From an optimization exercise on the open Yosys and OpenROAD flow, aimed at small area, a short achievable clock period and few clock cycles; shortcuts taken in it are not production practice. In this exercise RTL edits were held to simulation tests only and were not proved equivalent to the original. The series may have gaps, and a smaller design here may also do less where the tests do not look.

==> design.v <==
`timescale 1ns / 1ps
module pipe_reg #(
    parameter W = 16,
    parameter D = 1
)(
    input  wire         aclk,
    input  wire         en,
    input  wire [W-1:0] d,
    output wire [W-1:0] q
);
    generate
        if (D == 0) begin : g_wire
            assign q = d;
        end else begin : g_regs
            reg [W-1:0] r [0:D-1];
            integer i;
            always @(posedge aclk) begin
                if (en) begin
                    r[0] <= d;
                    for (i = 1; i < D; i = i + 1)
                        r[i] <= r[i-1];
                end
            end
            assign q = r[D-1];
        end
    endgenerate
endmodule
`timescale 1ns / 1ps
module bf16_mul #(
    parameter LAT = 2
)(
    input  wire        aclk,
    input  wire        en,
    input  wire [15:0] a,
    input  wire [15:0] b,
    output wire [15:0] y
);
    wire       sa = a[15], sb = b[15];
    wire [7:0] ea = a[14:7], eb = b[14:7];
    wire [6:0] ma = a[6:0],  mb = b[6:0];
    wire       sy = sa ^ sb;
    wire a_zero = (ea == 8'd0);
    wire b_zero = (eb == 8'd0);
    wire a_inf  = (ea == 8'hff) && (ma == 7'd0);
    wire b_inf  = (eb == 8'hff) && (mb == 7'd0);
    wire a_nan  = (ea == 8'hff) && (ma != 7'd0);
    wire b_nan  = (eb == 8'hff) && (mb != 7'd0);
    wire [15:0] p = {1'b1, ma} * {1'b1, mb};
    wire [9:0]  e_sum = {2'b00, ea} + {2'b00, eb} - 10'd127 + {9'd0, p[15]};
    wire [6:0]  mant  = p[15] ? p[14:8] : p[13:7];
    wire        g     = p[15] ? p[7]    : p[6];
    wire        st    = p[15] ? (|p[6:0]) : (|p[5:0]);
    wire        rnd   = g & (st | mant[0]);
    wire [7:0]  mr    = {1'b0, mant} + {7'd0, rnd};
    wire [9:0]  e_fin = e_sum + {9'd0, mr[7]};
    wire [6:0]  m_fin = mr[7] ? 7'd0 : mr[6:0];
    reg [15:0] r;
    always @(*) begin
        if (a_nan || b_nan || (a_inf && b_zero) || (a_zero && b_inf))
            r = 16'h7fc0;
        else if (a_inf || b_inf)
            r = {sy, 8'hff, 7'd0};
        else if (a_zero || b_zero)
            r = {sy, 15'd0};
        else if (!e_fin[9] && (e_fin[8] || e_fin[7:0] == 8'hff))
            r = {sy, 8'hff, 7'd0};
        else if (e_fin[9] || e_fin == 10'd0)
            r = {sy, 15'd0};
        else
            r = {sy, e_fin[7:0], m_fin};
    end
    pipe_reg #(.W(16), .D(LAT)) u_out (.aclk(aclk), .en(en), .d(r), .q(y));
endmodule
`timescale 1ns / 1ps
module bf16_addsub #(
    parameter LAT = 2,
    parameter SUB = 0
)(
    input  wire        aclk,
    input  wire        en,
    input  wire [15:0] a,
    input  wire [15:0] b,
    output wire [15:0] y
);
    wire       sa = a[15];
    wire       sb = b[15] ^ (SUB != 0);
    wire [7:0] ea = a[14:7], eb = b[14:7];
    wire [6:0] ma = a[6:0],  mb = b[6:0];
    wire a_zero = (ea == 8'd0);
    wire b_zero = (eb == 8'd0);
    wire a_inf  = (ea == 8'hff) && (ma == 7'd0);
    wire b_inf  = (eb == 8'hff) && (mb == 7'd0);
    wire a_nan  = (ea == 8'hff) && (ma != 7'd0);
    wire b_nan  = (eb == 8'hff) && (mb != 7'd0);
    wire       swap = {eb, mb} > {ea, ma};
    wire       sx = swap ? sb : sa;
    wire       sn = swap ? sa : sb;
    wire [7:0] ex = swap ? eb : ea;
    wire [7:0] en_ = swap ? ea : eb;
    wire [6:0] mx = swap ? mb : ma;
    wire [6:0] mn = swap ? ma : mb;
    wire [7:0] d  = ex - en_;
    wire [10:0] fx = {1'b1, mx, 3'b000};
    wire [10:0] fn = {1'b1, mn, 3'b000};
    reg  [10:0] fn_sh;
    always @(*) begin
        if (d >= 8'd11) begin
            fn_sh = 11'd1;
        end else begin
            fn_sh = fn >> d;
            fn_sh[0] = fn_sh[0] | (|(fn & ~(11'h7ff << d)));
        end
    end
    wire        eff_sub = sx ^ sn;
    wire [11:0] s = eff_sub ? ({1'b0, fx} - {1'b0, fn_sh}) : ({1'b0, fx} + {1'b0, fn_sh});
    reg  [3:0]  lz;
    integer     k;
    always @(*) begin
        lz = 4'd11;
        for (k = 0; k <= 10; k = k + 1)
            if (s[k]) lz = 4'd10 - k[3:0];
    end
    wire [10:0] s_r  = {s[11:2], s[1] | s[0]};
    wire [10:0] s_l  = s[10:0] << lz;
    wire [10:0] nrm  = s[11] ? s_r : s_l;
    wire [9:0]  e_n  = s[11] ? ({2'b00, ex} + 10'd1) : ({2'b00, ex} - {6'd0, lz});
    wire [6:0]  mant = nrm[9:3];
    wire        g    = nrm[2];
    wire        st   = nrm[1] | nrm[0];
    wire        rnd  = g & (st | mant[0]);
    wire [7:0]  mr   = {1'b0, mant} + {7'd0, rnd};
    wire [9:0]  e_fin = e_n + {9'd0, mr[7]};
    wire [6:0]  m_fin = mr[7] ? 7'd0 : mr[6:0];
    reg [15:0] r;
    always @(*) begin
        if (a_nan || b_nan || (a_inf && b_inf && (sa != sb)))
            r = 16'h7fc0;
        else if (a_inf)
            r = {sa, 8'hff, 7'd0};
        else if (b_inf)
            r = {sb, 8'hff, 7'd0};
        else if (a_zero && b_zero)
            r = {sa & sb, 15'd0};
        else if (b_zero)
            r = {sa, ea, ma};
        else if (a_zero)
            r = {sb, eb, mb};
        else if (s == 12'd0)
            r = 16'h0000;
        else if (!e_fin[9] && (e_fin[8] || e_fin[7:0] == 8'hff))
            r = {sx, 8'hff, 7'd0};
        else if (e_fin[9] || e_fin == 10'd0)
            r = {sx, 15'd0};
        else
            r = {sx, e_fin[7:0], m_fin};
    end
    pipe_reg #(.W(16), .D(LAT)) u_out (.aclk(aclk), .en(en), .d(r), .q(y));
endmodule
`timescale 1ns / 1ps
module inv_sqrt #(
    parameter LAT = 2
)(
    input  wire        aclk,
    input  wire        en,
    input  wire [15:0] x,
    output wire [15:0] y
);
    wire [15:0] data1;
    wire [15:0] data2 = 16'h5f37 - (x >> 1);
    wire [15:0] data2_align;
    wire [15:0] data_newton1;
    wire [15:0] data_newton2;
    wire [15:0] data_newton3;
    bf16_mul #(.LAT(LAT)) u_gethalf (.aclk(aclk), .en(en), .a(x), .b(16'h3f00), .y(data1));
    bf16_mul #(.LAT(LAT)) u_newton1 (.aclk(aclk), .en(en), .a(data2), .b(data2), .y(data_newton1));
    bf16_mul #(.LAT(LAT)) u_newton2 (.aclk(aclk), .en(en), .a(data1), .b(data_newton1), .y(data_newton2));
    bf16_addsub #(.LAT(LAT), .SUB(1)) u_newton3 (.aclk(aclk), .en(en), .a(16'h3fc0), .b(data_newton2), .y(data_newton3));
    pipe_reg #(.W(16), .D(3*LAT)) u_fifo (.aclk(aclk), .en(en), .d(data2), .q(data2_align));
    bf16_mul #(.LAT(LAT)) u_newton4 (.aclk(aclk), .en(en), .a(data_newton3), .b(data2_align), .y(y));
endmodule
`timescale 1ns / 1ps
module layernorm_norm #(
    parameter LAT = 2
)(
    input  wire         aclk,
    input  wire         arstn,
    input  wire [159:0] S_AXIS_TDATA,
    input  wire         S_AXIS_TVALID,
    output wire         S_AXIS_TREADY,
    output wire [127:0] M_AXIS_TDATA,
    output wire         M_AXIS_TVALID,
    input  wire         M_AXIS_TREADY
);
    localparam DEPTH = 9 * LAT;
    wire en = S_AXIS_TREADY;
    reg [DEPTH-1:0] vld;
    always @(posedge aclk or negedge arstn) begin
        if (!arstn)
            vld <= {DEPTH{1'b0}};
        else if (en)
            vld <= {vld[DEPTH-2:0], S_AXIS_TVALID};
    end
    assign M_AXIS_TVALID = vld[DEPTH-1];
    assign S_AXIS_TREADY = !vld[DEPTH-1] || M_AXIS_TREADY;
    wire [127:0] x   = S_AXIS_TDATA[159:32];
    wire [15:0]  sum = S_AXIS_TDATA[31:16];
    wire [15:0]  ex2 = S_AXIS_TDATA[15:0];
    wire [15:0]  mean;
    wire [15:0]  meansquare;
    wire [127:0] x_align;
    wire [127:0] zero_mean;
    bf16_mul #(.LAT(LAT)) cal_mean (.aclk(aclk), .en(en), .a(sum), .b(16'h3aab), .y(mean));
    bf16_mul #(.LAT(LAT)) cal_meansquare (.aclk(aclk), .en(en), .a(mean), .b(mean), .y(meansquare));
    pipe_reg #(.W(128), .D(LAT)) mean_fifo (.aclk(aclk), .en(en), .d(x), .q(x_align));
    genvar i;
    generate
        for (i = 0; i < 8; i = i + 1) begin : sub_mean
            bf16_addsub #(.LAT(LAT), .SUB(1)) u_sub (.aclk(aclk), .en(en),
                .a(x_align[16*i +: 16]), .b(mean), .y(zero_mean[16*i +: 16]));
        end
    endgenerate
    wire [15:0] ex2_align;
    wire [15:0] variance;
    pipe_reg #(.W(16), .D(2*LAT)) ex2_fifo (.aclk(aclk), .en(en), .d(ex2), .q(ex2_align));
    bf16_addsub #(.LAT(LAT), .SUB(1)) cal_var (.aclk(aclk), .en(en), .a(ex2_align), .b(meansquare), .y(variance));
    wire [15:0] var_eps;
    wire [15:0] inv_sqrt_rms;
    bf16_addsub #(.LAT(LAT), .SUB(0)) u_epsilon (.aclk(aclk), .en(en), .a(variance), .b(16'h3728), .y(var_eps));
    inv_sqrt #(.LAT(LAT)) u_inv_sqrt (.aclk(aclk), .en(en), .x(var_eps), .y(inv_sqrt_rms));
    wire [127:0] zm_align;
    pipe_reg #(.W(128), .D(6*LAT)) inv_fifo (.aclk(aclk), .en(en), .d(zero_mean), .q(zm_align));
    generate
        for (i = 0; i < 8; i = i + 1) begin : mul_invsqrtrms
            bf16_mul #(.LAT(LAT)) u_mul (.aclk(aclk), .en(en),
                .a(zm_align[16*i +: 16]), .b(inv_sqrt_rms), .y(M_AXIS_TDATA[16*i +: 16]));
        end
    endgenerate
endmodule
==> run.sh <==
#!/bin/bash
# synth_recipe.tcl (not shown) runs the flow's synth.tcl, then flattens the netlist and writes it again
# the make line also repeats each setting of config.mk as NAME=value (left out here)
make -C /OpenROAD-flow-scripts/flow DESIGN_CONFIG=/design/flow/config.mk WORK_HOME=/design/flow/orfs CLKGATE_MAP_FILE= SYNTH_SCRIPT=/design/flow/synth_recipe.tcl finish
==> config.mk <==
export PLATFORM = sky130hd
export DESIGN_NAME = layernorm_norm
export DESIGN_NICKNAME = layernorm_norm
export VERILOG_FILES = /design/flow/design.v
export SDC_FILE = /design/flow/constraint.sdc
export NUM_CORES = 4
export LEC_CHECK = 0
export CAP_MARGIN = 20
export CORE_MARGIN = 2
export CORE_UTILIZATION = 40
export SLEW_MARGIN = 20
==> constraint.sdc <==
create_clock -name core_clock -period 11.0 [get_ports {aclk}]
set_input_delay 2.2000 -clock core_clock [delete_from_list [all_inputs] [get_ports {aclk}]]
set_output_delay 2.2000 -clock core_clock [all_outputs]
set_load 0.01 [all_outputs]
==> impl_metrics.tcl, run 1 <==
set metrics [dict create \
    cts_buffer_depth 4 \
    critPathLaunch "cal_mean.u_out.g_regs.r[1][13]$_DFFE_PP_" \
    setup-tns-final_ps 0 \
    fmax_mhz 95.2 \
    cp_top_family "compound AO/OA/AOI/OAI gates" \
    cts_inserted_buffers 301 \
    ys_async_sr_fraction 0.00651 \
    synth_seq_cells 2766 \
    tightest_slew_ps 1150 \
    final_common_cell "edfxtp_1" \
    seq_area_um2 83000 \
    worst-path-buf-inv 5 \
    end_kind "register" \
    syn_area_um2 169000 \
    rsz0062_at_grt "yes" \
    drc 0 \
    cts_tree "done" \
    cts_hold_buf 0 \
    die_h_um 653 \
    path_class "reg2reg" \
    setup_viol 0 \
    run_status "complete, no violations" \
    core_um2 420000 \
    max_stage_delay_ps 560 \
    start_util 0.402 \
    grt_pass1_wl_um 679000 \
    dr.pass1.iters 8 \
    die_x_um 653 \
    period_needed_ps 10500 \
    drv_slew 0 \
    area_growth_syn_to_layout_pct 15.7 \
    cp.required_ps 11610 \
    avgViaCountPerCell 5.42 \
    multiInputGateArea_um2 79900 \
    period_share 0.955 \
    htreeDepth 5 \
    grt_pass1_vias 115000 \
    antenna_left 0 \
    hold_start "inv_fifo.g_regs.r[3][99]$_DFFE_PP_" \
    seq_area_frac_synth 0.492 \
    regMostFlops "inv_fifo.g_regs.r" \
    hp-class "reg2reg" \
    synth_area_leaders "edfxtp_1 (49%), ha_1 (7.6%), fa_1 (5.5%), inv_1 (3.0%), nand2_1 (2.5%)" \
    ys.flop_type "edfxtp_1" \
    timing.rr.start "cal_mean.u_out.g_regs.r[1][13]$_DFFE_PP_" \
    root_buffer "clkbuf_16" \
    skew_ps 81.1 \
    synth_edf_count 2748 \
    place_congestion 0.935 \
    numPortBuffers 293 \
    num_vias 120000 \
    cp_max_fo 7 \
    synthesis.nets 16800 \
    drt_iter0_drc 10800 \
    path_clk_slew_ps 60 \
    crit_arrival_ps 11120 \
    synth_top_area_frac 0.489 \
    dieArea_um2 427000 \
    grt_remaining_overflow 0 \
    slew_headroom 0.229 \
    yosysWarnings 14 \
    clkSinkCount 2766 \
    ys_types 143 \
    antenna_found_initial 14 \
    fillers 38600 \
    netlist_top_cells_count "edfxtp_1 (2748), inv_1 (1327), nand2_1 (1139)" \
    hold_viol_final 0 \
    syn_area_per_cell_um2 11.1 \
    largest_reg_flops 1536 \
    synth_cells 15200 \
    final_cell_mix "edfxtp_1 (2748), inv_1 (1323), nand2_1 (1135)" \
    maxCapViolations 0 \
    drive_above_1_share 0.124 \
    synth_most_common_cell "edfxtp_1" \
    hold_ws_ps 359 \
    ios 294 \
    clk_latency_ps 930 \
    cp-start-kind "register" \
    cp_slowest_cell "or4b_4" \
    nets 17800 \
    yosys.area.top_type "edfxtp_1" \
    dp_hpwl_um 330000 \
    grt_max_degree 181 \
]
Testbench counts for the RTL of run 1, summed over its fixed seeds: cycles 4,240.
==> run 1: final timing paths <==
kind | end | slack, ps | cells after the start
worst max-delay path | sub_mean[2].u_sub.u_out.g_regs.r[0][3]$_SDFFCE_PP0P_ | 500 | 49
worst min-delay path | inv_fifo.g_regs.r[4][99]$_DFFE_PP_ | 360 | 0
worst max register to register | sub_mean[2].u_sub.u_out.g_regs.r[0][3]$_SDFFCE_PP0P_ | 500 | 49
worst min register to register | inv_fifo.g_regs.r[4][99]$_DFFE_PP_ | 360 | 0
max in group asynchronous | vld[5]$_DFFE_PN0P_ | 8750 | 1
min in group asynchronous | vld[17]$_DFFE_PN0P_ | 1770 | 1
==> run 1: repair_timing <==
action	in CTS	in global routing
resized for setup	0	294
endpoints found under the setup margin	1	138
buffers inserted	3	60
gates cloned	0	1
pin swaps	0	64
==> run 1: layer usage <==
layer | share of wire | track usage
met1 | 0.48 | 0.298
met2 | 0.43 | 0.300
met3 | 0.061 | 0.0268
met4 | 0.034 | 0.0652
met5 | 0.00011 | 0
==> run 1: logic make-up (layout without fill, tap and decap cells) <==
kind of cell | Yosys count | after routing | synth area share
buffers and inverters | 1885 | 3155 | 0.0431
other | 0 | 8 | 0
adders and majority gates | 1492 | 1492 | 0.131
DFF | 2766 | 2766 | 0.492
AOI/OAI and AO/OA | 3408 | 3408 | 0.136
muxes | 447 | 447 | 0.0305
and+or+nand+nor | 4483 | 4483 | 0.132
xor gates and xnor gates | 678 | 678 | 0.0353
==> run 1: stage by stage <==
step	utilization	worst slack [ps]	cell area, µm²	std cells
after global placement	0.438	0.714	184000	21500
after global routing	0.465	-137	195000	22100
after detailed placement	0.438	-38.2	184000	21500
after floorplan	-	-62.8	169000	15200
final	0.465	497	195000	22100
after CTS	0.460	55.3	193000	22000
==> run 1: layout make-up <==
| type | count | share of cell area |
|---|---|---|
| inverters | 1350 | 0.0260 |
| repair buffers | 1265 | 0.0546 |
| clock buffers | 361 | 0.0398 |
| well taps | 5640 | 0.0361 |
| flip-flops and latches | 2766 | 0.425 |
| diodes | 8 | 0.000103 |
| multi-input cells | 10500 | 0.409 |
| clock inverters | 179 | 0.00919 |
Figure 1. The routed nets (run 1).
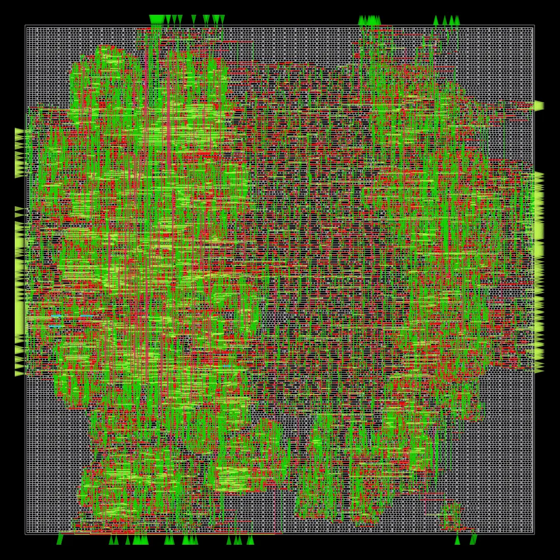
total track usage: 0.200
met3 WL: 26600 µm
final wirelength: 438000 µm
WL per Instance: 19.8 µm

Figure 2. Signal wires on met3 (run 1).
Cells faint in the background.
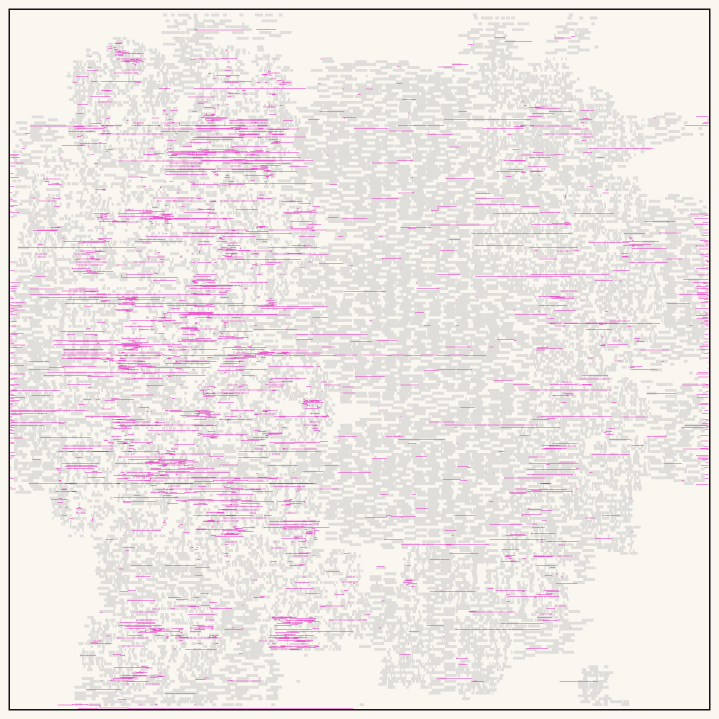
share of all routed wire = 6.1%
wire length on this layer = 26.6 mm

Figure 3. Layout detail (run 1).
Region (302, 171) to (352, 221) µm. Cells in gray, sequential cells in the stronger gray; small squares are vias.
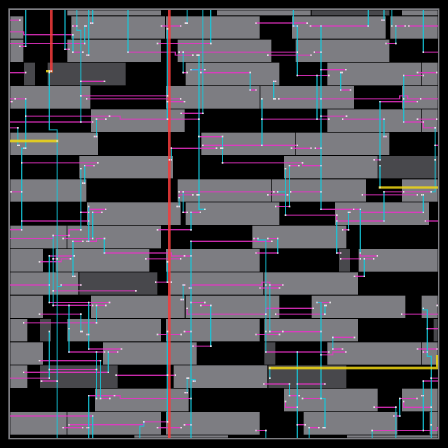
red -> M4
magenta -> M1
cyan -> M2
yellow -> M3
most frequent = edfxtp_1 (49), clkbuf_16 (5), clkinv_1 (3)
cells with their middle in the window = 58
sequential cells in the window = 49
netlist names of flops here include = inv_fifo.g_regs.r (36), sub_mean.u_sub.u_out.g_regs.r (13)

Figure 4. Finished layout with every layer on (run 1).
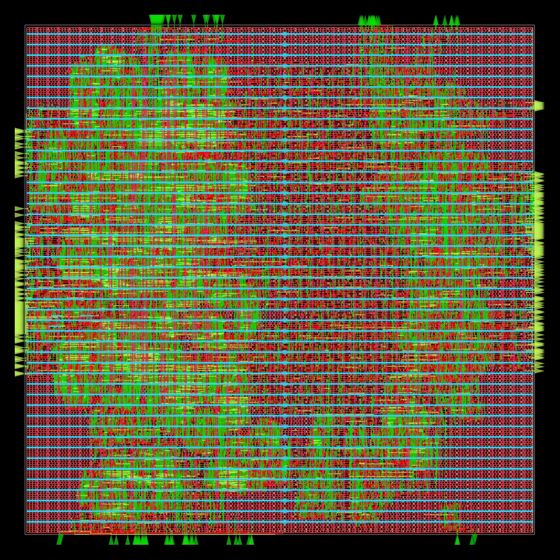
Layout Utilization: 0.465
post-route cell area: 195000 µm²
row count: 238

## Run 2: files that changed since run 1, shown whole
==> design.v <==
`timescale 1ns / 1ps
module pipe_reg #(
    parameter W = 16,
    parameter D = 1
)(
    input  wire         aclk,
    input  wire         en,
    input  wire [W-1:0] d,
    output wire [W-1:0] q
);
    generate
        if (D == 0) begin : g_wire
            assign q = d;
        end else begin : g_regs
            reg [W-1:0] r [0:D-1];
            integer i;
            always @(posedge aclk) begin
                if (en) begin
                    r[0] <= d;
                    for (i = 1; i < D; i = i + 1)
                        r[i] <= r[i-1];
                end
            end
            assign q = r[D-1];
        end
    endgenerate
endmodule
`timescale 1ns / 1ps
module bf16_mul (
    input  wire [15:0] a,
    input  wire [15:0] b,
    output reg  [15:0] y
);
    wire       sa = a[15], sb = b[15];
    wire [7:0] ea = a[14:7], eb = b[14:7];
    wire [6:0] ma = a[6:0],  mb = b[6:0];
    wire       sy = sa ^ sb;
    wire a_zero = (ea == 8'd0);
    wire b_zero = (eb == 8'd0);
    wire a_inf  = (ea == 8'hff) && (ma == 7'd0);
    wire b_inf  = (eb == 8'hff) && (mb == 7'd0);
    wire a_nan  = (ea == 8'hff) && (ma != 7'd0);
    wire b_nan  = (eb == 8'hff) && (mb != 7'd0);
    wire [15:0] p = {1'b1, ma} * {1'b1, mb};
    wire [9:0]  e_sum = {2'b00, ea} + {2'b00, eb} - 10'd127 + {9'd0, p[15]};
    wire [6:0]  mant  = p[15] ? p[14:8] : p[13:7];
    wire        g     = p[15] ? p[7]    : p[6];
    wire        st    = p[15] ? (|p[6:0]) : (|p[5:0]);
    wire        rnd   = g & (st | mant[0]);
    wire [7:0]  mr    = {1'b0, mant} + {7'd0, rnd};
    wire [9:0]  e_fin = e_sum + {9'd0, mr[7]};
    wire [6:0]  m_fin = mr[7] ? 7'd0 : mr[6:0];
    always @(*) begin
        if (a_nan || b_nan || (a_inf && b_zero) || (a_zero && b_inf))
            y = 16'h7fc0;
        else if (a_inf || b_inf)
            y = {sy, 8'hff, 7'd0};
        else if (a_zero || b_zero)
            y = {sy, 15'd0};
        else if (!e_fin[9] && (e_fin[8] || e_fin[7:0] == 8'hff))
            y = {sy, 8'hff, 7'd0};
        else if (e_fin[9] || e_fin == 10'd0)
            y = {sy, 15'd0};
        else
            y = {sy, e_fin[7:0], m_fin};
    end
endmodule
module ln_front (
    input  wire [15:0] sum,
    output reg  [15:0] mean,
    output reg  [15:0] msq
);
    wire       s = sum[15];
    wire [7:0] e = sum[14:7];
    wire [6:0] m = sum[6:0];
    wire [15:0] t;
    ln_mean_tab u_tab (.a(m), .y(t));
    wire [9:0] me = {2'b00, e} - 10'd10 + {9'd0, t[15]};
    wire [9:0] qe = {me[8:0], 1'b0} - 10'd127 + {9'd0, t[7]};
    always @(*) begin
        if (e == 8'hff) begin
            mean = (m != 7'd0) ? 16'h7fc0 : {s, 8'hff, 7'd0};
            msq  = (m != 7'd0) ? 16'h7fc0 : 16'h7f80;
        end else if (e == 8'd0 || me[9] || me == 10'd0) begin
            mean = {s, 15'd0};
            msq  = 16'h0000;
        end else begin
            mean = {s, me[7:0], t[14:8]};
            if (!qe[9] && (qe[8] || qe[7:0] == 8'hff))
                msq = 16'h7f80;
            else if (qe[9] || qe == 10'd0)
                msq = 16'h0000;
            else
                msq = {1'b0, qe[7:0], t[6:0]};
        end
    end
endmodule
module ln_mean_tab (
    input  wire [6:0] a,
    output reg  [15:0] y
);
    always @(*) begin
        case (a)
            7'h0: y = 16'h2b64;
            7'h1: y = 16'h2c67;
            7'h2: y = 16'h2e6d;
            7'h3: y = 16'h2f6f;
            7'h4: y = 16'h3072;
            7'h5: y = 16'h3278;
            7'h6: y = 16'h337a;
            7'h7: y = 16'h347d;
            7'h8: y = 16'h3681;
            7'h9: y = 16'h3783;
            7'ha: y = 16'h3884;
            7'hb: y = 16'h3a87;
            7'hc: y = 16'h3b89;
            7'hd: y = 16'h3c8a;
            7'he: y = 16'h3e8d;
            7'hf: y = 16'h3f8f;
            7'h10: y = 16'h4090;
            7'h11: y = 16'h4293;
            7'h12: y = 16'h4395;
            7'h13: y = 16'h4496;
            7'h14: y = 16'h4699;
            7'h15: y = 16'h479b;
            7'h16: y = 16'h489c;
            7'h17: y = 16'h4a9f;
            7'h18: y = 16'h4ba1;
            7'h19: y = 16'h4ca3;
            7'h1a: y = 16'h4ea6;
            7'h1b: y = 16'h4fa7;
            7'h1c: y = 16'h50a9;
            7'h1d: y = 16'h52ac;
            7'h1e: y = 16'h53ae;
            7'h1f: y = 16'h54b0;
            7'h20: y = 16'h56b3;
            7'h21: y = 16'h57b5;
            7'h22: y = 16'h58b6;
            7'h23: y = 16'h5aba;
            7'h24: y = 16'h5bbb;
            7'h25: y = 16'h5cbd;
            7'h26: y = 16'h5ec1;
            7'h27: y = 16'h5fc2;
            7'h28: y = 16'h60c4;
            7'h29: y = 16'h62c8;
            7'h2a: y = 16'h63c9;
            7'h2b: y = 16'h64cb;
            7'h2c: y = 16'h66cf;
            7'h2d: y = 16'h67d0;
            7'h2e: y = 16'h68d2;
            7'h2f: y = 16'h6ad6;
            7'h30: y = 16'h6bd8;
            7'h31: y = 16'h6cda;
            7'h32: y = 16'h6edd;
            7'h33: y = 16'h6fdf;
            7'h34: y = 16'h70e1;
            7'h35: y = 16'h72e5;
            7'h36: y = 16'h73e7;
            7'h37: y = 16'h74e9;
            7'h38: y = 16'h76ec;
            7'h39: y = 16'h77ee;
            7'h3a: y = 16'h78f0;
            7'h3b: y = 16'h7af4;
            7'h3c: y = 16'h7bf6;
            7'h3d: y = 16'h7cf8;
            7'h3e: y = 16'h7efc;
            7'h3f: y = 16'h7ffe;
            7'h40: y = 16'h8000;
            7'h41: y = 16'h8102;
            7'h42: y = 16'h8204;
            7'h43: y = 16'h8204;
            7'h44: y = 16'h8306;
            7'h45: y = 16'h8408;
            7'h46: y = 16'h8408;
            7'h47: y = 16'h850a;
            7'h48: y = 16'h860c;
            7'h49: y = 16'h860c;
            7'h4a: y = 16'h870e;
            7'h4b: y = 16'h8810;
            7'h4c: y = 16'h8810;
            7'h4d: y = 16'h8913;
            7'h4e: y = 16'h8a15;
            7'h4f: y = 16'h8a15;
            7'h50: y = 16'h8b17;
            7'h51: y = 16'h8c19;
            7'h52: y = 16'h8c19;
            7'h53: y = 16'h8d1b;
            7'h54: y = 16'h8e1e;
            7'h55: y = 16'h8e1e;
            7'h56: y = 16'h8f20;
            7'h57: y = 16'h9022;
            7'h58: y = 16'h9022;
            7'h59: y = 16'h9124;
            7'h5a: y = 16'h9227;
            7'h5b: y = 16'h9227;
            7'h5c: y = 16'h9329;
            7'h5d: y = 16'h942b;
            7'h5e: y = 16'h942b;
            7'h5f: y = 16'h952d;
            7'h60: y = 16'h9630;
            7'h61: y = 16'h9630;
            7'h62: y = 16'h9732;
            7'h63: y = 16'h9834;
            7'h64: y = 16'h9834;
            7'h65: y = 16'h9937;
            7'h66: y = 16'h9a39;
            7'h67: y = 16'h9a39;
            7'h68: y = 16'h9b3c;
            7'h69: y = 16'h9c3e;
            7'h6a: y = 16'h9c3e;
            7'h6b: y = 16'h9d41;
            7'h6c: y = 16'h9e43;
            7'h6d: y = 16'h9e43;
            7'h6e: y = 16'h9f46;
            7'h6f: y = 16'ha048;
            7'h70: y = 16'ha048;
            7'h71: y = 16'ha14b;
            7'h72: y = 16'ha24d;
            7'h73: y = 16'ha24d;
            7'h74: y = 16'ha350;
            7'h75: y = 16'ha452;
            7'h76: y = 16'ha452;
            7'h77: y = 16'ha555;
            7'h78: y = 16'ha657;
            7'h79: y = 16'ha657;
            7'h7a: y = 16'ha75a;
            7'h7b: y = 16'ha85c;
            7'h7c: y = 16'ha85c;
            7'h7d: y = 16'ha95f;
            7'h7e: y = 16'haa62;
            7'h7f: y = 16'haa62;
            default: y = 16'h0;
        endcase
    end
endmodule
`timescale 1ns / 1ps
module bf16_addsub #(
    parameter SUB = 0
)(
    input  wire [15:0] a,
    input  wire [15:0] b,
    output reg  [15:0] y
);
    wire       sa = a[15];
    wire       sb = b[15] ^ (SUB != 0);
    wire [7:0] ea = a[14:7], eb = b[14:7];
    wire [6:0] ma = a[6:0],  mb = b[6:0];
    wire a_zero = (ea == 8'd0);
    wire b_zero = (eb == 8'd0);
    wire a_inf  = (ea == 8'hff) && (ma == 7'd0);
    wire b_inf  = (eb == 8'hff) && (mb == 7'd0);
    wire a_nan  = (ea == 8'hff) && (ma != 7'd0);
    wire b_nan  = (eb == 8'hff) && (mb != 7'd0);
    wire       swap = {eb, mb} > {ea, ma};
    wire       sx = swap ? sb : sa;
    wire       sn = swap ? sa : sb;
    wire [7:0] ex = swap ? eb : ea;
    wire [7:0] en_ = swap ? ea : eb;
    wire [6:0] mx = swap ? mb : ma;
    wire [6:0] mn = swap ? ma : mb;
    wire [7:0] d  = ex - en_;
    wire [10:0] fx = {1'b1, mx, 3'b000};
    wire [10:0] fn = {1'b1, mn, 3'b000};
    reg  [10:0] fn_sh;
    always @(*) begin
        if (d >= 8'd11) begin
            fn_sh = 11'd1;
        end else begin
            fn_sh = fn >> d;
            fn_sh[0] = fn_sh[0] | (|(fn & ~(11'h7ff << d)));
        end
    end
    wire        eff_sub = sx ^ sn;
    wire [11:0] s = eff_sub ? ({1'b0, fx} - {1'b0, fn_sh}) : ({1'b0, fx} + {1'b0, fn_sh});
    reg  [3:0]  lz;
    integer     k;
    always @(*) begin
        lz = 4'd11;
        for (k = 0; k <= 10; k = k + 1)
            if (s[k]) lz = 4'd10 - k[3:0];
    end
    wire [10:0] s_r  = {s[11:2], s[1] | s[0]};
    wire [10:0] s_l  = s[10:0] << lz;
    wire [10:0] nrm  = s[11] ? s_r : s_l;
    wire [9:0]  e_n  = s[11] ? ({2'b00, ex} + 10'd1) : ({2'b00, ex} - {6'd0, lz});
    wire [6:0]  mant = nrm[9:3];
    wire        g    = nrm[2];
    wire        st   = nrm[1] | nrm[0];
    wire        rnd  = g & (st | mant[0]);
    wire [7:0]  mr   = {1'b0, mant} + {7'd0, rnd};
    wire [9:0]  e_fin = e_n + {9'd0, mr[7]};
    wire [6:0]  m_fin = mr[7] ? 7'd0 : mr[6:0];
    always @(*) begin
        if (a_nan || b_nan || (a_inf && b_inf && (sa != sb)))
            y = 16'h7fc0;
        else if (a_inf)
            y = {sa, 8'hff, 7'd0};
        else if (b_inf)
            y = {sb, 8'hff, 7'd0};
        else if (a_zero && b_zero)
            y = {sa & sb, 15'd0};
        else if (b_zero)
            y = {sa, ea, ma};
        else if (a_zero)
            y = {sb, eb, mb};
        else if (s == 12'd0)
            y = 16'h0000;
        else if (!e_fin[9] && (e_fin[8] || e_fin[7:0] == 8'hff))
            y = {sx, 8'hff, 7'd0};
        else if (e_fin[9] || e_fin == 10'd0)
            y = {sx, 15'd0};
        else
            y = {sx, e_fin[7:0], m_fin};
    end
endmodule
`timescale 1ns / 1ps
module inv_sqrt (
    input  wire [15:0] x,
    output reg  [15:0] y
);
    wire       s = x[15];
    wire [7:0] e = x[14:7];
    wire [6:0] m = x[6:0];
    wire [7:0] t;
    ln_rsqrt_tab u_tab (.a({e[0], m}), .y(t));
    wire [7:0] re = 8'd189 + {7'd0, t[7]} - {1'b0, e[7:1]};
    wire [15:0] seed = 16'h5f37 - {1'b0, x[15:1]};
    wire [7:0]  se = seed[14:7];
    wire [7:0]  u;
    ln_m15_tab u_m15 (.a(seed[6:0]), .y(u));
    wire [8:0]  ae = {1'b0, se} + {8'd0, u[7]};
    reg  [15:0] alt;
    always @(*) begin
        if (se == 8'hff)
            alt = (seed[6:0] != 7'd0) ? 16'h7fc0 : {seed[15], 8'hff, 7'd0};
        else if (se == 8'd0)
            alt = {seed[15], 15'd0};
        else if (ae[8] || ae[7:0] == 8'hff)
            alt = {seed[15], 8'hff, 7'd0};
        else
            alt = {seed[15], ae[7:0], u[6:0]};
    end
    wire regular = !s && ((e >= 8'd2 && e <= 8'd251) || (e == 8'd252 && m < 7'd112));
    always @(*) begin
        if (regular)
            y = {1'b0, re, t[6:0]};
        else if (e == 8'hff)
            y = (s && m == 7'd0) ? 16'hff80 : 16'h7fc0;
        else if (s && e[7])
            y = 16'hff80;
        else
            y = alt;
    end
endmodule
module ln_rsqrt_tab (
    input  wire [7:0] a,
    output reg  [7:0] y
);
    always @(*) begin
        case (a)
            8'h0: y = 8'hb5;
            8'h1: y = 8'hb4;
            8'h2: y = 8'hb4;
            8'h3: y = 8'hb3;
            8'h4: y = 8'hb2;
            8'h5: y = 8'hb1;
            8'h6: y = 8'hb1;
            8'h7: y = 8'hb0;
            8'h8: y = 8'hb0;
            8'h9: y = 8'haf;
            8'ha: y = 8'hae;
            8'hb: y = 8'had;
            8'hc: y = 8'had;
            8'hd: y = 8'hac;
            8'he: y = 8'hac;
            8'hf: y = 8'hab;
            8'h10: y = 8'hab;
            8'h11: y = 8'haa;
            8'h12: y = 8'ha9;
            8'h13: y = 8'ha9;
            8'h14: y = 8'ha8;
            8'h15: y = 8'ha8;
            8'h16: y = 8'ha7;
            8'h17: y = 8'ha7;
            8'h18: y = 8'ha6;
            8'h19: y = 8'ha6;
            8'h1a: y = 8'ha5;
            8'h1b: y = 8'ha4;
            8'h1c: y = 8'ha4;
            8'h1d: y = 8'ha3;
            8'h1e: y = 8'ha3;
            8'h1f: y = 8'ha2;
            8'h20: y = 8'ha2;
            8'h21: y = 8'ha1;
            8'h22: y = 8'ha1;
            8'h23: y = 8'ha0;
            8'h24: y = 8'ha0;
            8'h25: y = 8'h9f;
            8'h26: y = 8'h9f;
            8'h27: y = 8'h9e;
            8'h28: y = 8'h9e;
            8'h29: y = 8'h9d;
            8'h2a: y = 8'h9d;
            8'h2b: y = 8'h9c;
            8'h2c: y = 8'h9c;
            8'h2d: y = 8'h9b;
            8'h2e: y = 8'h9b;
            8'h2f: y = 8'h9a;
            8'h30: y = 8'h9a;
            8'h31: y = 8'h99;
            8'h32: y = 8'h99;
            8'h33: y = 8'h99;
            8'h34: y = 8'h98;
            8'h35: y = 8'h98;
            8'h36: y = 8'h98;
            8'h37: y = 8'h97;
            8'h38: y = 8'h97;
            8'h39: y = 8'h96;
            8'h3a: y = 8'h96;
            8'h3b: y = 8'h96;
            8'h3c: y = 8'h95;
            8'h3d: y = 8'h95;
            8'h3e: y = 8'h94;
            8'h3f: y = 8'h94;
            8'h40: y = 8'h93;
            8'h41: y = 8'h93;
            8'h42: y = 8'h93;
            8'h43: y = 8'h92;
            8'h44: y = 8'h93;
            8'h45: y = 8'h92;
            8'h46: y = 8'h92;
            8'h47: y = 8'h91;
            8'h48: y = 8'h91;
            8'h49: y = 8'h90;
            8'h4a: y = 8'h90;
            8'h4b: y = 8'h90;
            8'h4c: y = 8'h8f;
            8'h4d: y = 8'h8f;
            8'h4e: y = 8'h8f;
            8'h4f: y = 8'h8e;
            8'h50: y = 8'h8e;
            8'h51: y = 8'h8d;
            8'h52: y = 8'h8d;
            8'h53: y = 8'h8d;
            8'h54: y = 8'h8d;
            8'h55: y = 8'h8c;
            8'h56: y = 8'h8c;
            8'h57: y = 8'h8c;
            8'h58: y = 8'h8b;
            8'h59: y = 8'h8b;
            8'h5a: y = 8'h8a;
            8'h5b: y = 8'h8a;
            8'h5c: y = 8'h8a;
            8'h5d: y = 8'h89;
            8'h5e: y = 8'h8a;
            8'h5f: y = 8'h89;
            8'h60: y = 8'h89;
            8'h61: y = 8'h89;
            8'h62: y = 8'h88;
            8'h63: y = 8'h88;
            8'h64: y = 8'h87;
            8'h65: y = 8'h87;
            8'h66: y = 8'h87;
            8'h67: y = 8'h87;
            8'h68: y = 8'h86;
            8'h69: y = 8'h86;
            8'h6a: y = 8'h86;
            8'h6b: y = 8'h86;
            8'h6c: y = 8'h85;
            8'h6d: y = 8'h85;
            8'h6e: y = 8'h84;
            8'h6f: y = 8'h84;
            8'h70: y = 8'h83;
            8'h71: y = 8'h83;
            8'h72: y = 8'h83;
            8'h73: y = 8'h83;
            8'h74: y = 8'h82;
            8'h75: y = 8'h82;
            8'h76: y = 8'h82;
            8'h77: y = 8'h82;
            8'h78: y = 8'h81;
            8'h79: y = 8'h81;
            8'h7a: y = 8'h81;
            8'h7b: y = 8'h81;
            8'h7c: y = 8'h80;
            8'h7d: y = 8'h80;
            8'h7e: y = 8'h80;
            8'h7f: y = 8'h80;
            8'h80: y = 8'h7f;
            8'h81: y = 8'h7f;
            8'h82: y = 8'h7e;
            8'h83: y = 8'h7e;
            8'h84: y = 8'h7d;
            8'h85: y = 8'h7b;
            8'h86: y = 8'h7a;
            8'h87: y = 8'h78;
            8'h88: y = 8'h79;
            8'h89: y = 8'h77;
            8'h8a: y = 8'h76;
            8'h8b: y = 8'h76;
            8'h8c: y = 8'h75;
            8'h8d: y = 8'h75;
            8'h8e: y = 8'h74;
            8'h8f: y = 8'h72;
            8'h90: y = 8'h71;
            8'h91: y = 8'h71;
            8'h92: y = 8'h70;
            8'h93: y = 8'h6e;
            8'h94: y = 8'h6f;
            8'h95: y = 8'h6d;
            8'h96: y = 8'h6c;
            8'h97: y = 8'h6b;
            8'h98: y = 8'h6b;
            8'h99: y = 8'h6a;
            8'h9a: y = 8'h69;
            8'h9b: y = 8'h68;
            8'h9c: y = 8'h68;
            8'h9d: y = 8'h67;
            8'h9e: y = 8'h66;
            8'h9f: y = 8'h66;
            8'ha0: y = 8'h65;
            8'ha1: y = 8'h64;
            8'ha2: y = 8'h63;
            8'ha3: y = 8'h62;
            8'ha4: y = 8'h62;
            8'ha5: y = 8'h61;
            8'ha6: y = 8'h60;
            8'ha7: y = 8'h60;
            8'ha8: y = 8'h5f;
            8'ha9: y = 8'h5f;
            8'haa: y = 8'h5e;
            8'hab: y = 8'h5d;
            8'hac: y = 8'h5d;
            8'had: y = 8'h5c;
            8'hae: y = 8'h5c;
            8'haf: y = 8'h5b;
            8'hb0: y = 8'h5b;
            8'hb1: y = 8'h5a;
            8'hb2: y = 8'h59;
            8'hb3: y = 8'h58;
            8'hb4: y = 8'h58;
            8'hb5: y = 8'h57;
            8'hb6: y = 8'h57;
            8'hb7: y = 8'h56;
            8'hb8: y = 8'h56;
            8'hb9: y = 8'h55;
            8'hba: y = 8'h54;
            8'hbb: y = 8'h53;
            8'hbc: y = 8'h53;
            8'hbd: y = 8'h52;
            8'hbe: y = 8'h52;
            8'hbf: y = 8'h51;
            8'hc0: y = 8'h50;
            8'hc1: y = 8'h50;
            8'hc2: y = 8'h4f;
            8'hc3: y = 8'h4f;
            8'hc4: y = 8'h4e;
            8'hc5: y = 8'h4e;
            8'hc6: y = 8'h4d;
            8'hc7: y = 8'h4d;
            8'hc8: y = 8'h4c;
            8'hc9: y = 8'h4c;
            8'hca: y = 8'h4b;
            8'hcb: y = 8'h4b;
            8'hcc: y = 8'h4a;
            8'hcd: y = 8'h4a;
            8'hce: y = 8'h4a;
            8'hcf: y = 8'h49;
            8'hd0: y = 8'h49;
            8'hd1: y = 8'h49;
            8'hd2: y = 8'h48;
            8'hd3: y = 8'h47;
            8'hd4: y = 8'h47;
            8'hd5: y = 8'h47;
            8'hd6: y = 8'h46;
            8'hd7: y = 8'h45;
            8'hd8: y = 8'h45;
            8'hd9: y = 8'h45;
            8'hda: y = 8'h44;
            8'hdb: y = 8'h44;
            8'hdc: y = 8'h43;
            8'hdd: y = 8'h43;
            8'hde: y = 8'h43;
            8'hdf: y = 8'h42;
            8'he0: y = 8'h41;
            8'he1: y = 8'h41;
            8'he2: y = 8'h41;
            8'he3: y = 8'h40;
            8'he4: y = 8'h40;
            8'he5: y = 8'h3f;
            8'he6: y = 8'h3f;
            8'he7: y = 8'h3f;
            8'he8: y = 8'h3e;
            8'he9: y = 8'h3d;
            8'hea: y = 8'h3d;
            8'heb: y = 8'h3d;
            8'hec: y = 8'h3c;
            8'hed: y = 8'h3c;
            8'hee: y = 8'h3c;
            8'hef: y = 8'h3c;
            8'hf0: y = 8'h3b;
            8'hf1: y = 8'h3a;
            8'hf2: y = 8'h3a;
            8'hf3: y = 8'h3a;
            8'hf4: y = 8'h39;
            8'hf5: y = 8'h39;
            8'hf6: y = 8'h38;
            8'hf7: y = 8'h38;
            8'hf8: y = 8'h37;
            8'hf9: y = 8'h37;
            8'hfa: y = 8'h37;
            8'hfb: y = 8'h37;
            8'hfc: y = 8'h36;
            8'hfd: y = 8'h36;
            8'hfe: y = 8'h36;
            8'hff: y = 8'h36;
            default: y = 8'h0;
        endcase
    end
endmodule
module ln_m15_tab (
    input  wire [6:0] a,
    output reg  [7:0] y
);
    always @(*) begin
        case (a)
            7'h0: y = 8'h40;
            7'h1: y = 8'h42;
            7'h2: y = 8'h43;
            7'h3: y = 8'h44;
            7'h4: y = 8'h46;
            7'h5: y = 8'h48;
            7'h6: y = 8'h49;
            7'h7: y = 8'h4a;
            7'h8: y = 8'h4c;
            7'h9: y = 8'h4e;
            7'ha: y = 8'h4f;
            7'hb: y = 8'h50;
            7'hc: y = 8'h52;
            7'hd: y = 8'h54;
            7'he: y = 8'h55;
            7'hf: y = 8'h56;
            7'h10: y = 8'h58;
            7'h11: y = 8'h5a;
            7'h12: y = 8'h5b;
            7'h13: y = 8'h5c;
            7'h14: y = 8'h5e;
            7'h15: y = 8'h60;
            7'h16: y = 8'h61;
            7'h17: y = 8'h62;
            7'h18: y = 8'h64;
            7'h19: y = 8'h66;
            7'h1a: y = 8'h67;
            7'h1b: y = 8'h68;
            7'h1c: y = 8'h6a;
            7'h1d: y = 8'h6c;
            7'h1e: y = 8'h6d;
            7'h1f: y = 8'h6e;
            7'h20: y = 8'h70;
            7'h21: y = 8'h72;
            7'h22: y = 8'h73;
            7'h23: y = 8'h74;
            7'h24: y = 8'h76;
            7'h25: y = 8'h78;
            7'h26: y = 8'h79;
            7'h27: y = 8'h7a;
            7'h28: y = 8'h7c;
            7'h29: y = 8'h7e;
            7'h2a: y = 8'h7f;
            7'h2b: y = 8'h80;
            7'h2c: y = 8'h81;
            7'h2d: y = 8'h82;
            7'h2e: y = 8'h82;
            7'h2f: y = 8'h83;
            7'h30: y = 8'h84;
            7'h31: y = 8'h85;
            7'h32: y = 8'h86;
            7'h33: y = 8'h86;
            7'h34: y = 8'h87;
            7'h35: y = 8'h88;
            7'h36: y = 8'h88;
            7'h37: y = 8'h89;
            7'h38: y = 8'h8a;
            7'h39: y = 8'h8b;
            7'h3a: y = 8'h8c;
            7'h3b: y = 8'h8c;
            7'h3c: y = 8'h8d;
            7'h3d: y = 8'h8e;
            7'h3e: y = 8'h8e;
            7'h3f: y = 8'h8f;
            7'h40: y = 8'h90;
            7'h41: y = 8'h91;
            7'h42: y = 8'h92;
            7'h43: y = 8'h92;
            7'h44: y = 8'h93;
            7'h45: y = 8'h94;
            7'h46: y = 8'h94;
            7'h47: y = 8'h95;
            7'h48: y = 8'h96;
            7'h49: y = 8'h97;
            7'h4a: y = 8'h98;
            7'h4b: y = 8'h98;
            7'h4c: y = 8'h99;
            7'h4d: y = 8'h9a;
            7'h4e: y = 8'h9a;
            7'h4f: y = 8'h9b;
            7'h50: y = 8'h9c;
            7'h51: y = 8'h9d;
            7'h52: y = 8'h9e;
            7'h53: y = 8'h9e;
            7'h54: y = 8'h9f;
            7'h55: y = 8'ha0;
            7'h56: y = 8'ha0;
            7'h57: y = 8'ha1;
            7'h58: y = 8'ha2;
            7'h59: y = 8'ha3;
            7'h5a: y = 8'ha4;
            7'h5b: y = 8'ha4;
            7'h5c: y = 8'ha5;
            7'h5d: y = 8'ha6;
            7'h5e: y = 8'ha6;
            7'h5f: y = 8'ha7;
            7'h60: y = 8'ha8;
            7'h61: y = 8'ha9;
            7'h62: y = 8'haa;
            7'h63: y = 8'haa;
            7'h64: y = 8'hab;
            7'h65: y = 8'hac;
            7'h66: y = 8'hac;
            7'h67: y = 8'had;
            7'h68: y = 8'hae;
            7'h69: y = 8'haf;
            7'h6a: y = 8'hb0;
            7'h6b: y = 8'hb0;
            7'h6c: y = 8'hb1;
            7'h6d: y = 8'hb2;
            7'h6e: y = 8'hb2;
            7'h6f: y = 8'hb3;
            7'h70: y = 8'hb4;
            7'h71: y = 8'hb5;
            7'h72: y = 8'hb6;
            7'h73: y = 8'hb6;
            7'h74: y = 8'hb7;
            7'h75: y = 8'hb8;
            7'h76: y = 8'hb8;
            7'h77: y = 8'hb9;
            7'h78: y = 8'hba;
            7'h79: y = 8'hbb;
            7'h7a: y = 8'hbc;
            7'h7b: y = 8'hbc;
            7'h7c: y = 8'hbd;
            7'h7d: y = 8'hbe;
            7'h7e: y = 8'hbe;
            7'h7f: y = 8'hbf;
            default: y = 8'h0;
        endcase
    end
endmodule
`timescale 1ns / 1ps
module layernorm_norm (
    input  wire         aclk,
    input  wire         arstn,
    input  wire [159:0] S_AXIS_TDATA,
    input  wire         S_AXIS_TVALID,
    output wire         S_AXIS_TREADY,
    output wire [127:0] M_AXIS_TDATA,
    output wire         M_AXIS_TVALID,
    input  wire         M_AXIS_TREADY
);
    localparam DEPTH = 4;
    wire en = S_AXIS_TREADY;
    reg [DEPTH-1:0] vld;
    always @(posedge aclk or negedge arstn) begin
        if (!arstn)
            vld <= {DEPTH{1'b0}};
        else if (en)
            vld <= {vld[DEPTH-2:0], S_AXIS_TVALID};
    end
    assign M_AXIS_TVALID = vld[DEPTH-1];
    assign S_AXIS_TREADY = !vld[DEPTH-1] || M_AXIS_TREADY;
    wire [15:0] mean0, msq0;
    ln_front u_front (.sum(S_AXIS_TDATA[31:16]), .mean(mean0), .msq(msq0));
    reg [127:0] x1;
    reg [15:0]  ex2_1, mean1, msq1;
    always @(posedge aclk) if (en) begin
        x1    <= S_AXIS_TDATA[159:32];
        ex2_1 <= S_AXIS_TDATA[15:0];
        mean1 <= mean0;
        msq1  <= msq0;
    end
    wire [127:0] zm_c;
    wire [15:0]  var_c;
    genvar i;
    generate
        for (i = 0; i < 8; i = i + 1) begin : g_sub
            bf16_addsub #(.SUB(1)) u_sub (.a(x1[16*i +: 16]), .b(mean1), .y(zm_c[16*i +: 16]));
        end
    endgenerate
    bf16_addsub #(.SUB(1)) u_var (.a(ex2_1), .b(msq1), .y(var_c));
    reg [127:0] zm2;
    reg [15:0]  var2;
    always @(posedge aclk) if (en) begin
        zm2  <= zm_c;
        var2 <= var_c;
    end
    wire [15:0] ve, r_c;
    bf16_addsub #(.SUB(0)) u_eps (.a(var2), .b(16'h3728), .y(ve));
    inv_sqrt u_rsqrt (.x(ve), .y(r_c));
    reg [127:0] zm3;
    reg [15:0]  r3;
    always @(posedge aclk) if (en) begin
        zm3 <= zm2;
        r3  <= r_c;
    end
    wire [127:0] y_c;
    generate
        for (i = 0; i < 8; i = i + 1) begin : g_mul
            bf16_mul u_mul (.a(zm3[16*i +: 16]), .b(r3), .y(y_c[16*i +: 16]));
        end
    endgenerate
    reg [127:0] y4;
    always @(posedge aclk) if (en) y4 <= y_c;
    assign M_AXIS_TDATA = y4;
endmodule
==> config.mk <==
export PLATFORM = sky130hd
export DESIGN_NAME = layernorm_norm
export DESIGN_NICKNAME = layernorm_norm
export VERILOG_FILES = /design/flow/design.v
export SDC_FILE = /design/flow/constraint.sdc
export NUM_CORES = 4
export LEC_CHECK = 0
export CAP_MARGIN = 20
export CORE_MARGIN = 2
export CORE_UTILIZATION = 40
export SETUP_SLACK_MARGIN = 5
export SLEW_MARGIN = 20
Figure 5. Signal wires on met3 (run 2).
Cells faint in the background.
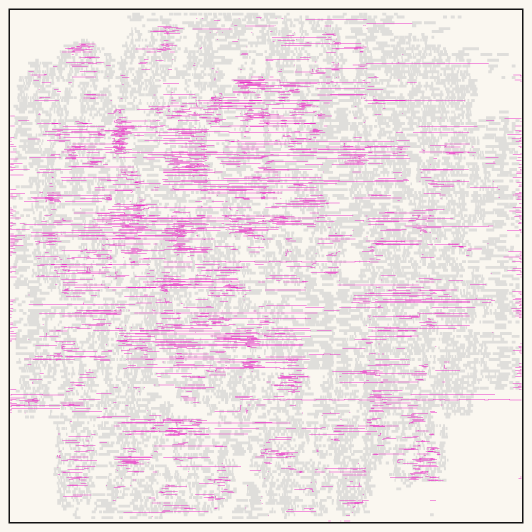
met3 usage: 0.0465
final wirelength: 356000 µm
via count: 94700

==> run 2 against run 1 <==
Core utilization grew 2.9 points. Maximum frequency grew 1.0%. Synthesized cell count shrank 24%. Worst setup slack gained 110 ps. Via count shrank 21%. Final area shrank 42%. Sequential share of layout area shrank 27 points.
==> impl_metrics.tcl, run 2 <==
set metrics [dict create \
    run_status "complete, no violations" \
    timing.rr.start "mean1[1]$_SDFFCE_PP0P_" \
    synth_seq_cells 595 \
    hold_path_end "zm3[47]$_DFFE_PP_" \
    synthesis.nets 12800 \
    ios 294 \
    cts_inserted_buffers 80 \
    cp.required_ps 11450 \
    synth_most_common_cell "nand2_1" \
    wl_per_cell_um 22.9 \
    cp_slowest_cell "or4_4" \
    avgViaCountPerCell 6.10 \
    period_share 0.945 \
    clk_latency_ps 780 \
    grtUsageTotal 0.289 \
    min_path_cells 0 \
    root_buffer "clkbuf_16" \
    cts_buffer_depth 3 \
    end_kind "register" \
    place_congestion 0.977 \
    maxCapViolations 0 \
    drt_iter0_drc 9809 \
    crit_arrival_ps 10850 \
    r2r_slack_ps 600 \
    hp-class "reg2reg" \
    grt_max_degree 166 \
    rows 176 \
    max_stage_delay_ps 610 \
    synth_cells 11500 \
    syn_area_per_cell_um2 8.02 \
    r2r_end "zm2[118]$_SDFFCE_PP1P_" \
    yosysWarnings 9 \
    final_cell_mix "nand2_1 (1021), buf_4 (981), inv_1 (966)" \
    synth_xor_area_frac 0.0518 \
    syn_area_um2 92200 \
    timing.final.ws_setup_ps 603 \
    hold_viol_final 0 \
    start_util 0.402 \
    tightest_slew_ps 1150 \
    rsz0062_at_grt "yes" \
    area_growth_syn_to_layout_pct 22.8 \
    cts_hold_buf 0 \
    ys.flop_type "edfxtp_1" \
    clkSinkCount 595 \
    final_common_cell "nand2_1" \
    die_x_um 484 \
    synth_compound_area_frac 0.245 \
    drc 0 \
    synth_fa_ha_area_frac 0.181 \
    nets 13700 \
    drive_above_1_share 0.186 \
    path_clk_slew_ps 60 \
    fillers 21900 \
    setup_viol 0 \
    grt_pass1_vias 89300 \
    synth_edf_count 591 \
    fmax_mhz 96.2 \
    seq_area_frac_synth 0.194 \
    dp_hpwl_um 274000 \
    antenna_found_initial 24 \
    dr.pass1.iters 6 \
    rr_worst_depth 51 \
    period_needed_ps 10400 \
    skew_ps 44.8 \
    dieArea_um2 234000 \
    core_um2 229000 \
    post-route-util 0.493 \
    synth_mux_area_frac 0.0435 \
    die_h_um 484 \
    yosys.area.top_type "edfxtp_1" \
    yosys.area_share.simple 0.221 \
    path_class "reg2reg" \
    drv_slew 0 \
    antenna_left 0 \
    synth_area_leaders "edfxtp_1 (19%), ha_1 (11%), fa_1 (7.0%), nand2_1 (4.3%), a21oi_1 (4.2%)" \
    grt_pass1_wl_um 537000 \
    netlist_top_cells_count "nand2_1 (1052), inv_1 (989), nor2_1 (922)" \
    synth_top_family_by_area "compound AO/OA/AOI/OAI gates" \
    ys_types 154 \
    cts_tree "done" \
    htreeDepth 3 \
    hold_start "zm2[47]$_SDFFCE_PP0P_" \
    synth_top_area_frac 0.193 \
    pre_cts_slack_ps -84.6 \
    cp-start-kind "register" \
    slew_headroom 0.233 \
    numPortBuffers 293 \
    grt_remaining_overflow 0 \
    cp_max_fo 6 \
    ys_async_sr_fraction 0.00672 \
]
Testbench counts for the RTL of run 2, summed over its fixed seeds: cycles 4,128.
Figure 6. Met2 routing (run 2).
The bar under the picture is 100 µm long.
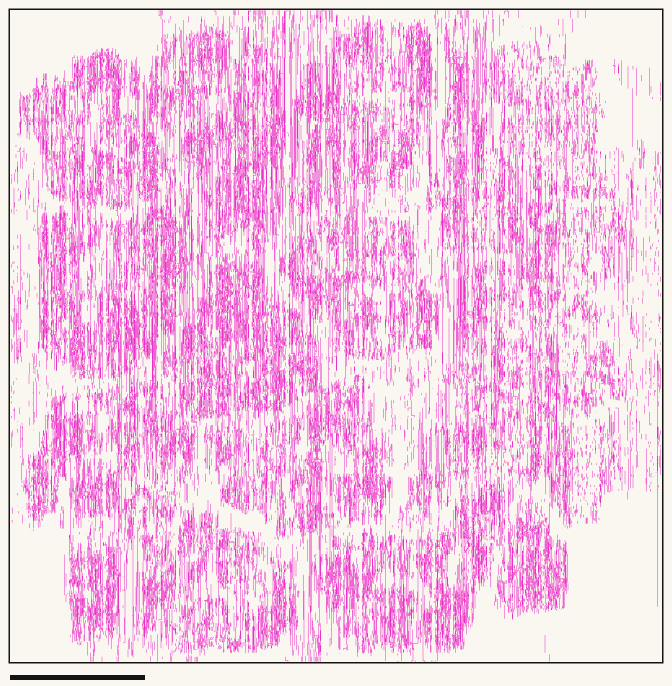
share of all routed wire = 43%
longest straight run = 154 µm
nets with wire on the layer = 11731
main direction = vertical

==> run 2: timing repair <==
| action | 4_1_cts | 5_1_grt |
|---|---|---|
| cloned | 4 | 3 |
| buffers inserted | 226 | 188 |
| setup endpoints to repair | 284 | 288 |
| pin swaps | 212 | 303 |
| resized for setup | 397 | 506 |
==> run 2: per-layer routing <==
metal	global-route usage	vias up	wire length, µm
li1	-	44000	-
met1	0.409	45700	158000
met2	0.436	4191	152000
met3	0.0465	749	29400
met4	0.122	8	16800
met5	0	-	55
==> run 2: worst max-delay path, delay by kind of cell (launching register included) <==
family | cells | cell delay (ps)
buffers and inverters | 4 | 480
AND/OR/NAND/NOR | 18 | 3610
XOR/XNOR | 1 | 130
AO/OA/AOI/OAI | 24 | 4540
flip-flops | 1 | 440
adder cells (fa/ha/maj) | 4 | 880
==> run 2: cell type report <==
cell class / count / area [µm²] / area share
Clock inverter: 56 / 649 / 0.00574
Inverter: 1020 / 3860 / 0.0341
Sequential cell: 595 / 17800 / 0.158
Antenna cell: 4 / 10.0 / 0.0000884
Multi-Input combinational cell: 9372 / 73400 / 0.648
Timing Repair inverter: 2 / 13.8 / 0.000122
Timing Repair Buffer: 1363 / 11600 / 0.102
Clock buffer: 89 / 2040 / 0.0180
Tap cell: 3026 / 3790 / 0.0335
==> run 2: worst max path at each step <==
stage                     depth (start not counted)                     end  slack [ps]                     from
final                                            51  zm2[118]$_SDFFCE_PP1P_         600   mean1[1]$_SDFFCE_PP0P_
after global placement                           47  zm2[112]$_SDFFCE_PP0P_        -230   mean1[2]$_SDFFCE_PP0P_
after detailed placement                         50  zm2[118]$_SDFFCE_PP1P_         -80   mean1[2]$_SDFFCE_PP0P_
after CTS                                        59         r3[9]$_DFFE_PP_         820    var2[4]$_SDFFCE_PP0P_
after floorplan                                  62         r3[1]$_DFFE_PP_         490    var2[0]$_SDFFCE_PP0P_
after global routing                             47  zm2[100]$_SDFFCE_PP0P_         190  mean1[11]$_SDFFCE_PP1P_
==> run 2: per-stage QoR <==
step	setup TNS [ps]	area [µm²]	std cells	hold slack [ps]
after global placement	-1780	103000	15000	402
after CTS	0	109000	15300	418
final	0	113000	15500	417
after floorplan	0	93200	11500	400
after detailed placement	-732	103000	15000	405
after global routing	0	113000	15500	424
==> run 3, diff against run 2 <==
--- a/config.mk
+++ b/config.mk
@@ -8,5 +8,4 @@
 export CAP_MARGIN = 20
 export CORE_MARGIN = 2
 export CORE_UTILIZATION = 40
-export SETUP_SLACK_MARGIN = 5
 export SLEW_MARGIN = 20
Figure 7. Placement density heat map (run 3).
The bar under the picture is 100 µm long. 24 x 24 tiles, from black (low) to pale yellow (high), 0 to 100% covered.
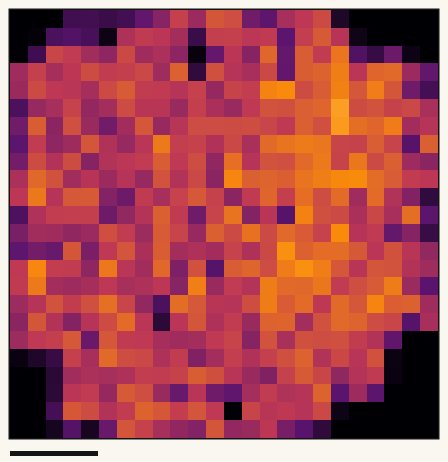
tiles over 75% full = 0.70%
nearly empty tiles = 7.8%
fullest tile = 79%
emptiest ninth of the die = bottom right
mean over tiles = 45%

==> run 3 against run 2 <==
Still clean on timing, DRC and antenna. Clock skew up 18 ps. Sequential share of layout area up 0.68 points. Flip-flop and latch count unchanged. Critical endpoint is now zm2[99]$_SDFFCE_PP0P_.
==> impl_metrics.tcl, run 3 <==
set metrics [dict create \
    rr_worst_depth 44 \
    path_clk_slew_ps 80 \
    cts_inserted_buffers 82 \
    dieArea_um2 234000 \
    core_um2 229000 \
    netlist_top_cells_count "nand2_1 (1052), inv_1 (989), nor2_1 (922)" \
    drv_slew 0 \
    numPortBuffers 293 \
    seq_area_frac_synth 0.194 \
    avgViaCountPerCell 6.06 \
    cp-start-kind "register" \
    dr.pass1.iters 9 \
    cp_slowest_cell "or4b_4" \
    worst-path-stages 44 \
    critPathLaunch "mean1[9]$_SDFFCE_PP1P_" \
    synthesis.nets 12800 \
    grt_pass1_wl_um 526000 \
    synth_seq_cells 595 \
    ys_async_sr_fraction 0.00672 \
    stdcell_area_um2 108000 \
    ios 294 \
    seq_area_um2 17800 \
    clk_latency_ps 790 \
    start_util 0.402 \
    antenna_found_initial 31 \
    cp_max_fo 17 \
    synth_area_leaders "edfxtp_1 (19%), ha_1 (11%), fa_1 (7.0%), nand2_1 (4.3%), a21oi_1 (4.2%)" \
    synth_top_area_frac 0.193 \
    synth_edf_count 591 \
    slew_headroom 0.227 \
    clkSinkCount 595 \
    tightest_slew_ps 1160 \
    ys_types 154 \
    run_status "complete, no violations" \
    ys.flop_type "edfxtp_1" \
    timing.rr.start "mean1[9]$_SDFFCE_PP1P_" \
    yosysWarnings 9 \
    grt_remaining_overflow 0 \
    die_h_um 484 \
    drc 0 \
    period_share 0.977 \
    setup-tns-final_ps 0 \
    min_path_cells 0 \
    hold_start "zm2[23]$_SDFFCE_PP1P_" \
    rows 176 \
    multiInputGateArea_um2 70000 \
    root_buffer "clkbuf_16" \
    crit_arrival_ps 11290 \
    grtUsageTotal 0.283 \
    setup_viol 0 \
    drt_iter0_drc 9911 \
    htreeDepth 3 \
    maxCapViolations 0 \
    grt_pass1_vias 88400 \
    drive_above_1_share 0.138 \
    cts_tree "done" \
    final_common_cell "nand2_1" \
    hold_path_end "zm3[23]$_DFFE_PP_" \
    period_needed_ps 10740 \
    nets 13600 \
    synth_most_common_cell "nand2_1" \
    grt_max_degree 73 \
    fmax_mhz 93.1 \
    cts_buffer_depth 3 \
    die_x_um 484 \
    cts_hold_buf 0 \
    antenna_left 0 \
    end_kind "register" \
]
Figure 8. The routed nets (run 3).
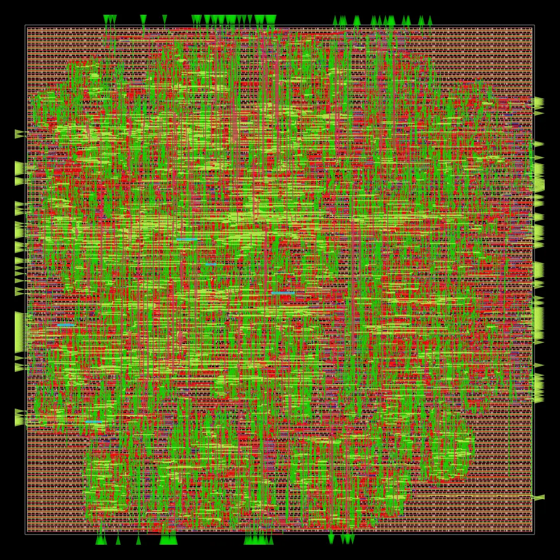
via count: 93300
met2 WL: 149000 µm
WL per Instance: 22.5 µm
met3 WL: 30000 µm
top sig layer: met5

## run 3: layer usage
| layer | global-route usage | share of wire | up-vias |
|---|---|---|---|
| met3 | 0.0491 | 0.086 | 632 |
| met4 | 0.111 | 0.042 | 10 |
| met1 | 0.397 | 0.44 | 44800 |
| met5 | 0 | 0.00021 | - |
| met2 | 0.429 | 0.43 | 4089 |
| li1 | - | - | 43700 |
## run 3: timing repair
action,CTS,global route
pin swaps,1,98
cloned,0,1
setup buffers,3,75
endpoints found under the setup margin,23,161
resized for setup,9,312
## run 3: through the flow
stage | utilization | instances | hold WS, ps
6_report | 0.473 | 15400 | 411
3_5_place_dp | 0.451 | 15100 | 405
5_1_grt | 0.473 | 15400 | 428
2_1_floorplan | - | 11500 | 400
4_1_cts | 0.464 | 15300 | 413
3_3_place_gp | 0.451 | 15100 | 402
## run 3: cell families (layout without fill, tap and decap cells)
family	after synthesis	in the layout	synth area share
simple gates	4073	4073	0.221
compound gates	3274	3274	0.245
buf+inv	1530	2380	0.0645
fa+ha+maj	1142	1142	0.181
flops	595	595	0.194
xor+xnor	539	539	0.0518
mux	344	344	0.0435
other cells	0	8	0
## run 3: area by class of cell
type	instances	share of cell area
repair buffers	1208	0.0941
clock inverters	61	0.00638
clock buffers	91	0.0196
diodes	8	0.000185
inverters	1020	0.0354
multi-input cells	9372	0.645
well taps	3026	0.0349
flip-flops and latches	595	0.165
==> run 4: too many edits to list; what changed since run 3 <==
design.v: 824 -> 1206 lines; modules unchanged: 3
  ln_add: new, 39 lines
  ln_inc: new, 19 lines
  bf16_mul: edited, 39 -> 9 lines
  bf16_mul_pre: new, 33 lines
  bf16_mul_post: new, 42 lines
  ln_mul8: new, 94 lines
  ln_front: edited, 30 -> 54 lines
  bf16_addsub: edited, 79 -> 116 lines
  bf16_as_pre: new, 60 lines
  bf16_as_post: new, 52 lines
  inv_sqrt: edited, 38 -> 43 lines
  layernorm_norm: edited, 65 -> 98 lines
  removed: pipe_reg
==> module bf16_as_post as of run 4 <==
module bf16_as_post (
    input  wire [23:0] q,
    output reg  [15:0] y
);
    wire [1:0]  spec    = q[23:22];
    wire        spec_s  = q[21];
    wire        sx      = q[20];
    wire [7:0]  ex      = q[19:12];
    wire [11:0] s       = q[11:0];
    wire        z8 = (s[10:3] == 8'd0);
    wire [10:0] n8 = z8 ? {s[2:0], 8'd0} : s[10:0];
    wire        z4 = (n8[10:7] == 4'd0);
    wire [10:0] n4 = z4 ? {n8[6:0], 4'd0} : n8;
    wire        z2 = (n4[10:9] == 2'd0);
    wire [10:0] n2 = z2 ? {n4[8:0], 2'd0} : n4;
    wire        z1 = !n2[10];
    wire [10:0] n1 = z1 ? {n2[9:0], 1'b0} : n2;
    wire [3:0]  lz = {z8, z4, z2, z1};
    wire [10:0] nrm  = s[11] ? {s[11:2], s[1] | s[0]} : n1;
    wire [6:0]  mant = nrm[9:3];
    wire        g    = nrm[2];
    wire        st   = nrm[1] | nrm[0];
    wire        rnd  = g & (st | mant[0]);
    wire [6:0]  m_fin;
    wire        mco;
    ln_inc #(.W(7)) u_inc (.a(mant), .ci(rnd), .s(m_fin), .co(mco));
    wire [9:0]  ex_p1, ex_p2, ex_m_lz;
    wire        q0, q1, q2;
    ln_inc #(.W(10)) u_ep1 (.a({2'b00, ex}), .ci(1'b1), .s(ex_p1), .co(q0));
    ln_add #(.W(10)) u_ep2 (.a({2'b00, ex}), .b(10'd2), .ci(1'b0), .s(ex_p2), .co(q1));
    ln_add #(.W(10)) u_eml (.a({2'b00, ex}), .b(~{6'd0, lz}), .ci(1'b1), .s(ex_m_lz), .co(q2));
    wire [9:0]  ex_m_lz_p1;
    wire        q4;
    ln_inc #(.W(10)) u_emp (.a(ex_m_lz), .ci(1'b1), .s(ex_m_lz_p1), .co(q4));
    wire [9:0]  e_fin = s[11] ? (mco ? ex_p2 : ex_p1) : (mco ? ex_m_lz_p1 : ex_m_lz);
    always @(*) begin
        if (spec == 2'd1)
            y = 16'h7fc0;
        else if (spec == 2'd2)
            y = {spec_s, 8'hff, 7'd0};
        else if (spec == 2'd3)
            y = {spec_s, 15'd0};
        else if (s == 12'd0)
            y = 16'h0000;
        else if (!e_fin[9] && (e_fin[8] || e_fin[7:0] == 8'hff))
            y = {sx, 8'hff, 7'd0};
        else if (e_fin[9] || e_fin == 10'd0)
            y = {sx, 15'd0};
        else
            y = {sx, e_fin[7:0], m_fin};
    end
endmodule
==> module bf16_mul as of run 4 <==
module bf16_mul (
    input  wire [15:0] a,
    input  wire [15:0] b,
    output wire [15:0] y
);
    wire [28:0] q;
    bf16_mul_pre  u_pre  (.a(a), .b(b), .q(q));
    bf16_mul_post u_post (.q(q), .y(y));
endmodule
==> module bf16_mul_post as of run 4 <==
module bf16_mul_post (
    input  wire [28:0] q,
    output reg  [15:0] y
);
    wire [1:0] spec = q[28:27];
    wire       sy   = q[26];
    wire [7:0] e0   = q[25:18];
    wire [2:0] ovf  = q[17:15];
    wire [2:0] unf  = q[14:12];
    wire [15:6] p   = q[11:2];
    wire       st_h = q[1];
    wire       st_l = q[0];
    wire [7:0] e1, e2;
    wire       c2, c3;
    ln_inc #(.W(8)) u_e1 (.a(e0), .ci(1'b1), .s(e1), .co(c2));
    ln_add #(.W(8)) u_e2 (.a(e0), .b(8'd2), .ci(1'b0), .s(e2), .co(c3));
    wire       rh = p[7] & (st_h | p[8]);
    wire       rl = p[6] & (st_l | p[7]);
    wire [6:0] mh, ml;
    wire       oh, ol;
    ln_inc #(.W(7)) u_ih (.a(p[14:8]), .ci(rh), .s(mh), .co(oh));
    ln_inc #(.W(7)) u_il (.a(p[13:7]), .ci(rl), .s(ml), .co(ol));
    wire [6:0] m_fin = p[15] ? mh : ml;
    wire [1:0] k = p[15] ? (oh ? 2'd2 : 2'd1) : (ol ? 2'd1 : 2'd0);
    wire [7:0] e_fin = (k == 2'd0) ? e0 : (k == 2'd1) ? e1 : e2;
    wire       e_ovf = ovf[k];
    wire       e_unf = unf[k];
    always @(*) begin
        if (spec == 2'd1)
            y = 16'h7fc0;
        else if (spec == 2'd2)
            y = {sy, 8'hff, 7'd0};
        else if (spec == 2'd3)
            y = {sy, 15'd0};
        else if (e_ovf)
            y = {sy, 8'hff, 7'd0};
        else if (e_unf)
            y = {sy, 15'd0};
        else
            y = {sy, e_fin, m_fin};
    end
endmodule
==> module bf16_addsub as of run 4 <==
module bf16_addsub #(
    parameter SUB = 0
)(
    input  wire [15:0] a,
    input  wire [15:0] b,
    output reg  [15:0] y
);
    wire       sa = a[15];
    wire       sb = b[15] ^ (SUB != 0);
    wire [7:0] ea = a[14:7], eb = b[14:7];
    wire [6:0] ma = a[6:0],  mb = b[6:0];
    wire a_zero = (ea == 8'd0);
    wire b_zero = (eb == 8'd0);
    wire a_max  = (ea == 8'hff);
    wire b_max  = (eb == 8'hff);
    wire a_inf  = a_max && (ma == 7'd0);
    wire b_inf  = b_max && (mb == 7'd0);
    wire a_nan  = a_max && (ma != 7'd0);
    wire b_nan  = b_max && (mb != 7'd0);
    wire       eff_sub = sa ^ sb;
    wire [7:0] dab, dba;
    wire       cab, cba, cm;
    wire [6:0] dm;
    ln_add #(.W(8)) u_dab (.a(ea), .b(~eb), .ci(1'b1), .s(dab), .co(cab));    
    ln_add #(.W(8)) u_dba (.a(eb), .b(~ea), .ci(1'b1), .s(dba), .co(cba));
    ln_add #(.W(7)) u_dm  (.a(ma), .b(~mb), .ci(1'b1), .s(dm),  .co(cm));     
    wire       e_lt = !cab;
    wire       e_eq = (ea == eb);
    wire       m_lt = !cm;
    wire       swap = e_lt || (e_eq && m_lt);
    wire       sx   = swap ? sb : sa;
    wire [7:0] ex   = e_lt ? eb : ea;
    wire [7:0] d    = e_lt ? dba : dab;
    wire [7:0] fa   = {1'b1, ma};
    wire [7:0] fb   = {1'b1, mb};
    wire       d1   = (d == 8'd1);
    wire [7:0] fxs  = swap ? fb : fa;                
    wire [7:0] fns  = swap ? fa : fb;
    wire [8:0] c_0, c_1;
    wire       k0, k1;
    ln_add #(.W(8)) u_c0 (.a(fxs), .b(~fns), .ci(1'b1), .s(c_0[7:0]), .co(k0));           
    ln_add #(.W(9)) u_c1 (.a({fxs, 1'b0}), .b(~{1'b0, fns}), .ci(1'b1), .s(c_1), .co(k1));  
    assign c_0[8] = 1'b0;
    wire [8:0] cv   = d1 ? c_1 : {c_0[7:0], 1'b0};
    wire        cz8 = (cv[8:1] == 8'd0);
    wire [8:0]  cn8 = cz8 ? {cv[0], 8'd0} : cv;
    wire        cz4 = (cn8[8:5] == 4'd0);
    wire [8:0]  cn4 = cz4 ? {cn8[4:0], 4'd0} : cn8;
    wire        cz2 = (cn4[8:7] == 2'd0);
    wire [8:0]  cn2 = cz2 ? {cn4[6:0], 2'd0} : cn4;
    wire        cz1 = !cn2[8];
    wire [8:0]  cn1 = cz1 ? {cn2[7:0], 1'b0} : cn2;
    wire [3:0]  clz = {cz8, cz4, cz2, cz1};
    wire        crnd = (clz == 4'd0) && cn1[0] && cn1[1];
    wire [6:0]  cmr;
    wire        cco;
    ln_inc #(.W(7)) u_cinc (.a(cn1[7:1]), .ci(crnd), .s(cmr), .co(cco));
    wire [9:0]  ex_m_clz, ex_p1, ex_m1;
    wire        q0, q1, q2;
    ln_add #(.W(10)) u_ce  (.a({2'b00, ex}), .b(~{6'd0, clz}), .ci(1'b1), .s(ex_m_clz), .co(q0));
    ln_inc #(.W(10)) u_ep1 (.a({2'b00, ex}), .ci(1'b1), .s(ex_p1), .co(q1));
    wire [9:0]  ex_m1_n;
    ln_inc #(.W(10)) u_em1 (.a(~{2'b00, ex}), .ci(1'b1), .s(ex_m1_n), .co(q2));    
    assign ex_m1 = ~ex_m1_n;
    wire [9:0]  ce   = cco ? ex_p1 : ex_m_clz;
    wire [6:0]  cm_  = cmr;
    wire        c_zero = (cv == 9'd0);
    wire [6:0]  mx   = swap ? mb : ma;
    wire [6:0]  mn   = swap ? ma : mb;
    wire [18:0] w    = {1'b1, mn, 11'd0} >> d[3:0];
    wire        big  = (d > 8'd10);
    wire [10:0] fn_sh = big ? 11'd1 : {w[18:9], w[8] | (|w[7:0])};
    wire [10:0] fx   = {1'b1, mx, 3'b000};
    wire [11:0] s;
    wire        sco;
    ln_add #(.W(12)) u_s (.a({1'b0, fx}), .b({1'b0, fn_sh} ^ {12{eff_sub}}), .ci(eff_sub), .s(s), .co(sco));
    wire [10:0] nrm  = s[11] ? {s[11:2], s[1] | s[0]} : (s[10] ? s[10:0] : {s[9:0], 1'b0});
    wire [6:0]  mant = nrm[9:3];
    wire        g    = nrm[2];
    wire        st   = nrm[1] | nrm[0];
    wire        rnd  = g & (st | mant[0]);
    wire [6:0]  fm;
    wire        fco;
    ln_inc #(.W(7)) u_finc (.a(mant), .ci(rnd), .s(fm), .co(fco));
    wire [9:0]  ex_p2;
    wire        q3;
    ln_inc #(.W(10)) u_ep2 (.a(ex_p1), .ci(1'b1), .s(ex_p2), .co(q3));
    wire [9:0]  fe   = s[11] ? (fco ? ex_p2 : ex_p1)
                     : s[10] ? (fco ? ex_p1 : {2'b00, ex})
                     :         (fco ? {2'b00, ex} : ex_m1);
    wire        close = eff_sub && (d[7:1] == 7'd0);
    wire [9:0]  e_fin = close ? ce : fe;
    wire [6:0]  m_fin = close ? cm_ : fm;
    always @(*) begin
        if (a_nan || b_nan || (a_inf && b_inf && (sa != sb)))
            y = 16'h7fc0;
        else if (a_inf)
            y = {sa, 8'hff, 7'd0};
        else if (b_inf)
            y = {sb, 8'hff, 7'd0};
        else if (a_zero && b_zero)
            y = {sa & sb, 15'd0};
        else if (b_zero)
            y = {sa, ea, ma};
        else if (a_zero)
            y = {sb, eb, mb};
        else if (close && c_zero)
            y = 16'h0000;
        else if (!e_fin[9] && (e_fin[8] || e_fin[7:0] == 8'hff))
            y = {sx, 8'hff, 7'd0};
        else if (e_fin[9] || e_fin == 10'd0)
            y = {sx, 15'd0};
        else
            y = {sx, e_fin[7:0], m_fin};
    end
endmodule
==> module layernorm_norm as of run 4 <==
module layernorm_norm (
    input  wire         aclk,
    input  wire         arstn,
    input  wire [159:0] S_AXIS_TDATA,
    input  wire         S_AXIS_TVALID,
    output wire         S_AXIS_TREADY,
    output wire [127:0] M_AXIS_TDATA,
    output wire         M_AXIS_TVALID,
    input  wire         M_AXIS_TREADY
);
    localparam DEPTH = 7;
    wire en = S_AXIS_TREADY;
    reg [DEPTH-1:0] vld;
    always @(posedge aclk or negedge arstn) begin
        if (!arstn)
            vld <= {DEPTH{1'b0}};
        else if (en)
            vld <= {vld[DEPTH-2:0], S_AXIS_TVALID};
    end
    assign M_AXIS_TVALID = vld[DEPTH-1];
    assign S_AXIS_TREADY = !vld[DEPTH-1] || M_AXIS_TREADY;
    wire [15:0] mean0, msq0;
    ln_front u_front (.sum(S_AXIS_TDATA[31:16]), .mean(mean0), .msq(msq0));
    reg [127:0] x1;
    reg [15:0]  ex2_1, mean1, msq1;
    always @(posedge aclk) if (en) begin
        x1    <= S_AXIS_TDATA[159:32];
        ex2_1 <= S_AXIS_TDATA[15:0];
        mean1 <= mean0;
        msq1  <= msq0;
    end
    wire [191:0] zq_c;
    wire [23:0]  vq_c;
    genvar i;
    generate
        for (i = 0; i < 8; i = i + 1) begin : g_sub
            bf16_as_pre #(.SUB(1)) u_pre (.a(x1[16*i +: 16]), .b(mean1), .q(zq_c[24*i +: 24]));
        end
    endgenerate
    bf16_as_pre #(.SUB(1)) u_var_pre (.a(ex2_1), .b(msq1), .q(vq_c));
    reg [191:0] zq2;
    reg [23:0]  vq2;
    always @(posedge aclk) if (en) begin
        zq2 <= zq_c;
        vq2 <= vq_c;
    end
    wire [127:0] zm_c;
    wire [15:0]  var_c;
    generate
        for (i = 0; i < 8; i = i + 1) begin : g_sub2
            bf16_as_post u_post (.q(zq2[24*i +: 24]), .y(zm_c[16*i +: 16]));
        end
    endgenerate
    bf16_as_post u_var_post (.q(vq2), .y(var_c));
    reg [127:0] zm3;
    reg [15:0]  var3;
    always @(posedge aclk) if (en) begin
        zm3  <= zm_c;
        var3 <= var_c;
    end
    wire [23:0] eq_c;
    bf16_as_pre #(.SUB(0)) u_eps_pre (.a(var3), .b(16'h3728), .q(eq_c));
    reg [127:0] zm4;
    reg [23:0]  eq4;
    always @(posedge aclk) if (en) begin
        zm4 <= zm3;
        eq4 <= eq_c;
    end
    wire [15:0] ve_c;
    bf16_as_post u_eps_post (.q(eq4), .y(ve_c));
    reg [127:0] zm5;
    reg [15:0]  ve5;
    always @(posedge aclk) if (en) begin
        zm5 <= zm4;
        ve5 <= ve_c;
    end
    wire [15:0] r_c;
    inv_sqrt u_rsqrt (.x(ve5), .y(r_c));
    reg [127:0] zm6;
    reg [15:0]  r6;
    always @(posedge aclk) if (en) begin
        zm6 <= zm5;
        r6  <= r_c;
    end
    wire [231:0] yq_c;
    generate
        for (i = 0; i < 8; i = i + 1) begin : g_mul
            bf16_mul_pre u_mul_pre (.a(zm6[16*i +: 16]), .b(r6), .q(yq_c[29*i +: 29]));
        end
    endgenerate
    reg [231:0] yq7;
    always @(posedge aclk) if (en) yq7 <= yq_c;
    generate
        for (i = 0; i < 8; i = i + 1) begin : g_mul2
            bf16_mul_post u_mul_post (.q(yq7[29*i +: 29]), .y(M_AXIS_TDATA[16*i +: 16]));
        end
    endgenerate
endmodule
==> module ln_add as of run 4 <==
module ln_add #(
    parameter W = 8
)(
    input  wire [W-1:0] a,
    input  wire [W-1:0] b,
    input  wire         ci,
    output wire [W-1:0] s,
    output wire         co
);
    localparam L = (W <= 2) ? 1 : (W <= 4) ? 2 : (W <= 8) ? 3 : (W <= 16) ? 4 : 5;
    wire [W-1:0] p0 = a ^ b;
    wire [W*(L+1)-1:0] G;
    wire [W*(L+1)-1:0] P;
    assign G[W-1:0] = (a & b) | {{(W-1){1'b0}}, p0[0] & ci};
    assign P[W-1:0] = p0;
    genvar k, i;
    generate
        for (k = 0; k < L; k = k + 1) begin : g_lv
            for (i = 0; i < W; i = i + 1) begin : g_bit
                if ((i >> k) % 2 == 1) begin : g_op
                    assign G[(k+1)*W + i] = G[k*W + i] | (P[k*W + i] & G[k*W + ((i >> k) << k) - 1]);
                    assign P[(k+1)*W + i] = P[k*W + i] & P[k*W + ((i >> k) << k) - 1];
                end else begin : g_pass
                    assign G[(k+1)*W + i] = G[k*W + i];
                    assign P[(k+1)*W + i] = P[k*W + i];
                end
            end
        end
    endgenerate
    wire [W-1:0] c = G[L*W +: W];    
    generate
        if (W == 1) begin : g_one
            assign s = p0 ^ ci;
        end else begin : g_many
            assign s = p0 ^ {c[W-2:0], ci};
        end
    endgenerate
    assign co = c[W-1];
endmodule
==> module ln_inc as of run 4 <==
module ln_inc #(
    parameter W = 8
)(
    input  wire [W-1:0] a,
    input  wire         ci,
    output wire [W-1:0] s,
    output wire         co
);
    wire [W:0] c;
    assign c[0] = ci;
    genvar i;
    generate
        for (i = 1; i <= W; i = i + 1) begin : g_c
            assign c[i] = ci & (&a[i-1:0]);
        end
    endgenerate
    assign s  = a ^ c[W-1:0];
    assign co = c[W];
endmodule
--- a/config.mk
+++ b/config.mk
@@ -9,3 +9,4 @@
 export CORE_MARGIN = 2
 export CORE_UTILIZATION = 40
+export SETUP_SLACK_MARGIN = 5
 export SLEW_MARGIN = 20
Figure 9. Layout detail (run 4).
Region (229, 128) to (279, 178) µm. Cells in gray, sequential cells in the stronger gray; small squares are vias.
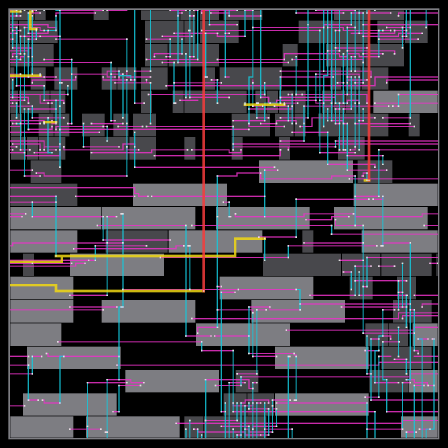

==> run 4 against run 3 <==
Via count fell by 12%. Clock skew fell by 20 ps. Count of clock-buffer cells in the layout rose by 71. Die area rose by 10%. Routed wire length fell by 14%. First-iteration DRC count fell by 28%. Hold slack got worse by 13 ps. Cell count fell by 6.9%. Maximum frequency rose by 78%. Critical endpoint is now zq2[129]$_DFFE_PP_. Synthesized area rose by 11%. Critical path type unchanged.
==> impl_metrics.tcl, run 4 <==
set metrics [dict create \
    antenna_left 0 \
    start_util 0.402 \
    antenna_found_initial 15 \
    cp.required_ps 11530 \
    cts_hold_buf 0 \
    drive_above_1_share 0.119 \
    die_x_um 509 \
    num_vias 82000 \
    end_kind "register" \
    r2r_end "zq2[129]$_DFFE_PP_" \
    period_needed_ps 6050 \
    r2r_slack_ps 4950 \
    grtUsageMet2 0.329 \
    netlist_top_cells_count "edfxtp_1 (1207), nand2_1 (983), inv_1 (823)" \
    rows 185 \
    dr.pass1.iters 6 \
    grt_max_degree 182 \
    yosysWarnings 10 \
    top_usage_layer "met1" \
    numPortBuffers 293 \
    drt-met1-wl_um 142000 \
    final_common_cell "edfxtp_1" \
    dieArea_um2 259000 \
    seq_area_frac_synth 0.357 \
    drt_iter0_drc 7090 \
    rsz0062_at_grt "yes" \
    use_met3 0.0384 \
    clk_latency_ps 830 \
    hp-class "reg2reg" \
    wl_per_cell_um 20.7 \
    avgViaCountPerCell 5.73 \
    regMostFlops "yq7" \
    core_um2 254000 \
    place_congestion 0.925 \
    final_cell_mix "edfxtp_1 (1207), nand2_1 (967), inv_1 (808)" \
    multiInputGateArea_um2 63000 \
    rr_worst_depth 28 \
    tightest_slew_ps 1250 \
    root_buffer "clkbuf_16" \
    synth_edf_count 1207 \
    cp_max_fo 8 \
    cp-start-kind "register" \
    seq_area_um2 36400 \
    grt_pass1_vias 78200 \
    ys.flop_type "edfxtp_1" \
    skew_ps 42.4 \
    cts_inserted_buffers 140 \
    path_class "reg2reg" \
    synth_area_leaders "edfxtp_1 (36%), ha_1 (9.7%), fa_1 (8.3%), nand2_1 (3.6%), a21oi_1 (3.2%)" \
    slew_headroom 0.160 \
    setup_viol 0 \
    wl_met2_um 127000 \
    yosys.area.top_type "edfxtp_1" \
    ios 294 \
    maxCapViolations 0 \
    synth_top_area_frac 0.356 \
    period_share 0.550 \
    path_clk_slew_ps 60 \
    largest_reg_flops 232 \
    drc 0 \
    dp_hpwl_um 220000 \
    met1_usage 0.335 \
    fmax_mhz 165 \
    hold_start "zm5[109]$_DFFE_PP_" \
    ys_async_sr_fraction 0.00577 \
    hold_path_end "zm6[109]$_DFFE_PP_" \
    critPathLaunch "mean1[7]$_SDFFCE_PP1P_" \
    grtUsageTotal 0.223 \
    syn_area_per_cell_um2 9.74 \
    run_status "complete, no violations" \
    synth_cells 10500 \
    hold_viol_final 0 \
    synth_most_common_cell "edfxtp_1" \
    synth_seq_cells 1214 \
]
Testbench counts for the RTL of run 4, summed over its fixed seeds: cycles 4,152.
Figure 10. Met2 routing (run 4).
The bar under the picture is 200 µm long.
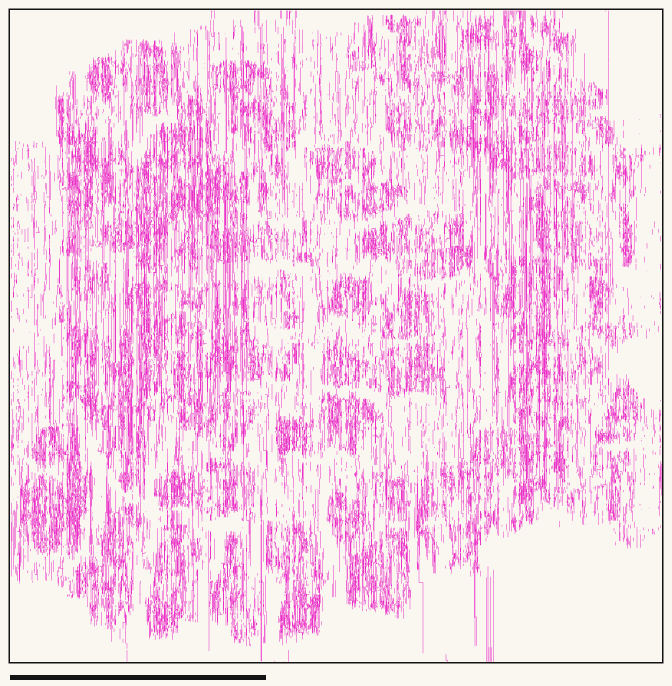
longest straight run = 242 µm
share of all routed wire = 43%
main direction = vertical
wire length on this layer = 127 mm

[run 4: cell count changes after synthesis, moves of 72 or more]
cell	delta
edfxtp_1	+616
nor2_1	-208
inv_1	-166
a21oi_1	-122
o21ai_0	-122
nand3_1	-119
fa_1	+98
o21bai_1	-84
nor3_1	-82
and2_1	-72
[run 4: metrics by stage]
stage / area, µm² / util / hold slack (ps) / setup WS (ps) / cells
2_1_floorplan: 102000 / - / 400 / 3580 / 10500
5_1_grt: 118000 / 0.466 / 407 / 4750 / 14300
4_1_cts: 115000 / 0.454 / 396 / 4840 / 14100
3_5_place_dp: 108000 / 0.426 / 405 / 3310 / 13700
6_report: 118000 / 0.466 / 398 / 4950 / 14300
3_3_place_gp: 108000 / 0.426 / 402 / 3410 / 13700
[run 4: how the worst max path moves through the flow]
stage / to / cells past startpoint
2_1_floorplan: S_AXIS_TREADY / 2
3_3_place_gp: zq2[81]$_DFFE_PP_ / 23
3_5_place_dp: zq2[81]$_DFFE_PP_ / 23
4_1_cts: zq2[81]$_DFFE_PP_ / 25
5_1_grt: zq2[129]$_DFFE_PP_ / 27
6_report: zq2[129]$_DFFE_PP_ / 28
[run 4: timing repair]
action / CTS / global route
setup endpoints to repair: 235 / 220
buffers inserted: 132 / 171
resized for setup: 293 / 351
pin swaps: 45 / 117
gates cloned: 6 / 5
[run 4: cell families after synthesis]
kind of cell | synth area share
adder cells (fa/ha/maj) | 0.180
multiplexers | 0.0470
XOR/XNOR | 0.0436
flip-flops | 0.357
buffers and inverters | 0.0493
AO/OA/AOI/OAI | 0.155
AND/OR/NAND/NOR | 0.167
[run 4: final cells by class]
| type | instances | share of cell area |
|---|---|---|
| Timing Repair Buffer | 700 | 0.0551 |
| Sequential cell | 1214 | 0.308 |
| Clock inverter | 95 | 0.00995 |
| Antenna cell | 5 | 0.000106 |
| Clock buffer | 162 | 0.0304 |
| Tap cell | 3366 | 0.0357 |
| Inverter | 841 | 0.0271 |
| Multi-Input combinational cell | 7935 | 0.533 |
==> run 5, diff against run 4 <==
--- a/config.mk
+++ b/config.mk
@@ -5,6 +5,7 @@
 export SDC_FILE = /design/flow/constraint.sdc
 export NUM_CORES = 4
 export LEC_CHECK = 0
+export ABC_AREA = 1
 export CAP_MARGIN = 20
 export CORE_MARGIN = 2
 export CORE_UTILIZATION = 40
Figure 11. Finished layout with every layer on (run 5).
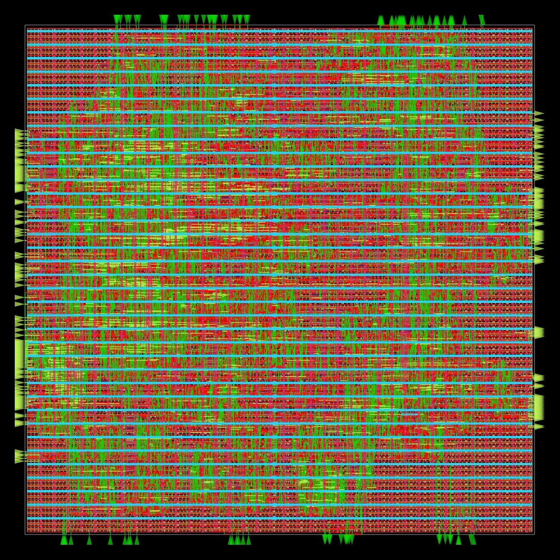
chip height: 512 µm
row count: 186
Die ar.: 262000 µm²
post-route cell area: 116000 µm²
Layout Utilization: 0.452

==> run 5 against run 4 <==
Largest cell class unchanged. Clock skew increased by 8.0 ps. Maximum frequency increased by 2.9%. Via count increased by 2.6%. Synthesized area increased by 1.4%. Hold slack got worse by 3.2 ps. Routed wire length decreased by 4.6%. Highest routed layer unchanged. Critical path depth decreased by 24. Register-to-register slack improved by 450 ps. Die area increased by 1.4%. Flip-flop and latch count unchanged.
==> impl_metrics.tcl, run 5 <==
set metrics [dict create \
    largest_reg_flops 232 \
    ios 294 \
    place_congestion 0.938 \
    avgViaCountPerCell 5.07 \
    drv_slew 0 \
    antenna_found_initial 8 \
    die_x_um 512 \
    area_growth_syn_to_layout_pct 12.3 \
    yosysWarnings 10 \
    grt_pass1_wl_um 445000 \
    root_buffer "clkbuf_16" \
    drive_above_1_share 0.0829 \
    netlist_top_cells_count "nand2_1 (3114), inv_1 (1935), edfxtp_1 (1207)" \
    seq_area_um2 36400 \
    maxCapViolations 0 \
    hp-class "reg2reg" \
    cp_slowest_cell "clkdlybuf4s50_1" \
    synth_cells 12800 \
    end_kind "primary output" \
    cts_buffer_depth 3 \
    rsz0062_at_grt "yes" \
    clkSinkCount 1214 \
    final_cell_mix "nand2_1 (3078), inv_1 (1907), edfxtp_1 (1207)" \
    seq_area_frac_synth 0.353 \
    syn_area_um2 103000 \
    fmax_mhz 170 \
    tightest_slew_ps 1100 \
    skew_ps 50.4 \
    yosys.area.top_type "edfxtp_1" \
    regMostFlops "yq7" \
    num_vias 84100 \
    cts_tree "done" \
    clk_latency_ps 860 \
    setup_viol 0 \
    grt_remaining_overflow 0 \
    synth_seq_cells 1214 \
    numPortBuffers 293 \
    hold_viol_final 0 \
    nets 14500 \
    crit_chain "clkdlybuf4s50_1 -> inv_12 -> nand2_8 -> dlygate4sd2_1" \
    htreeDepth 4 \
    dp_hpwl_um 217000 \
    reg.largest.list "yq7 (232), zq2 (192)" \
    synth_edf_count 1207 \
    period_share 0.534 \
    synth_most_common_cell "nand2_1" \
    cp.required_ps 8800 \
    start_util 0.402 \
    antenna_left 0 \
    ys.flop_type "edfxtp_1" \
    ys_types 84 \
    multiInputGateArea_um2 58600 \
    cp_top_family "buffers and inverters" \
    worst-path-buf-inv 3 \
    cp_max_fo 44 \
    crit_arrival_ps 3680 \
    cts_inserted_buffers 146 \
    core_um2 257000 \
    run_status "complete, no violations" \
    ys_async_sr_fraction 0.00577 \
    synth_top_area_frac 0.351 \
    path_clk_slew_ps 60 \
    grt_pass1_vias 78500 \
    synthesis.nets 14200 \
    max_stage_delay_ps 620 \
    final_common_cell "nand2_1" \
    path_class "in2out" \
    slew_headroom 0.256 \
    drt_iter0_drc 7083 \
    synth_area_leaders "edfxtp_1 (35%), nand2_1 (11%), ha_1 (9.6%), fa_1 (8.2%), inv_1 (7.0%)" \
    cp-start-kind "input pin" \
    dr.pass1.iters 8 \
    fillers 25400 \
    grtUsageTotal 0.212 \
    grt_max_degree 154 \
    syn_area_per_cell_um2 8.06 \
    setup-tns-final_ps 0 \
    drc 0 \
    period_needed_ps 5880 \
]
Figure 12. The routed nets (run 5).
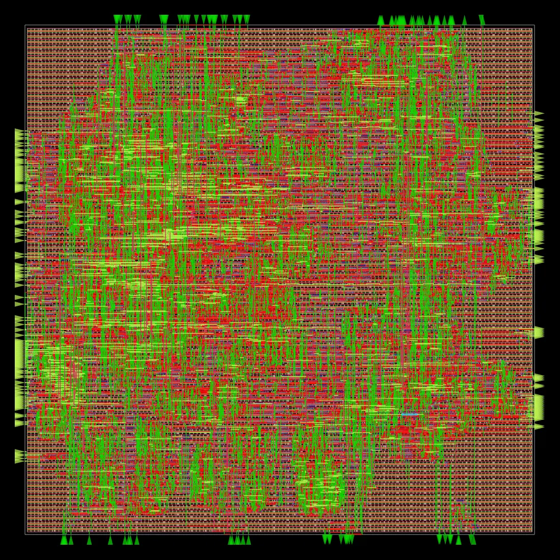
final wirelength: 283000 µm
WL per Instance: 17.1 µm
met3 WL: 16900 µm
met1 wire length: 139000 µm

## run 5: cell families after synthesis
logic type      count (synthesis)  synth area share
flops                        1214             0.353
fa+ha+maj                    1212             0.178
simple gates                 5838             0.247
compound gates               1707            0.0934
xor+xnor                      436            0.0370
buf+inv                      2385            0.0903
mux                            24           0.00239
## run 5: through the flow
step	hold slack [ps]	cells	setup slack [ps]	util	area (µm²)
floorplan	400	12800	3610	-	103000
global placement	401	16200	4150	0.426	109000
detailed placement	405	16200	3890	0.426	109000
CTS	387	16500	4910	0.449	115000
global route	404	16600	4850	0.452	116000
finish	395	16600	5120	0.452	116000
## run 5: area by class of cell
cell class / instances / share of cell area
antenna: 3 / 0.0000647
clock buffer: 162 / 0.0322
clock inverter: 104 / 0.0106
inverter: 2018 / 0.0662
multi-input combinational: 9223 / 0.505
sequential: 1214 / 0.314
tap: 3384 / 0.0365
timing repair buffer: 474 / 0.0354
## run 5: worst paths after layout
kind                                          from            endpoint  slack, ps  cells after the start
worst max-delay path                 M_AXIS_TREADY       S_AXIS_TREADY       5120                      4
worst min-delay path            zm5[106]$_DFFE_PP_  zm6[106]$_DFFE_PP_        390                      0
worst max register to register  mean1[6]$_DFFE_PP_  zq2[129]$_DFFE_PP_       5400                     26
worst min register to register  zm5[106]$_DFFE_PP_  zm6[106]$_DFFE_PP_        390                      0
max in group asynchronous                    arstn  vld[5]$_DFFE_PN0P_       9120                      1
min in group asynchronous                    arstn  vld[0]$_DFFE_PN0P_       1640                      1
## run 5: repair_timing
| item | CTS | global route |
|---|---|---|
| gates cloned | 2 | 4 |
| gates resized for setup | 333 | 253 |
| buffers inserted | 53 | 47 |
| hold endpoints to repair | 0 | 0 |
| pin swaps | 23 | 26 |
| hold buffers | 0 | 0 |
| setup endpoints to repair | 211 | 208 |
## run 5: per-layer routing
layer / share of wire / track usage / vias up
met5: 0.000046 / 0 / -
met4: 0.027 / 0.0566 / 2
met3: 0.060 / 0.0303 / 349
met2: 0.42 / 0.319 / 2304
met1: 0.49 / 0.317 / 38900
li1: - / - / 42600
==> run 6, diff against run 5 <==
--- a/config.mk
+++ b/config.mk
@@ -5,9 +5,8 @@
 export SDC_FILE = /design/flow/constraint.sdc
 export NUM_CORES = 4
 export LEC_CHECK = 0
-export ABC_AREA = 1
 export CAP_MARGIN = 20
 export CORE_MARGIN = 2
-export CORE_UTILIZATION = 40
+export CORE_UTILIZATION = 55
 export SETUP_SLACK_MARGIN = 5
 export SLEW_MARGIN = 20
Figure 13. Signal wires on met3 (run 6).
Cells faint in the background.
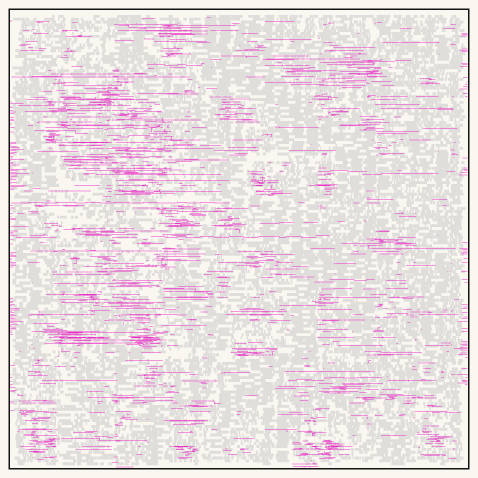
longest straight run = 168 µm
main direction = horizontal
wire length on this layer = 21.2 mm
nets with wire on the layer = 1196
share of all routed wire = 7.3%

==> run 6 against run 5 <==
Synthesized area shrank 1.4%. Still clean. Cell count fell by 19%. Worst setup slack got worse by 91 ps.
==> impl_metrics.tcl, run 6 <==
set metrics [dict create \
    cp_top_family "compound AO/OA/AOI/OAI gates" \
    root_buffer "clkbuf_16" \
    core_um2 183000 \
    run_status "complete, no violations" \
    place_congestion 0.955 \
    path_clk_slew_ps 60 \
    synth_cells 10500 \
    end_kind "register" \
    rows 157 \
    nets 12200 \
    antenna_found_initial 10 \
    period_share 0.542 \
    final_cell_mix "edfxtp_1 (1207), nand2_1 (967), inv_1 (811)" \
    seq_area_frac_synth 0.357 \
    syn_area_per_cell_um2 9.74 \
    postCtsResizedCells 276 \
    timing.rr.start "mean1[7]$_SDFFCE_PP1P_" \
    synth_top_area_frac 0.356 \
    synth_area_leaders "edfxtp_1 (36%), ha_1 (9.7%), fa_1 (8.3%), nand2_1 (3.6%), a21oi_1 (3.2%)" \
    antenna_left 0 \
    drt_iter0_drc 8049 \
    dieArea_um2 189000 \
    clkSinkCount 1214 \
    r2r_end "zq2[129]$_DFFE_PP_" \
    drc 0 \
    start_util 0.555 \
    netlist_top_cells_count "edfxtp_1 (1207), nand2_1 (983), inv_1 (823)" \
    fmax_mhz 168 \
    num_vias 82600 \
    yosysWarnings 10 \
    setup-tns-final_ps 0 \
    hold_viol_final 0 \
    ios 294 \
    ys_async_sr_fraction 0.00577 \
    area_growth_syn_to_layout_pct 14.5 \
    final_cells 13400 \
    synth_most_common_cell "edfxtp_1" \
    synth_seq_cells 1214 \
    cp-start-kind "register" \
    hold_path_end "zm6[47]$_DFFE_PP_" \
    multiInputGateArea_um2 62900 \
    skew_ps 35.6 \
    final_common_cell "edfxtp_1" \
    period_needed_ps 5970 \
    fillers 15200 \
    ys.flop_type "edfxtp_1" \
    cts_setup_buffers 106 \
    worst-path-buf-inv 3 \
    hold_ws_ps 407 \
    synth_edf_count 1207 \
    synthesis.nets 11800 \
    htreeDepth 4 \
    grtUsageTotal 0.298 \
    wl_per_cell_um 21.6 \
    grt_pass1_wl_um 442000 \
    path_class "reg2reg" \
    hp-class "reg2reg" \
    numPortBuffers 293 \
    largest_reg_flops 232 \
    placedCellCount 12800 \
    hold_start "zm5[47]$_DFFE_PP_" \
    slew_headroom 0.285 \
    cts_inserted_buffers 136 \
    min_path_cells 0 \
    grt_max_degree 182 \
    wl_um 290000 \
    max_stage_delay_ps 450 \
    r2r_slack_ps 5030 \
    crit_arrival_ps 6500 \
    rsz0062_at_grt "yes" \
    cp_slowest_cell "a221o_1" \
    cp.required_ps 11530 \
    drive_above_1_share 0.117 \
    die_x_um 434 \
    dr.pass1.iters 9 \
    avgViaCountPerCell 6.15 \
    setup_viol 0 \
    clk_latency_ps 810 \
    reg.largest.list "yq7 (232), zq2 (192)" \
    placed_cell_area_um2 107000 \
    maxCapViolations 0 \
    tightest_slew_ps 1040 \
    dp_hpwl_um 210000 \
    syn_area_um2 102000 \
    cts_buffer_depth 3 \
    cts_tree "done" \
    cp_max_fo 6 \
    ys_types 115 \
    drv_slew 0 \
    cts_hold_buf 0 \
    grt_remaining_overflow 0 \
    rr_worst_depth 26 \
    regMostFlops "yq7" \
    yosys.area.top_type "edfxtp_1" \
    seq_area_um2 36400 \
    stdcell_area_um2 117000 \
    grt_pass1_vias 76700 \
    die_h_um 434 \
]
Figure 14. Layout detail (run 6).
Region (192, 105) to (242, 155) µm. Cells in gray, sequential cells in the stronger gray; small squares are vias.
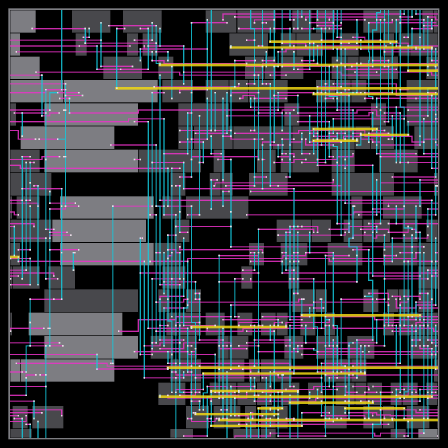

run 6: cells by family after synthesis:
| logic type | Yosys count | share of synthesized area |
|---|---|---|
| AND/OR/NAND/NOR | 3405 | 0.167 |
| AO/OA/AOI/OAI | 2425 | 0.155 |
| XOR/XNOR | 507 | 0.0436 |
| buffers and inverters | 1319 | 0.0493 |
| flip-flops | 1214 | 0.357 |
| adder cells (fa/ha/maj) | 1213 | 0.180 |
| multiplexers | 380 | 0.0470 |
run 6: worst max-delay path by stage:
stage | from | endpoint | slack [ps] | cells after the start
after CTS | yq7[148]$_DFFE_PP_ | M_AXIS_TDATA[83] | 5000 | 11
after global routing | mean1[7]$_SDFFCE_PP1P_ | zq2[32]$_DFFE_PP_ | 4710 | 24
after detailed placement | mean1[9]$_SDFFCE_PP1P_ | zq2[9]$_DFFE_PP_ | 3430 | 22
after floorplan | M_AXIS_TREADY | S_AXIS_TREADY | 3580 | 2
after global placement | mean1[9]$_SDFFCE_PP1P_ | zq2[81]$_DFFE_PP_ | 3460 | 23
final | mean1[7]$_SDFFCE_PP1P_ | zq2[129]$_DFFE_PP_ | 5030 | 26
run 6: worst reg2reg max path, delay by kind of cell (launching register included):
kind	cells	cell delay [ps]
buffers and inverters	3	380
AND/OR/NAND/NOR	7	1060
flip-flops	1	440
XOR/XNOR	2	320
AO/OA/AOI/OAI	9	2100
multiplexers	1	290
adder cells (fa/ha/maj)	4	1110
run 6: final cells by class:
type                       instances  share of cell area
multi-input combinational       7939               0.539
sequential                      1214               0.312
timing repair buffer             720              0.0568
clock buffer                     161              0.0301
inverter                         841              0.0274
tap                             2464              0.0264
clock inverter                    85             0.00776
antenna                            3           0.0000643
run 6: metrics by stage:
step                 util  worst slack (ps)
floorplan               -              3580
global placement    0.583              3460
detailed placement  0.583              3430
CTS                 0.619              5000
global route        0.636              4710
finish              0.636              5030
run 6: layer usage:
metal	vias up	global-route usage	wire length, µm
li1	38900	-	-
met5	-	0	34
met4	6	0.100	10900
met2	3218	0.448	127000
met1	40000	0.443	132000
met3	502	0.0407	21200
==> run 7, diff against run 6 <==
--- a/config.mk
+++ b/config.mk
@@ -5,6 +5,7 @@
 export SDC_FILE = /design/flow/constraint.sdc
 export NUM_CORES = 4
 export LEC_CHECK = 0
+export ABC_AREA = 1
 export CAP_MARGIN = 20
 export CORE_MARGIN = 2
 export CORE_UTILIZATION = 55
Figure 15. The routed nets (run 7).
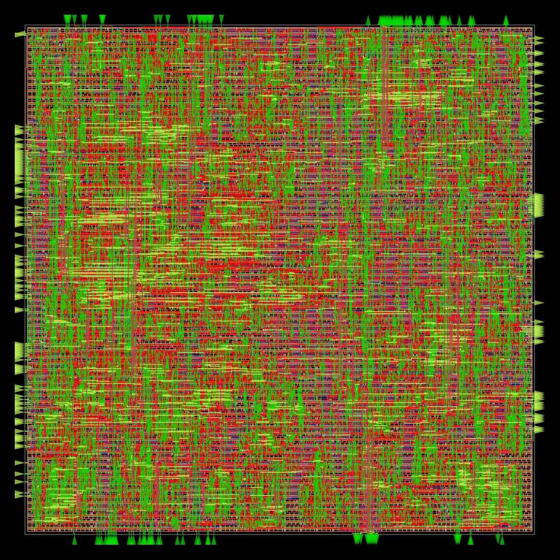
top sig layer: met4
WL per Instance: 17.9 µm

==> run 7 against run 6 <==
Via count increased by 4.3%. Highest routed layer is now met4. Critical endpoint is now M_AXIS_TDATA[37]. Synthesized cell count increased by 22%. Sequential share of layout area increased by 0.55 points. First-iteration DRC count decreased by 13%. Clock skew decreased by 4.8 ps.
==> impl_metrics.tcl, run 7 <==
set metrics [dict create \
    drc 0 \
    grt_max_degree 170 \
    hold_ws_ps 393 \
    yosysWarnings 10 \
    syn_area_per_cell_um2 8.06 \
    period_share 0.532 \
    hp-class "reg2reg" \
    placedCellCount 15300 \
    wl_um 280000 \
    cp.required_ps 8800 \
    dieArea_um2 191000 \
    place_congestion 0.934 \
    postCtsResizedCells 307 \
    max_stage_delay_ps 380 \
    avgViaCountPerCell 5.50 \
    start_util 0.552 \
    cp_slowest_cell "edfxtp_1" \
    cp-start-kind "register" \
    tightest_slew_ps 1140 \
    root_buffer "clkbuf_16" \
    dr.pass1.iters 8 \
    crit_arrival_ps 3650 \
    syn_area_um2 103000 \
    grtUsageTotal 0.289 \
    htreeDepth 4 \
    ys_types 84 \
    grt_pass1_vias 81300 \
    die_x_um 437 \
    netlist_top_cells_count "nand2_1 (3114), inv_1 (1935), edfxtp_1 (1207)" \
    synth_seq_cells 1214 \
    regMostFlops "yq7" \
    period_needed_ps 5850 \
    fillers 16600 \
    end_kind "primary output" \
    hold_viol_final 0 \
    synth_cells 12800 \
    clkSinkCount 1214 \
    cp_top_family "simple AND/OR/NAND/NOR gates" \
    yosys.area.top_type "edfxtp_1" \
    path_clk_slew_ps 60 \
    cts_setup_buffers 41 \
    area_growth_syn_to_layout_pct 11.0 \
    cts_hold_buf 0 \
    drt_iter0_drc 7004 \
    reg.largest.list "yq7 (232), zq2 (192)" \
    ys_async_sr_fraction 0.00577 \
    synth_edf_count 1207 \
    synthesis.nets 14200 \
    antenna_left 0 \
    worst-path-buf-inv 8 \
    die_h_um 437 \
    run_status "complete, no violations" \
    synth_most_common_cell "nand2_1" \
    synth_area_leaders "edfxtp_1 (35%), nand2_1 (11%), ha_1 (9.6%), fa_1 (8.2%), inv_1 (7.0%)" \
    placed_cell_area_um2 108000 \
    antenna_found_initial 3 \
    dp_hpwl_um 213000 \
    setup_viol 0 \
    drv_slew 0 \
    crit_chain "nand2_2 -> nor2_2 -> inv_2 -> nor2_4 -> nand2_2 -> nor2_2 -> inv_2 -> nor2_2 -> inv_1 -> nor2_2 -> inv_2 -> nor2_4 -> clkinv_4 -> o21ai_2 -> o21a_1 -> inv_2 -> nor2_4 -> nand3_4 -> buf_6 -> a211oi_4 -> buf_2" \
    slew_headroom 0.236 \
    setup-tns-final_ps 0 \
    cp_max_fo 7 \
    rows 159 \
    maxCapViolations 0 \
    skew_ps 30.9 \
    grt_pass1_wl_um 442000 \
    final_cells 15700 \
    path_class "reg2out" \
    synth_top_area_frac 0.351 \
    cts_buffer_depth 3 \
    grt_remaining_overflow 0 \
    final_cell_mix "nand2_1 (3072), inv_1 (1907), edfxtp_1 (1207)" \
    numPortBuffers 293 \
    ios 294 \
    rsz0062_at_grt "yes" \
    ys.flop_type "edfxtp_1" \
    core_um2 187000 \
    nets 14400 \
    cts_tree "done" \
    cts_inserted_buffers 134 \
    seq_area_frac_synth 0.353 \
    largest_reg_flops 232 \
    stdcell_area_um2 115000 \
    clk_latency_ps 790 \
    fmax_mhz 171 \
    num_vias 86100 \
]
Figure 16. Met2 routing (run 7).
The bar under the picture is 100 µm long.
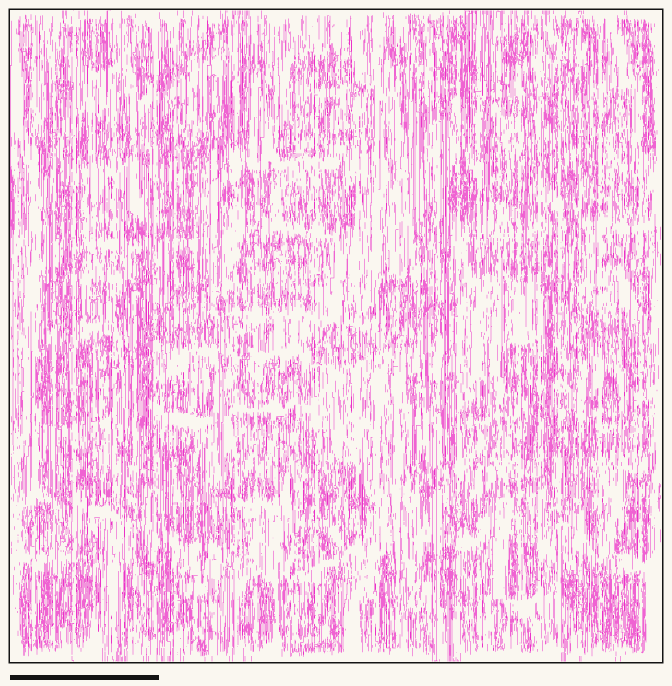
share of all routed wire = 44%
longest straight run = 159 µm
wire length on this layer = 123 mm

[run 7: final timing paths]
| check | start | end | depth (start not counted) | slack, ps |
|---|---|---|---|---|
| worst max-delay path | yq7[62]$_DFFE_PP_ | M_AXIS_TDATA[37] | 21 | 5150 |
| worst min-delay path | zm5[85]$_DFFE_PP_ | zm6[85]$_DFFE_PP_ | 0 | 390 |
| worst min register to register | zm5[85]$_DFFE_PP_ | zm6[85]$_DFFE_PP_ | 0 | 390 |
| worst max register to register | mean1[13]$_SDFFCE_PP1P_ | zq2[153]$_DFFE_PP_ | 28 | 5290 |
| max in group asynchronous | arstn | vld[0]$_DFFE_PN0P_ | 1 | 9000 |
| min in group asynchronous | arstn | vld[2]$_DFFE_PN0P_ | 1 | 1710 |
[run 7: through the flow]
stage / worst slack [ps] / util
after floorplan: 3610 / -
final: 5150 / 0.612
after detailed placement: 4150 / 0.579
after global routing: 4930 / 0.612
after global placement: 4350 / 0.579
after CTS: 4960 / 0.607
[run 7: metal layers]
layer | vias to the layer above | share of wire | GRT usage | wire length, µm
met5 | - | 0 | 0 | 0
met1 | 40400 | 0.46 | 0.418 | 129000
li1 | 42600 | - | - | -
met4 | 0 | 0.039 | 0.104 | 10900
met3 | 486 | 0.064 | 0.0369 | 17800
met2 | 2670 | 0.44 | 0.446 | 123000
[run 7: cell type report]
| type | count | area (µm²) | share of cell area |
|---|---|---|---|
| Multi-Input combinational cell | 9224 | 58700 | 0.512 |
| Clock buffer | 156 | 3460 | 0.0302 |
| Sequential cell | 1214 | 36400 | 0.318 |
| Timing Repair Buffer | 470 | 4220 | 0.0368 |
| Tap cell | 2495 | 3120 | 0.0272 |
| Antenna cell | 1 | 2.50 | 0.0000218 |
| Inverter | 2018 | 7670 | 0.0669 |
| Timing Repair inverter | 1 | 5.00 | 0.0000437 |
| Clock inverter | 81 | 1060 | 0.00925 |
[run 7: cell families (layout without fill, tap and decap cells)]
group	Yosys count	count (layout)	synth area share
simple gates	5838	5844	0.247
buf+inv	2385	2726	0.0903
compound gates	1707	1708	0.0934
flops	1214	1214	0.353
fa+ha+maj	1212	1212	0.178
xor+xnor	436	436	0.0370
mux	24	24	0.00239
other cells	0	1	0
==> run 8, diff against run 7 <==
--- a/design.v
+++ b/design.v
@@ -115,7 +115,7 @@
     wire [7:0] e1, e2;
     wire       c2, c3;
     ln_inc #(.W(8)) u_e1 (.a(e0), .ci(1'b1), .s(e1), .co(c2));
-    ln_add #(.W(8)) u_e2 (.a(e0), .b(8'd2), .ci(1'b0), .s(e2), .co(c3));
+    ln_inc #(.W(8)) u_e2 (.a(e1), .ci(1'b1), .s(e2), .co(c3));
     wire       rh = p[7] & (st_h | p[8]);
     wire       rl = p[6] & (st_l | p[7]);
     wire [6:0] mh, ml;
@@ -569,7 +569,7 @@
     wire       cab, cba, cm;
     wire [6:0] dm;
     ln_add #(.W(8)) u_dab (.a(ea), .b(~eb), .ci(1'b1), .s(dab), .co(cab));
-    ln_add #(.W(8)) u_dba (.a(eb), .b(~ea), .ci(1'b1), .s(dba), .co(cba));
+    ln_inc #(.W(8)) u_dba (.a(~dab), .ci(1'b1), .s(dba), .co(cba));           
     ln_add #(.W(7)) u_dm  (.a(ma), .b(~mb), .ci(1'b1), .s(dm),  .co(cm));
     wire       e_lt = !cab;
     wire       e_eq = (ea == eb);
@@ -631,15 +631,10 @@
     wire [6:0]  m_fin;
     wire        mco;
     ln_inc #(.W(7)) u_inc (.a(mant), .ci(rnd), .s(m_fin), .co(mco));
-    wire [9:0]  ex_p1, ex_p2, ex_m_lz;
-    wire        q0, q1, q2;
-    ln_inc #(.W(10)) u_ep1 (.a({2'b00, ex}), .ci(1'b1), .s(ex_p1), .co(q0));
-    ln_add #(.W(10)) u_ep2 (.a({2'b00, ex}), .b(10'd2), .ci(1'b0), .s(ex_p2), .co(q1));
-    ln_add #(.W(10)) u_eml (.a({2'b00, ex}), .b(~{6'd0, lz}), .ci(1'b1), .s(ex_m_lz), .co(q2));
-    wire [9:0]  ex_m_lz_p1;
-    wire        q4;
-    ln_inc #(.W(10)) u_emp (.a(ex_m_lz), .ci(1'b1), .s(ex_m_lz_p1), .co(q4));
-    wire [9:0]  e_fin = s[11] ? (mco ? ex_p2 : ex_p1) : (mco ? ex_m_lz_p1 : ex_m_lz);
+    wire [4:0]  delta = s[11] ? {3'b000, mco, !mco} : ({4'b0000, mco} - {1'b0, lz});
+    wire [9:0]  e_fin;
+    wire        q0;
+    ln_add #(.W(10)) u_ef (.a({2'b00, ex}), .b({{5{delta[4]}}, delta}), .ci(1'b0), .s(e_fin), .co(q0));
     always @(*) begin
         if (spec == 2'd1)
             y = 16'h7fc0;
--- a/config.mk
+++ b/config.mk
@@ -5,9 +5,8 @@
 export SDC_FILE = /design/flow/constraint.sdc
 export NUM_CORES = 4
 export LEC_CHECK = 0
-export ABC_AREA = 1
 export CAP_MARGIN = 20
 export CORE_MARGIN = 2
-export CORE_UTILIZATION = 55
+export CORE_UTILIZATION = 40
 export SETUP_SLACK_MARGIN = 5
 export SLEW_MARGIN = 20
Figure 17. Signal wires on met3 (run 8).
Cells faint in the background.
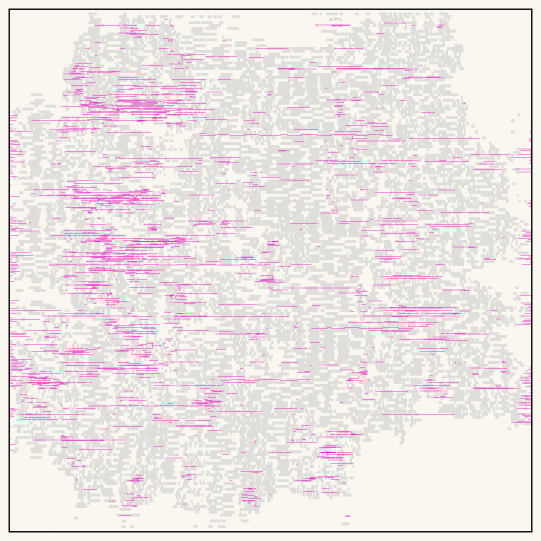
nets with wire on the layer = 1021
main direction = horizontal
wire length on this layer = 17400 µm
longest straight run = 109 µm

==> run 8 against run 7 <==
Highest routed layer is now met5. Largest cell class unchanged. Synthesized area fell by 7.8%. Critical path depth rose by 6. Non-clock buffer count rose by 536. Register-to-register slack got worse by 500 ps. Still clean.
==> impl_metrics.tcl, run 8 <==
set metrics [dict create \
    run_status "complete, no violations" \
    wl_met3_um 17400 \
    grtUsageMet2 0.317 \
    cts_tree "done" \
    clkSinkCount 1214 \
    tightest_slew_ps 1170 \
    reg.largest.list "yq7 (232), zq2 (192)" \
    avgViaCountPerCell 5.59 \
    dr.pass1.iters 8 \
    multi_input_area_share 0.515 \
    wl_met2_um 116000 \
    dieArea_um2 242000 \
    synth_seq_cells 1214 \
    clk_share 0.0397 \
    synth_most_common_cell "edfxtp_1" \
    synth_area_leaders "edfxtp_1 (38%), ha_1 (9.7%), fa_1 (8.5%), nand2_1 (4.1%), a21oi_1 (3.5%)" \
    cts_inserted_buffers 139 \
    end_kind "register" \
    skew_ps 31.2 \
    nFlopsAndLatches 1214 \
    final_common_cell "edfxtp_1" \
    die_h_um 492 \
    nonClkBufAreaFrac 0.0748 \
    synthesis.nets 10900 \
    drc 0 \
    drt_iter0_drc 6443 \
    top_usage_layer "met1" \
    seq_share 0.314 \
    rsz0062_at_grt "yes" \
    postCtsResizedCells 630 \
    fillers 21600 \
    placed_cell_area_um2 101000 \
    hp-class "reg2reg" \
    grt_remaining_overflow 0 \
    ys_async_sr_fraction 0.00577 \
    cp.required_ps 11550 \
    area_growth_syn_to_layout_pct 21.8 \
    drive_above_1_share 0.188 \
    inverters 687 \
    setup-tns-final_ps 0 \
    num_vias 76400 \
    cts_setup_buffers 394 \
    ys_types 112 \
    antenna_found_initial 4 \
    root_buffer "clkbuf_16" \
    syn_area_um2 95200 \
    synth_cells 9601 \
    yosys.area.top_type "edfxtp_1" \
    hold_viol_final 0 \
    path_class "reg2reg" \
    seq_area_um2 36400 \
    cts_hold_buf 0 \
    multiInputGateArea_um2 59700 \
    nets 11700 \
    nNonClkBuffers 1006 \
    fmax_mhz 161 \
    maxCapViolations 0 \
    htreeDepth 4 \
    tap_cells 3167 \
    dr.max_layer_used "met5" \
    antenna_left 0 \
    synth_edf_count 1207 \
    die_x_um 492 \
    final_cell_mix "edfxtp_1 (1207), nand2_1 (967), ha_1 (689)" \
    wl_per_cell_um 20.0 \
    largest_cell_class "multi-input combinational cells" \
    largest_reg_flops 232 \
    grt_pass1_vias 72900 \
    crit_arrival_ps 6760 \
    place_congestion 0.930 \
    setup_viol 0 \
    ios 294 \
    stdcell_area_um2 116000 \
    grtUsageTotal 0.216 \
    clk_latency_ps 800 \
    period_needed_ps 6210 \
    period_share 0.565 \
    seq_area_frac_synth 0.382 \
    multi_input_cells 7345 \
    slew_headroom 0.213 \
    grt_pass1_wl_um 419000 \
    grt_max_degree 187 \
    yosysWarnings 10 \
    met1_usage 0.325 \
    drt-met1-wl_um 130000 \
    wl_um 274000 \
    ys.flop_type "edfxtp_1" \
    dp_hpwl_um 197000 \
    synth_top_area_frac 0.381 \
    numPortBuffers 293 \
    cp-start-kind "register" \
    syn_area_per_cell_um2 9.92 \
    cts_buffer_depth 3 \
    diodes 4 \
    path_clk_slew_ps 60 \
    use_met3 0.0307 \
    netlist_top_cells_count "edfxtp_1 (1207), nand2_1 (1029), ha_1 (737)" \
    regMostFlops "yq7" \
]
Testbench counts for the RTL of run 8, summed over its fixed seeds: cycles 4,152.
Figure 18. Placement density heat map (run 8).
The bar under the picture is 100 µm long. 25 x 25 tiles, from black (low) to pale yellow (high), 0 to 100% covered.
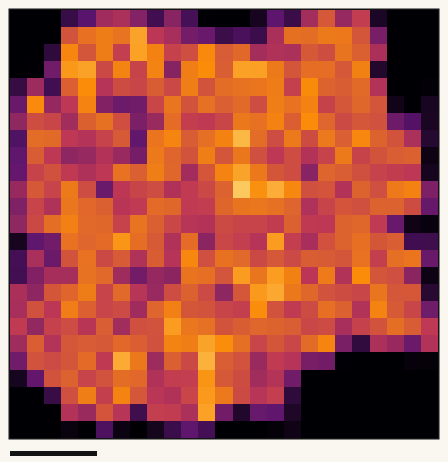
core area: 237000 µm²
Layout Utilization: 0.489
initial core utilization: 0.401

[run 8: cell types whose count changed in the layout (fill, tap and decap cells not counted), sizes merged, moves of 83 or more]
cell and change:
a21o +184, a21oi +176, and2 +299, and3 +112, buf +518, inv -1305, mux2i +140, nand2 -2202
nand2b +83, nand3 -742, nor2 -445, o21ai -274, xnor2 +181
[run 8: worst max-delay path: stages (launching register included)]
cell	delay, ps
edfxtp_1	420
or4_4	600
o41ai_4	510
o221ai_4	210
buf_4	170
buf_4	140
a21oi_2	160
nor2_1	50
a21oi_1	140
mux2i_1	130
nand2b_1	220
nor3_4	170
buf_4	140
buf_6	90
nand4_1	150
a21boi_2	220
ha_2	190
fa_2	360
a21o_1	180
a21oi_2	180
buf_4	140
fa_2	460
nand4b_1	210
nor3_2	120
nand3_1	100
nand2_1	170
nor3_2	90
a41o_1	240
[run 8: path summary, 6_finish.rpt]
check | start | end | slack, ps | depth (start not counted)
max in group asynchronous | arstn | vld[5]$_DFFE_PN0P_ | 9100 | 1
max reg2reg | zq2[76]$_DFFE_PP_ | zm3[54]$_SDFFCE_PN1P_ | 4790 | 27
min | zm4[98]$_DFFE_PP_ | zm5[98]$_DFFE_PP_ | 390 | 0
min in group asynchronous | arstn | vld[6]$_DFFE_PN0P_ | 1660 | 1
min reg2reg | zm4[98]$_DFFE_PP_ | zm5[98]$_DFFE_PP_ | 390 | 0
max | zq2[76]$_DFFE_PP_ | zm3[54]$_SDFFCE_PN1P_ | 4790 | 27
[run 8: cell families (layout without fill, tap and decap cells)]
kind of cell / Yosys count / in the layout / synth area share
AND/OR/NAND/NOR: 3138 / 3142 / 0.161
flip-flops: 1214 / 1214 / 0.382
buffers and inverters: 1053 / 1941 / 0.0421
other: 0 / 4 / 0
AO/OA/AOI/OAI: 2207 / 2214 / 0.147
adder cells (fa/ha/maj): 1149 / 1149 / 0.183
XOR/XNOR: 573 / 573 / 0.0527
multiplexers: 267 / 267 / 0.0327
[run 8: per-stage QoR]
step / util / cells / setup WS, ps / hold WS (ps)
CTS: 0.469 / 13400 / 4850 / 391
floorplan: - / 9601 / 3580 / 400
detailed placement: 0.427 / 12800 / 3660 / 405
global placement: 0.427 / 12800 / 3710 / 400
finish: 0.489 / 13700 / 4790 / 395
global route: 0.489 / 13700 / 4440 / 397
==> run 9, diff against run 8 <==
--- a/config.mk
+++ b/config.mk
@@ -5,8 +5,8 @@
 export SDC_FILE = /design/flow/constraint.sdc
 export NUM_CORES = 4
 export LEC_CHECK = 0
-export CAP_MARGIN = 20
+export CAP_MARGIN = 10
 export CORE_MARGIN = 2
 export CORE_UTILIZATION = 40
 export SETUP_SLACK_MARGIN = 5
-export SLEW_MARGIN = 20
+export SLEW_MARGIN = 10
Figure 19. The routed nets (run 9).
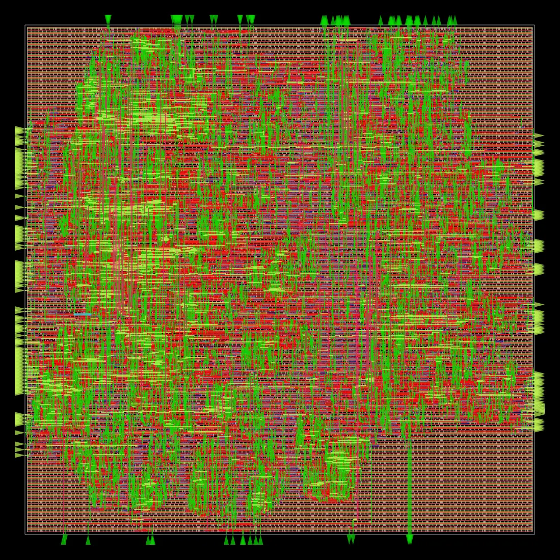
final wirelength: 274000 µm
via count: 76400

==> run 9 against run 8 <==
Global-route usage did not move. Critical path depth did not move. Still clean. Clock skew is the same.
==> impl_metrics.tcl, run 9 <==
set metrics [dict create \
    ys_types 112 \
    end_kind "register" \
    rr_worst_depth 27 \
    hold_viol_final 0 \
    synth_area_leaders "edfxtp_1 (38%), ha_1 (9.7%), fa_1 (8.5%), nand2_1 (4.1%), a21oi_1 (3.5%)" \
    cts_tree "done" \
    seq_area_frac_synth 0.382 \
    placed_cell_area_um2 101000 \
    area_growth_syn_to_layout_pct 21.8 \
    synth_seq_cells 1214 \
    maxCapViolations 0 \
    grt_pass1_wl_um 419000 \
    worst-path-buf-inv 5 \
    largest_reg_flops 232 \
    max_stage_delay_ps 600 \
    dp_hpwl_um 197000 \
    setup-tns-final_ps 0 \
    path_class "reg2reg" \
    period_share 0.565 \
    cp_top_family "simple AND/OR/NAND/NOR gates" \
    rsz0062_at_grt "yes" \
    drc 0 \
    hp-class "reg2reg" \
    grtUsageTotal 0.216 \
    cp_max_fo 4 \
    fmax_mhz 161 \
    hold_path_end "zm5[98]$_DFFE_PP_" \
    hold_ws_ps 395 \
    r2r_end "zm3[54]$_SDFFCE_PN1P_" \
    timing.final.ws_setup_ps 4790 \
    min_path_cells 0 \
    drt_iter0_drc 6443 \
    grt_remaining_overflow 0 \
    timing.rr.start "zq2[76]$_DFFE_PP_" \
    grt_max_degree 187 \
    final_cell_mix "edfxtp_1 (1207), nand2_1 (967), ha_1 (689)" \
    cp-start-kind "register" \
    tightest_slew_ps 1170 \
    path_clk_slew_ps 60 \
    final_cells 13700 \
    hold_start "zm4[98]$_DFFE_PP_" \
    yosys.area.top_type "edfxtp_1" \
    cts_buffer_depth 3 \
    ys.flop_type "edfxtp_1" \
    grt_pass1_vias 72900 \
    post-route-util 0.489 \
    final_common_cell "edfxtp_1" \
    synth_edf_count 1207 \
    clkSinkCount 1214 \
    dr.pass1.iters 8 \
    cts_hold_buf 0 \
    clk_latency_ps 800 \
    drv_slew 0 \
    core_um2 237000 \
    antenna_left 0 \
    critPathMostFrequentCell "buf_4" \
    antenna_found_initial 4 \
    ios 294 \
    run_status "complete, no violations" \
    root_buffer "clkbuf_16" \
    nets 11700 \
    skew_ps 31.2 \
    regMostFlops "yq7" \
    reg.largest.list "yq7 (232), zq2 (192)" \
    pre_cts_slack_ps 3660 \
    synthesis.nets 10900 \
    avgViaCountPerCell 5.59 \
    setup_viol 0 \
    synth_most_common_cell "edfxtp_1" \
    die_h_um 492 \
    r2r_slack_ps 4790 \
    placedCellCount 12800 \
    start_util 0.401 \
    place_congestion 0.930 \
    syn_area_um2 95200 \
    drive_above_1_share 0.188 \
    numPortBuffers 293 \
    netlist_top_cells_count "edfxtp_1 (1207), nand2_1 (1029), ha_1 (737)" \
    stdcell_area_um2 116000 \
    ys_async_sr_fraction 0.00577 \
    period_needed_ps 6210 \
    htreeDepth 4 \
    synth_top_area_frac 0.381 \
    syn_area_per_cell_um2 9.92 \
    cp_slowest_cell "or4_4" \
    wl_per_cell_um 20.0 \
    die_x_um 492 \
    cp.required_ps 11550 \
    slew_headroom 0.213 \
    synth_cells 9601 \
    crit_arrival_ps 6760 \
    yosysWarnings 10 \
    cts_inserted_buffers 139 \
]
Figure 20. Finished layout with every layer on (run 9).
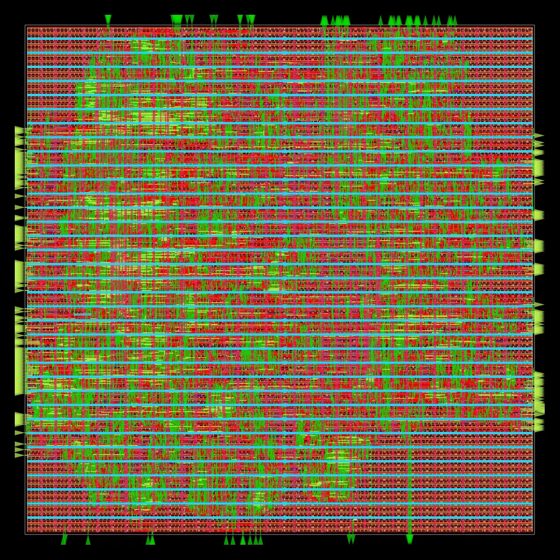
row count: 179
Die ar.: 242000 µm²

## run 9: cell counts after synthesis
Identical to the previous run, type by type.
## run 9: timing repair
item	4_1_cts	5_1_grt
setup endpoints to repair	337	356
pin swaps	220	403
cloned	6	7
buffers inserted	394	234
resized for setup	630	672
## run 9: worst max-delay path by stage
stage,slack [ps],cells past startpoint,startpoint,endpoint
4_1_cts,4850,33,zq2[9]$_DFFE_PP_,zm3[4]$_SDFFCE_PP0P_
3_5_place_dp,3660,32,zq2[129]$_DFFE_PP_,zm3[82]$_SDFFCE_PP0P_
2_1_floorplan,3580,2,M_AXIS_TREADY,S_AXIS_TREADY
6_report,4790,27,zq2[76]$_DFFE_PP_,zm3[54]$_SDFFCE_PN1P_
5_1_grt,4440,32,eq4[1]$_DFFE_PP_,ve5[4]$_SDFFCE_PP0P_
3_3_place_gp,3710,31,zq2[9]$_DFFE_PP_,zm3[3]$_SDFFCE_PP0P_
## run 9: logic make-up (layout without fill, tap and decap cells)
group | Yosys count | in the layout | share of synthesized area
and+or+nand+nor | 3138 | 3142 | 0.161
AOI/OAI and AO/OA | 2207 | 2214 | 0.147
DFF | 1214 | 1214 | 0.382
adders and majority gates | 1149 | 1149 | 0.183
buffers and inverters | 1053 | 1941 | 0.0421
xor gates and xnor gates | 573 | 573 | 0.0527
muxes | 267 | 267 | 0.0327
other | 0 | 4 | 0
## run 9: cell type report
| class | instances | area [µm²] |
|---|---|---|
| multi-input cells | 7345 | 59700 |
| clock inverters | 92 | 1040 |
| well taps | 3167 | 3960 |
| inverters | 687 | 2640 |
| fillers | 21600 | 121000 |
| clock buffers | 156 | 3560 |
| diodes | 4 | 10.0 |
| repair buffers | 1006 | 8670 |
| flip-flops and latches | 1214 | 36400 |
## run 9: routing by layer
| layer | GRT usage | vias up | wire length, µm |
|---|---|---|---|
| li1 | - | 36300 | - |
| met1 | 0.325 | 37000 | 130000 |
| met2 | 0.317 | 2619 | 116000 |
| met3 | 0.0307 | 459 | 17400 |
| met4 | 0.0695 | 2 | 9740 |
| met5 | 0 | - | 14 |

what the ideal ports hide:
How much do the figures lean on ideal ports? The routed layouts below were timed once more, with nothing changed but the port constraints.
Step 1, drivers: a clkbuf_16 drives aclk and a buf_2 each remaining input, both assumed.
Step 2 moves the port delays by t, midway between the first and last clock arrival at a register: inputs arrive t later, outputs are due t later. That takes back most of the time a late clock gives input paths.
Three values: ideal, step 1, step 2; two values: the first two.
run | shift t [ns] | slack for setup (ns) | hold slack, ns | worst register clock-pin slew, ns | pins driven straight from the clock port
run 1 | 1.005 | 0.497 / 0.497 / 0.497 | 0.359 / 0.359 / 0.359 | 0.07 / 0.07 | 1
run 2 | 0.847 | 0.603 / 0.603 / 0.603 | 0.417 / 0.417 / 0.417 | 0.08 / 0.08 | 1
run 3 | 0.850 | 0.258 / 0.258 / 0.258 | 0.411 / 0.411 / 0.411 | 0.10 / 0.10 | 1
run 4 | 0.911 | 4.952 / 4.952 / 4.737 | 0.398 / 0.398 / 0.398 | 0.07 / 0.07 | 1
run 5 | 0.933 | 5.125 / 5.103 / 4.715 | 0.395 / 0.395 / 0.395 | 0.07 / 0.07 | 1
run 6 | 0.885 | 5.034 / 5.034 / 4.697 | 0.407 / 0.407 / 0.407 | 0.07 / 0.07 | 1
run 7 | 0.873 | 5.148 / 5.058 / 4.653 | 0.393 / 0.393 / 0.393 | 0.07 / 0.07 | 1
run 8 | 0.893 | 4.789 / 4.789 / 4.706 | 0.395 / 0.395 / 0.395 | 0.07 / 0.07 | 1
run 9 | 0.893 | 4.789 / 4.789 / 4.706 | 0.395 / 0.395 / 0.395 | 0.07 / 0.07 | 1
After both steps setup and hold are still met in every run listed. The setup slack of run 7, which loses most, moves by -0.090 ns with the drivers and by -0.495 ns with both steps.
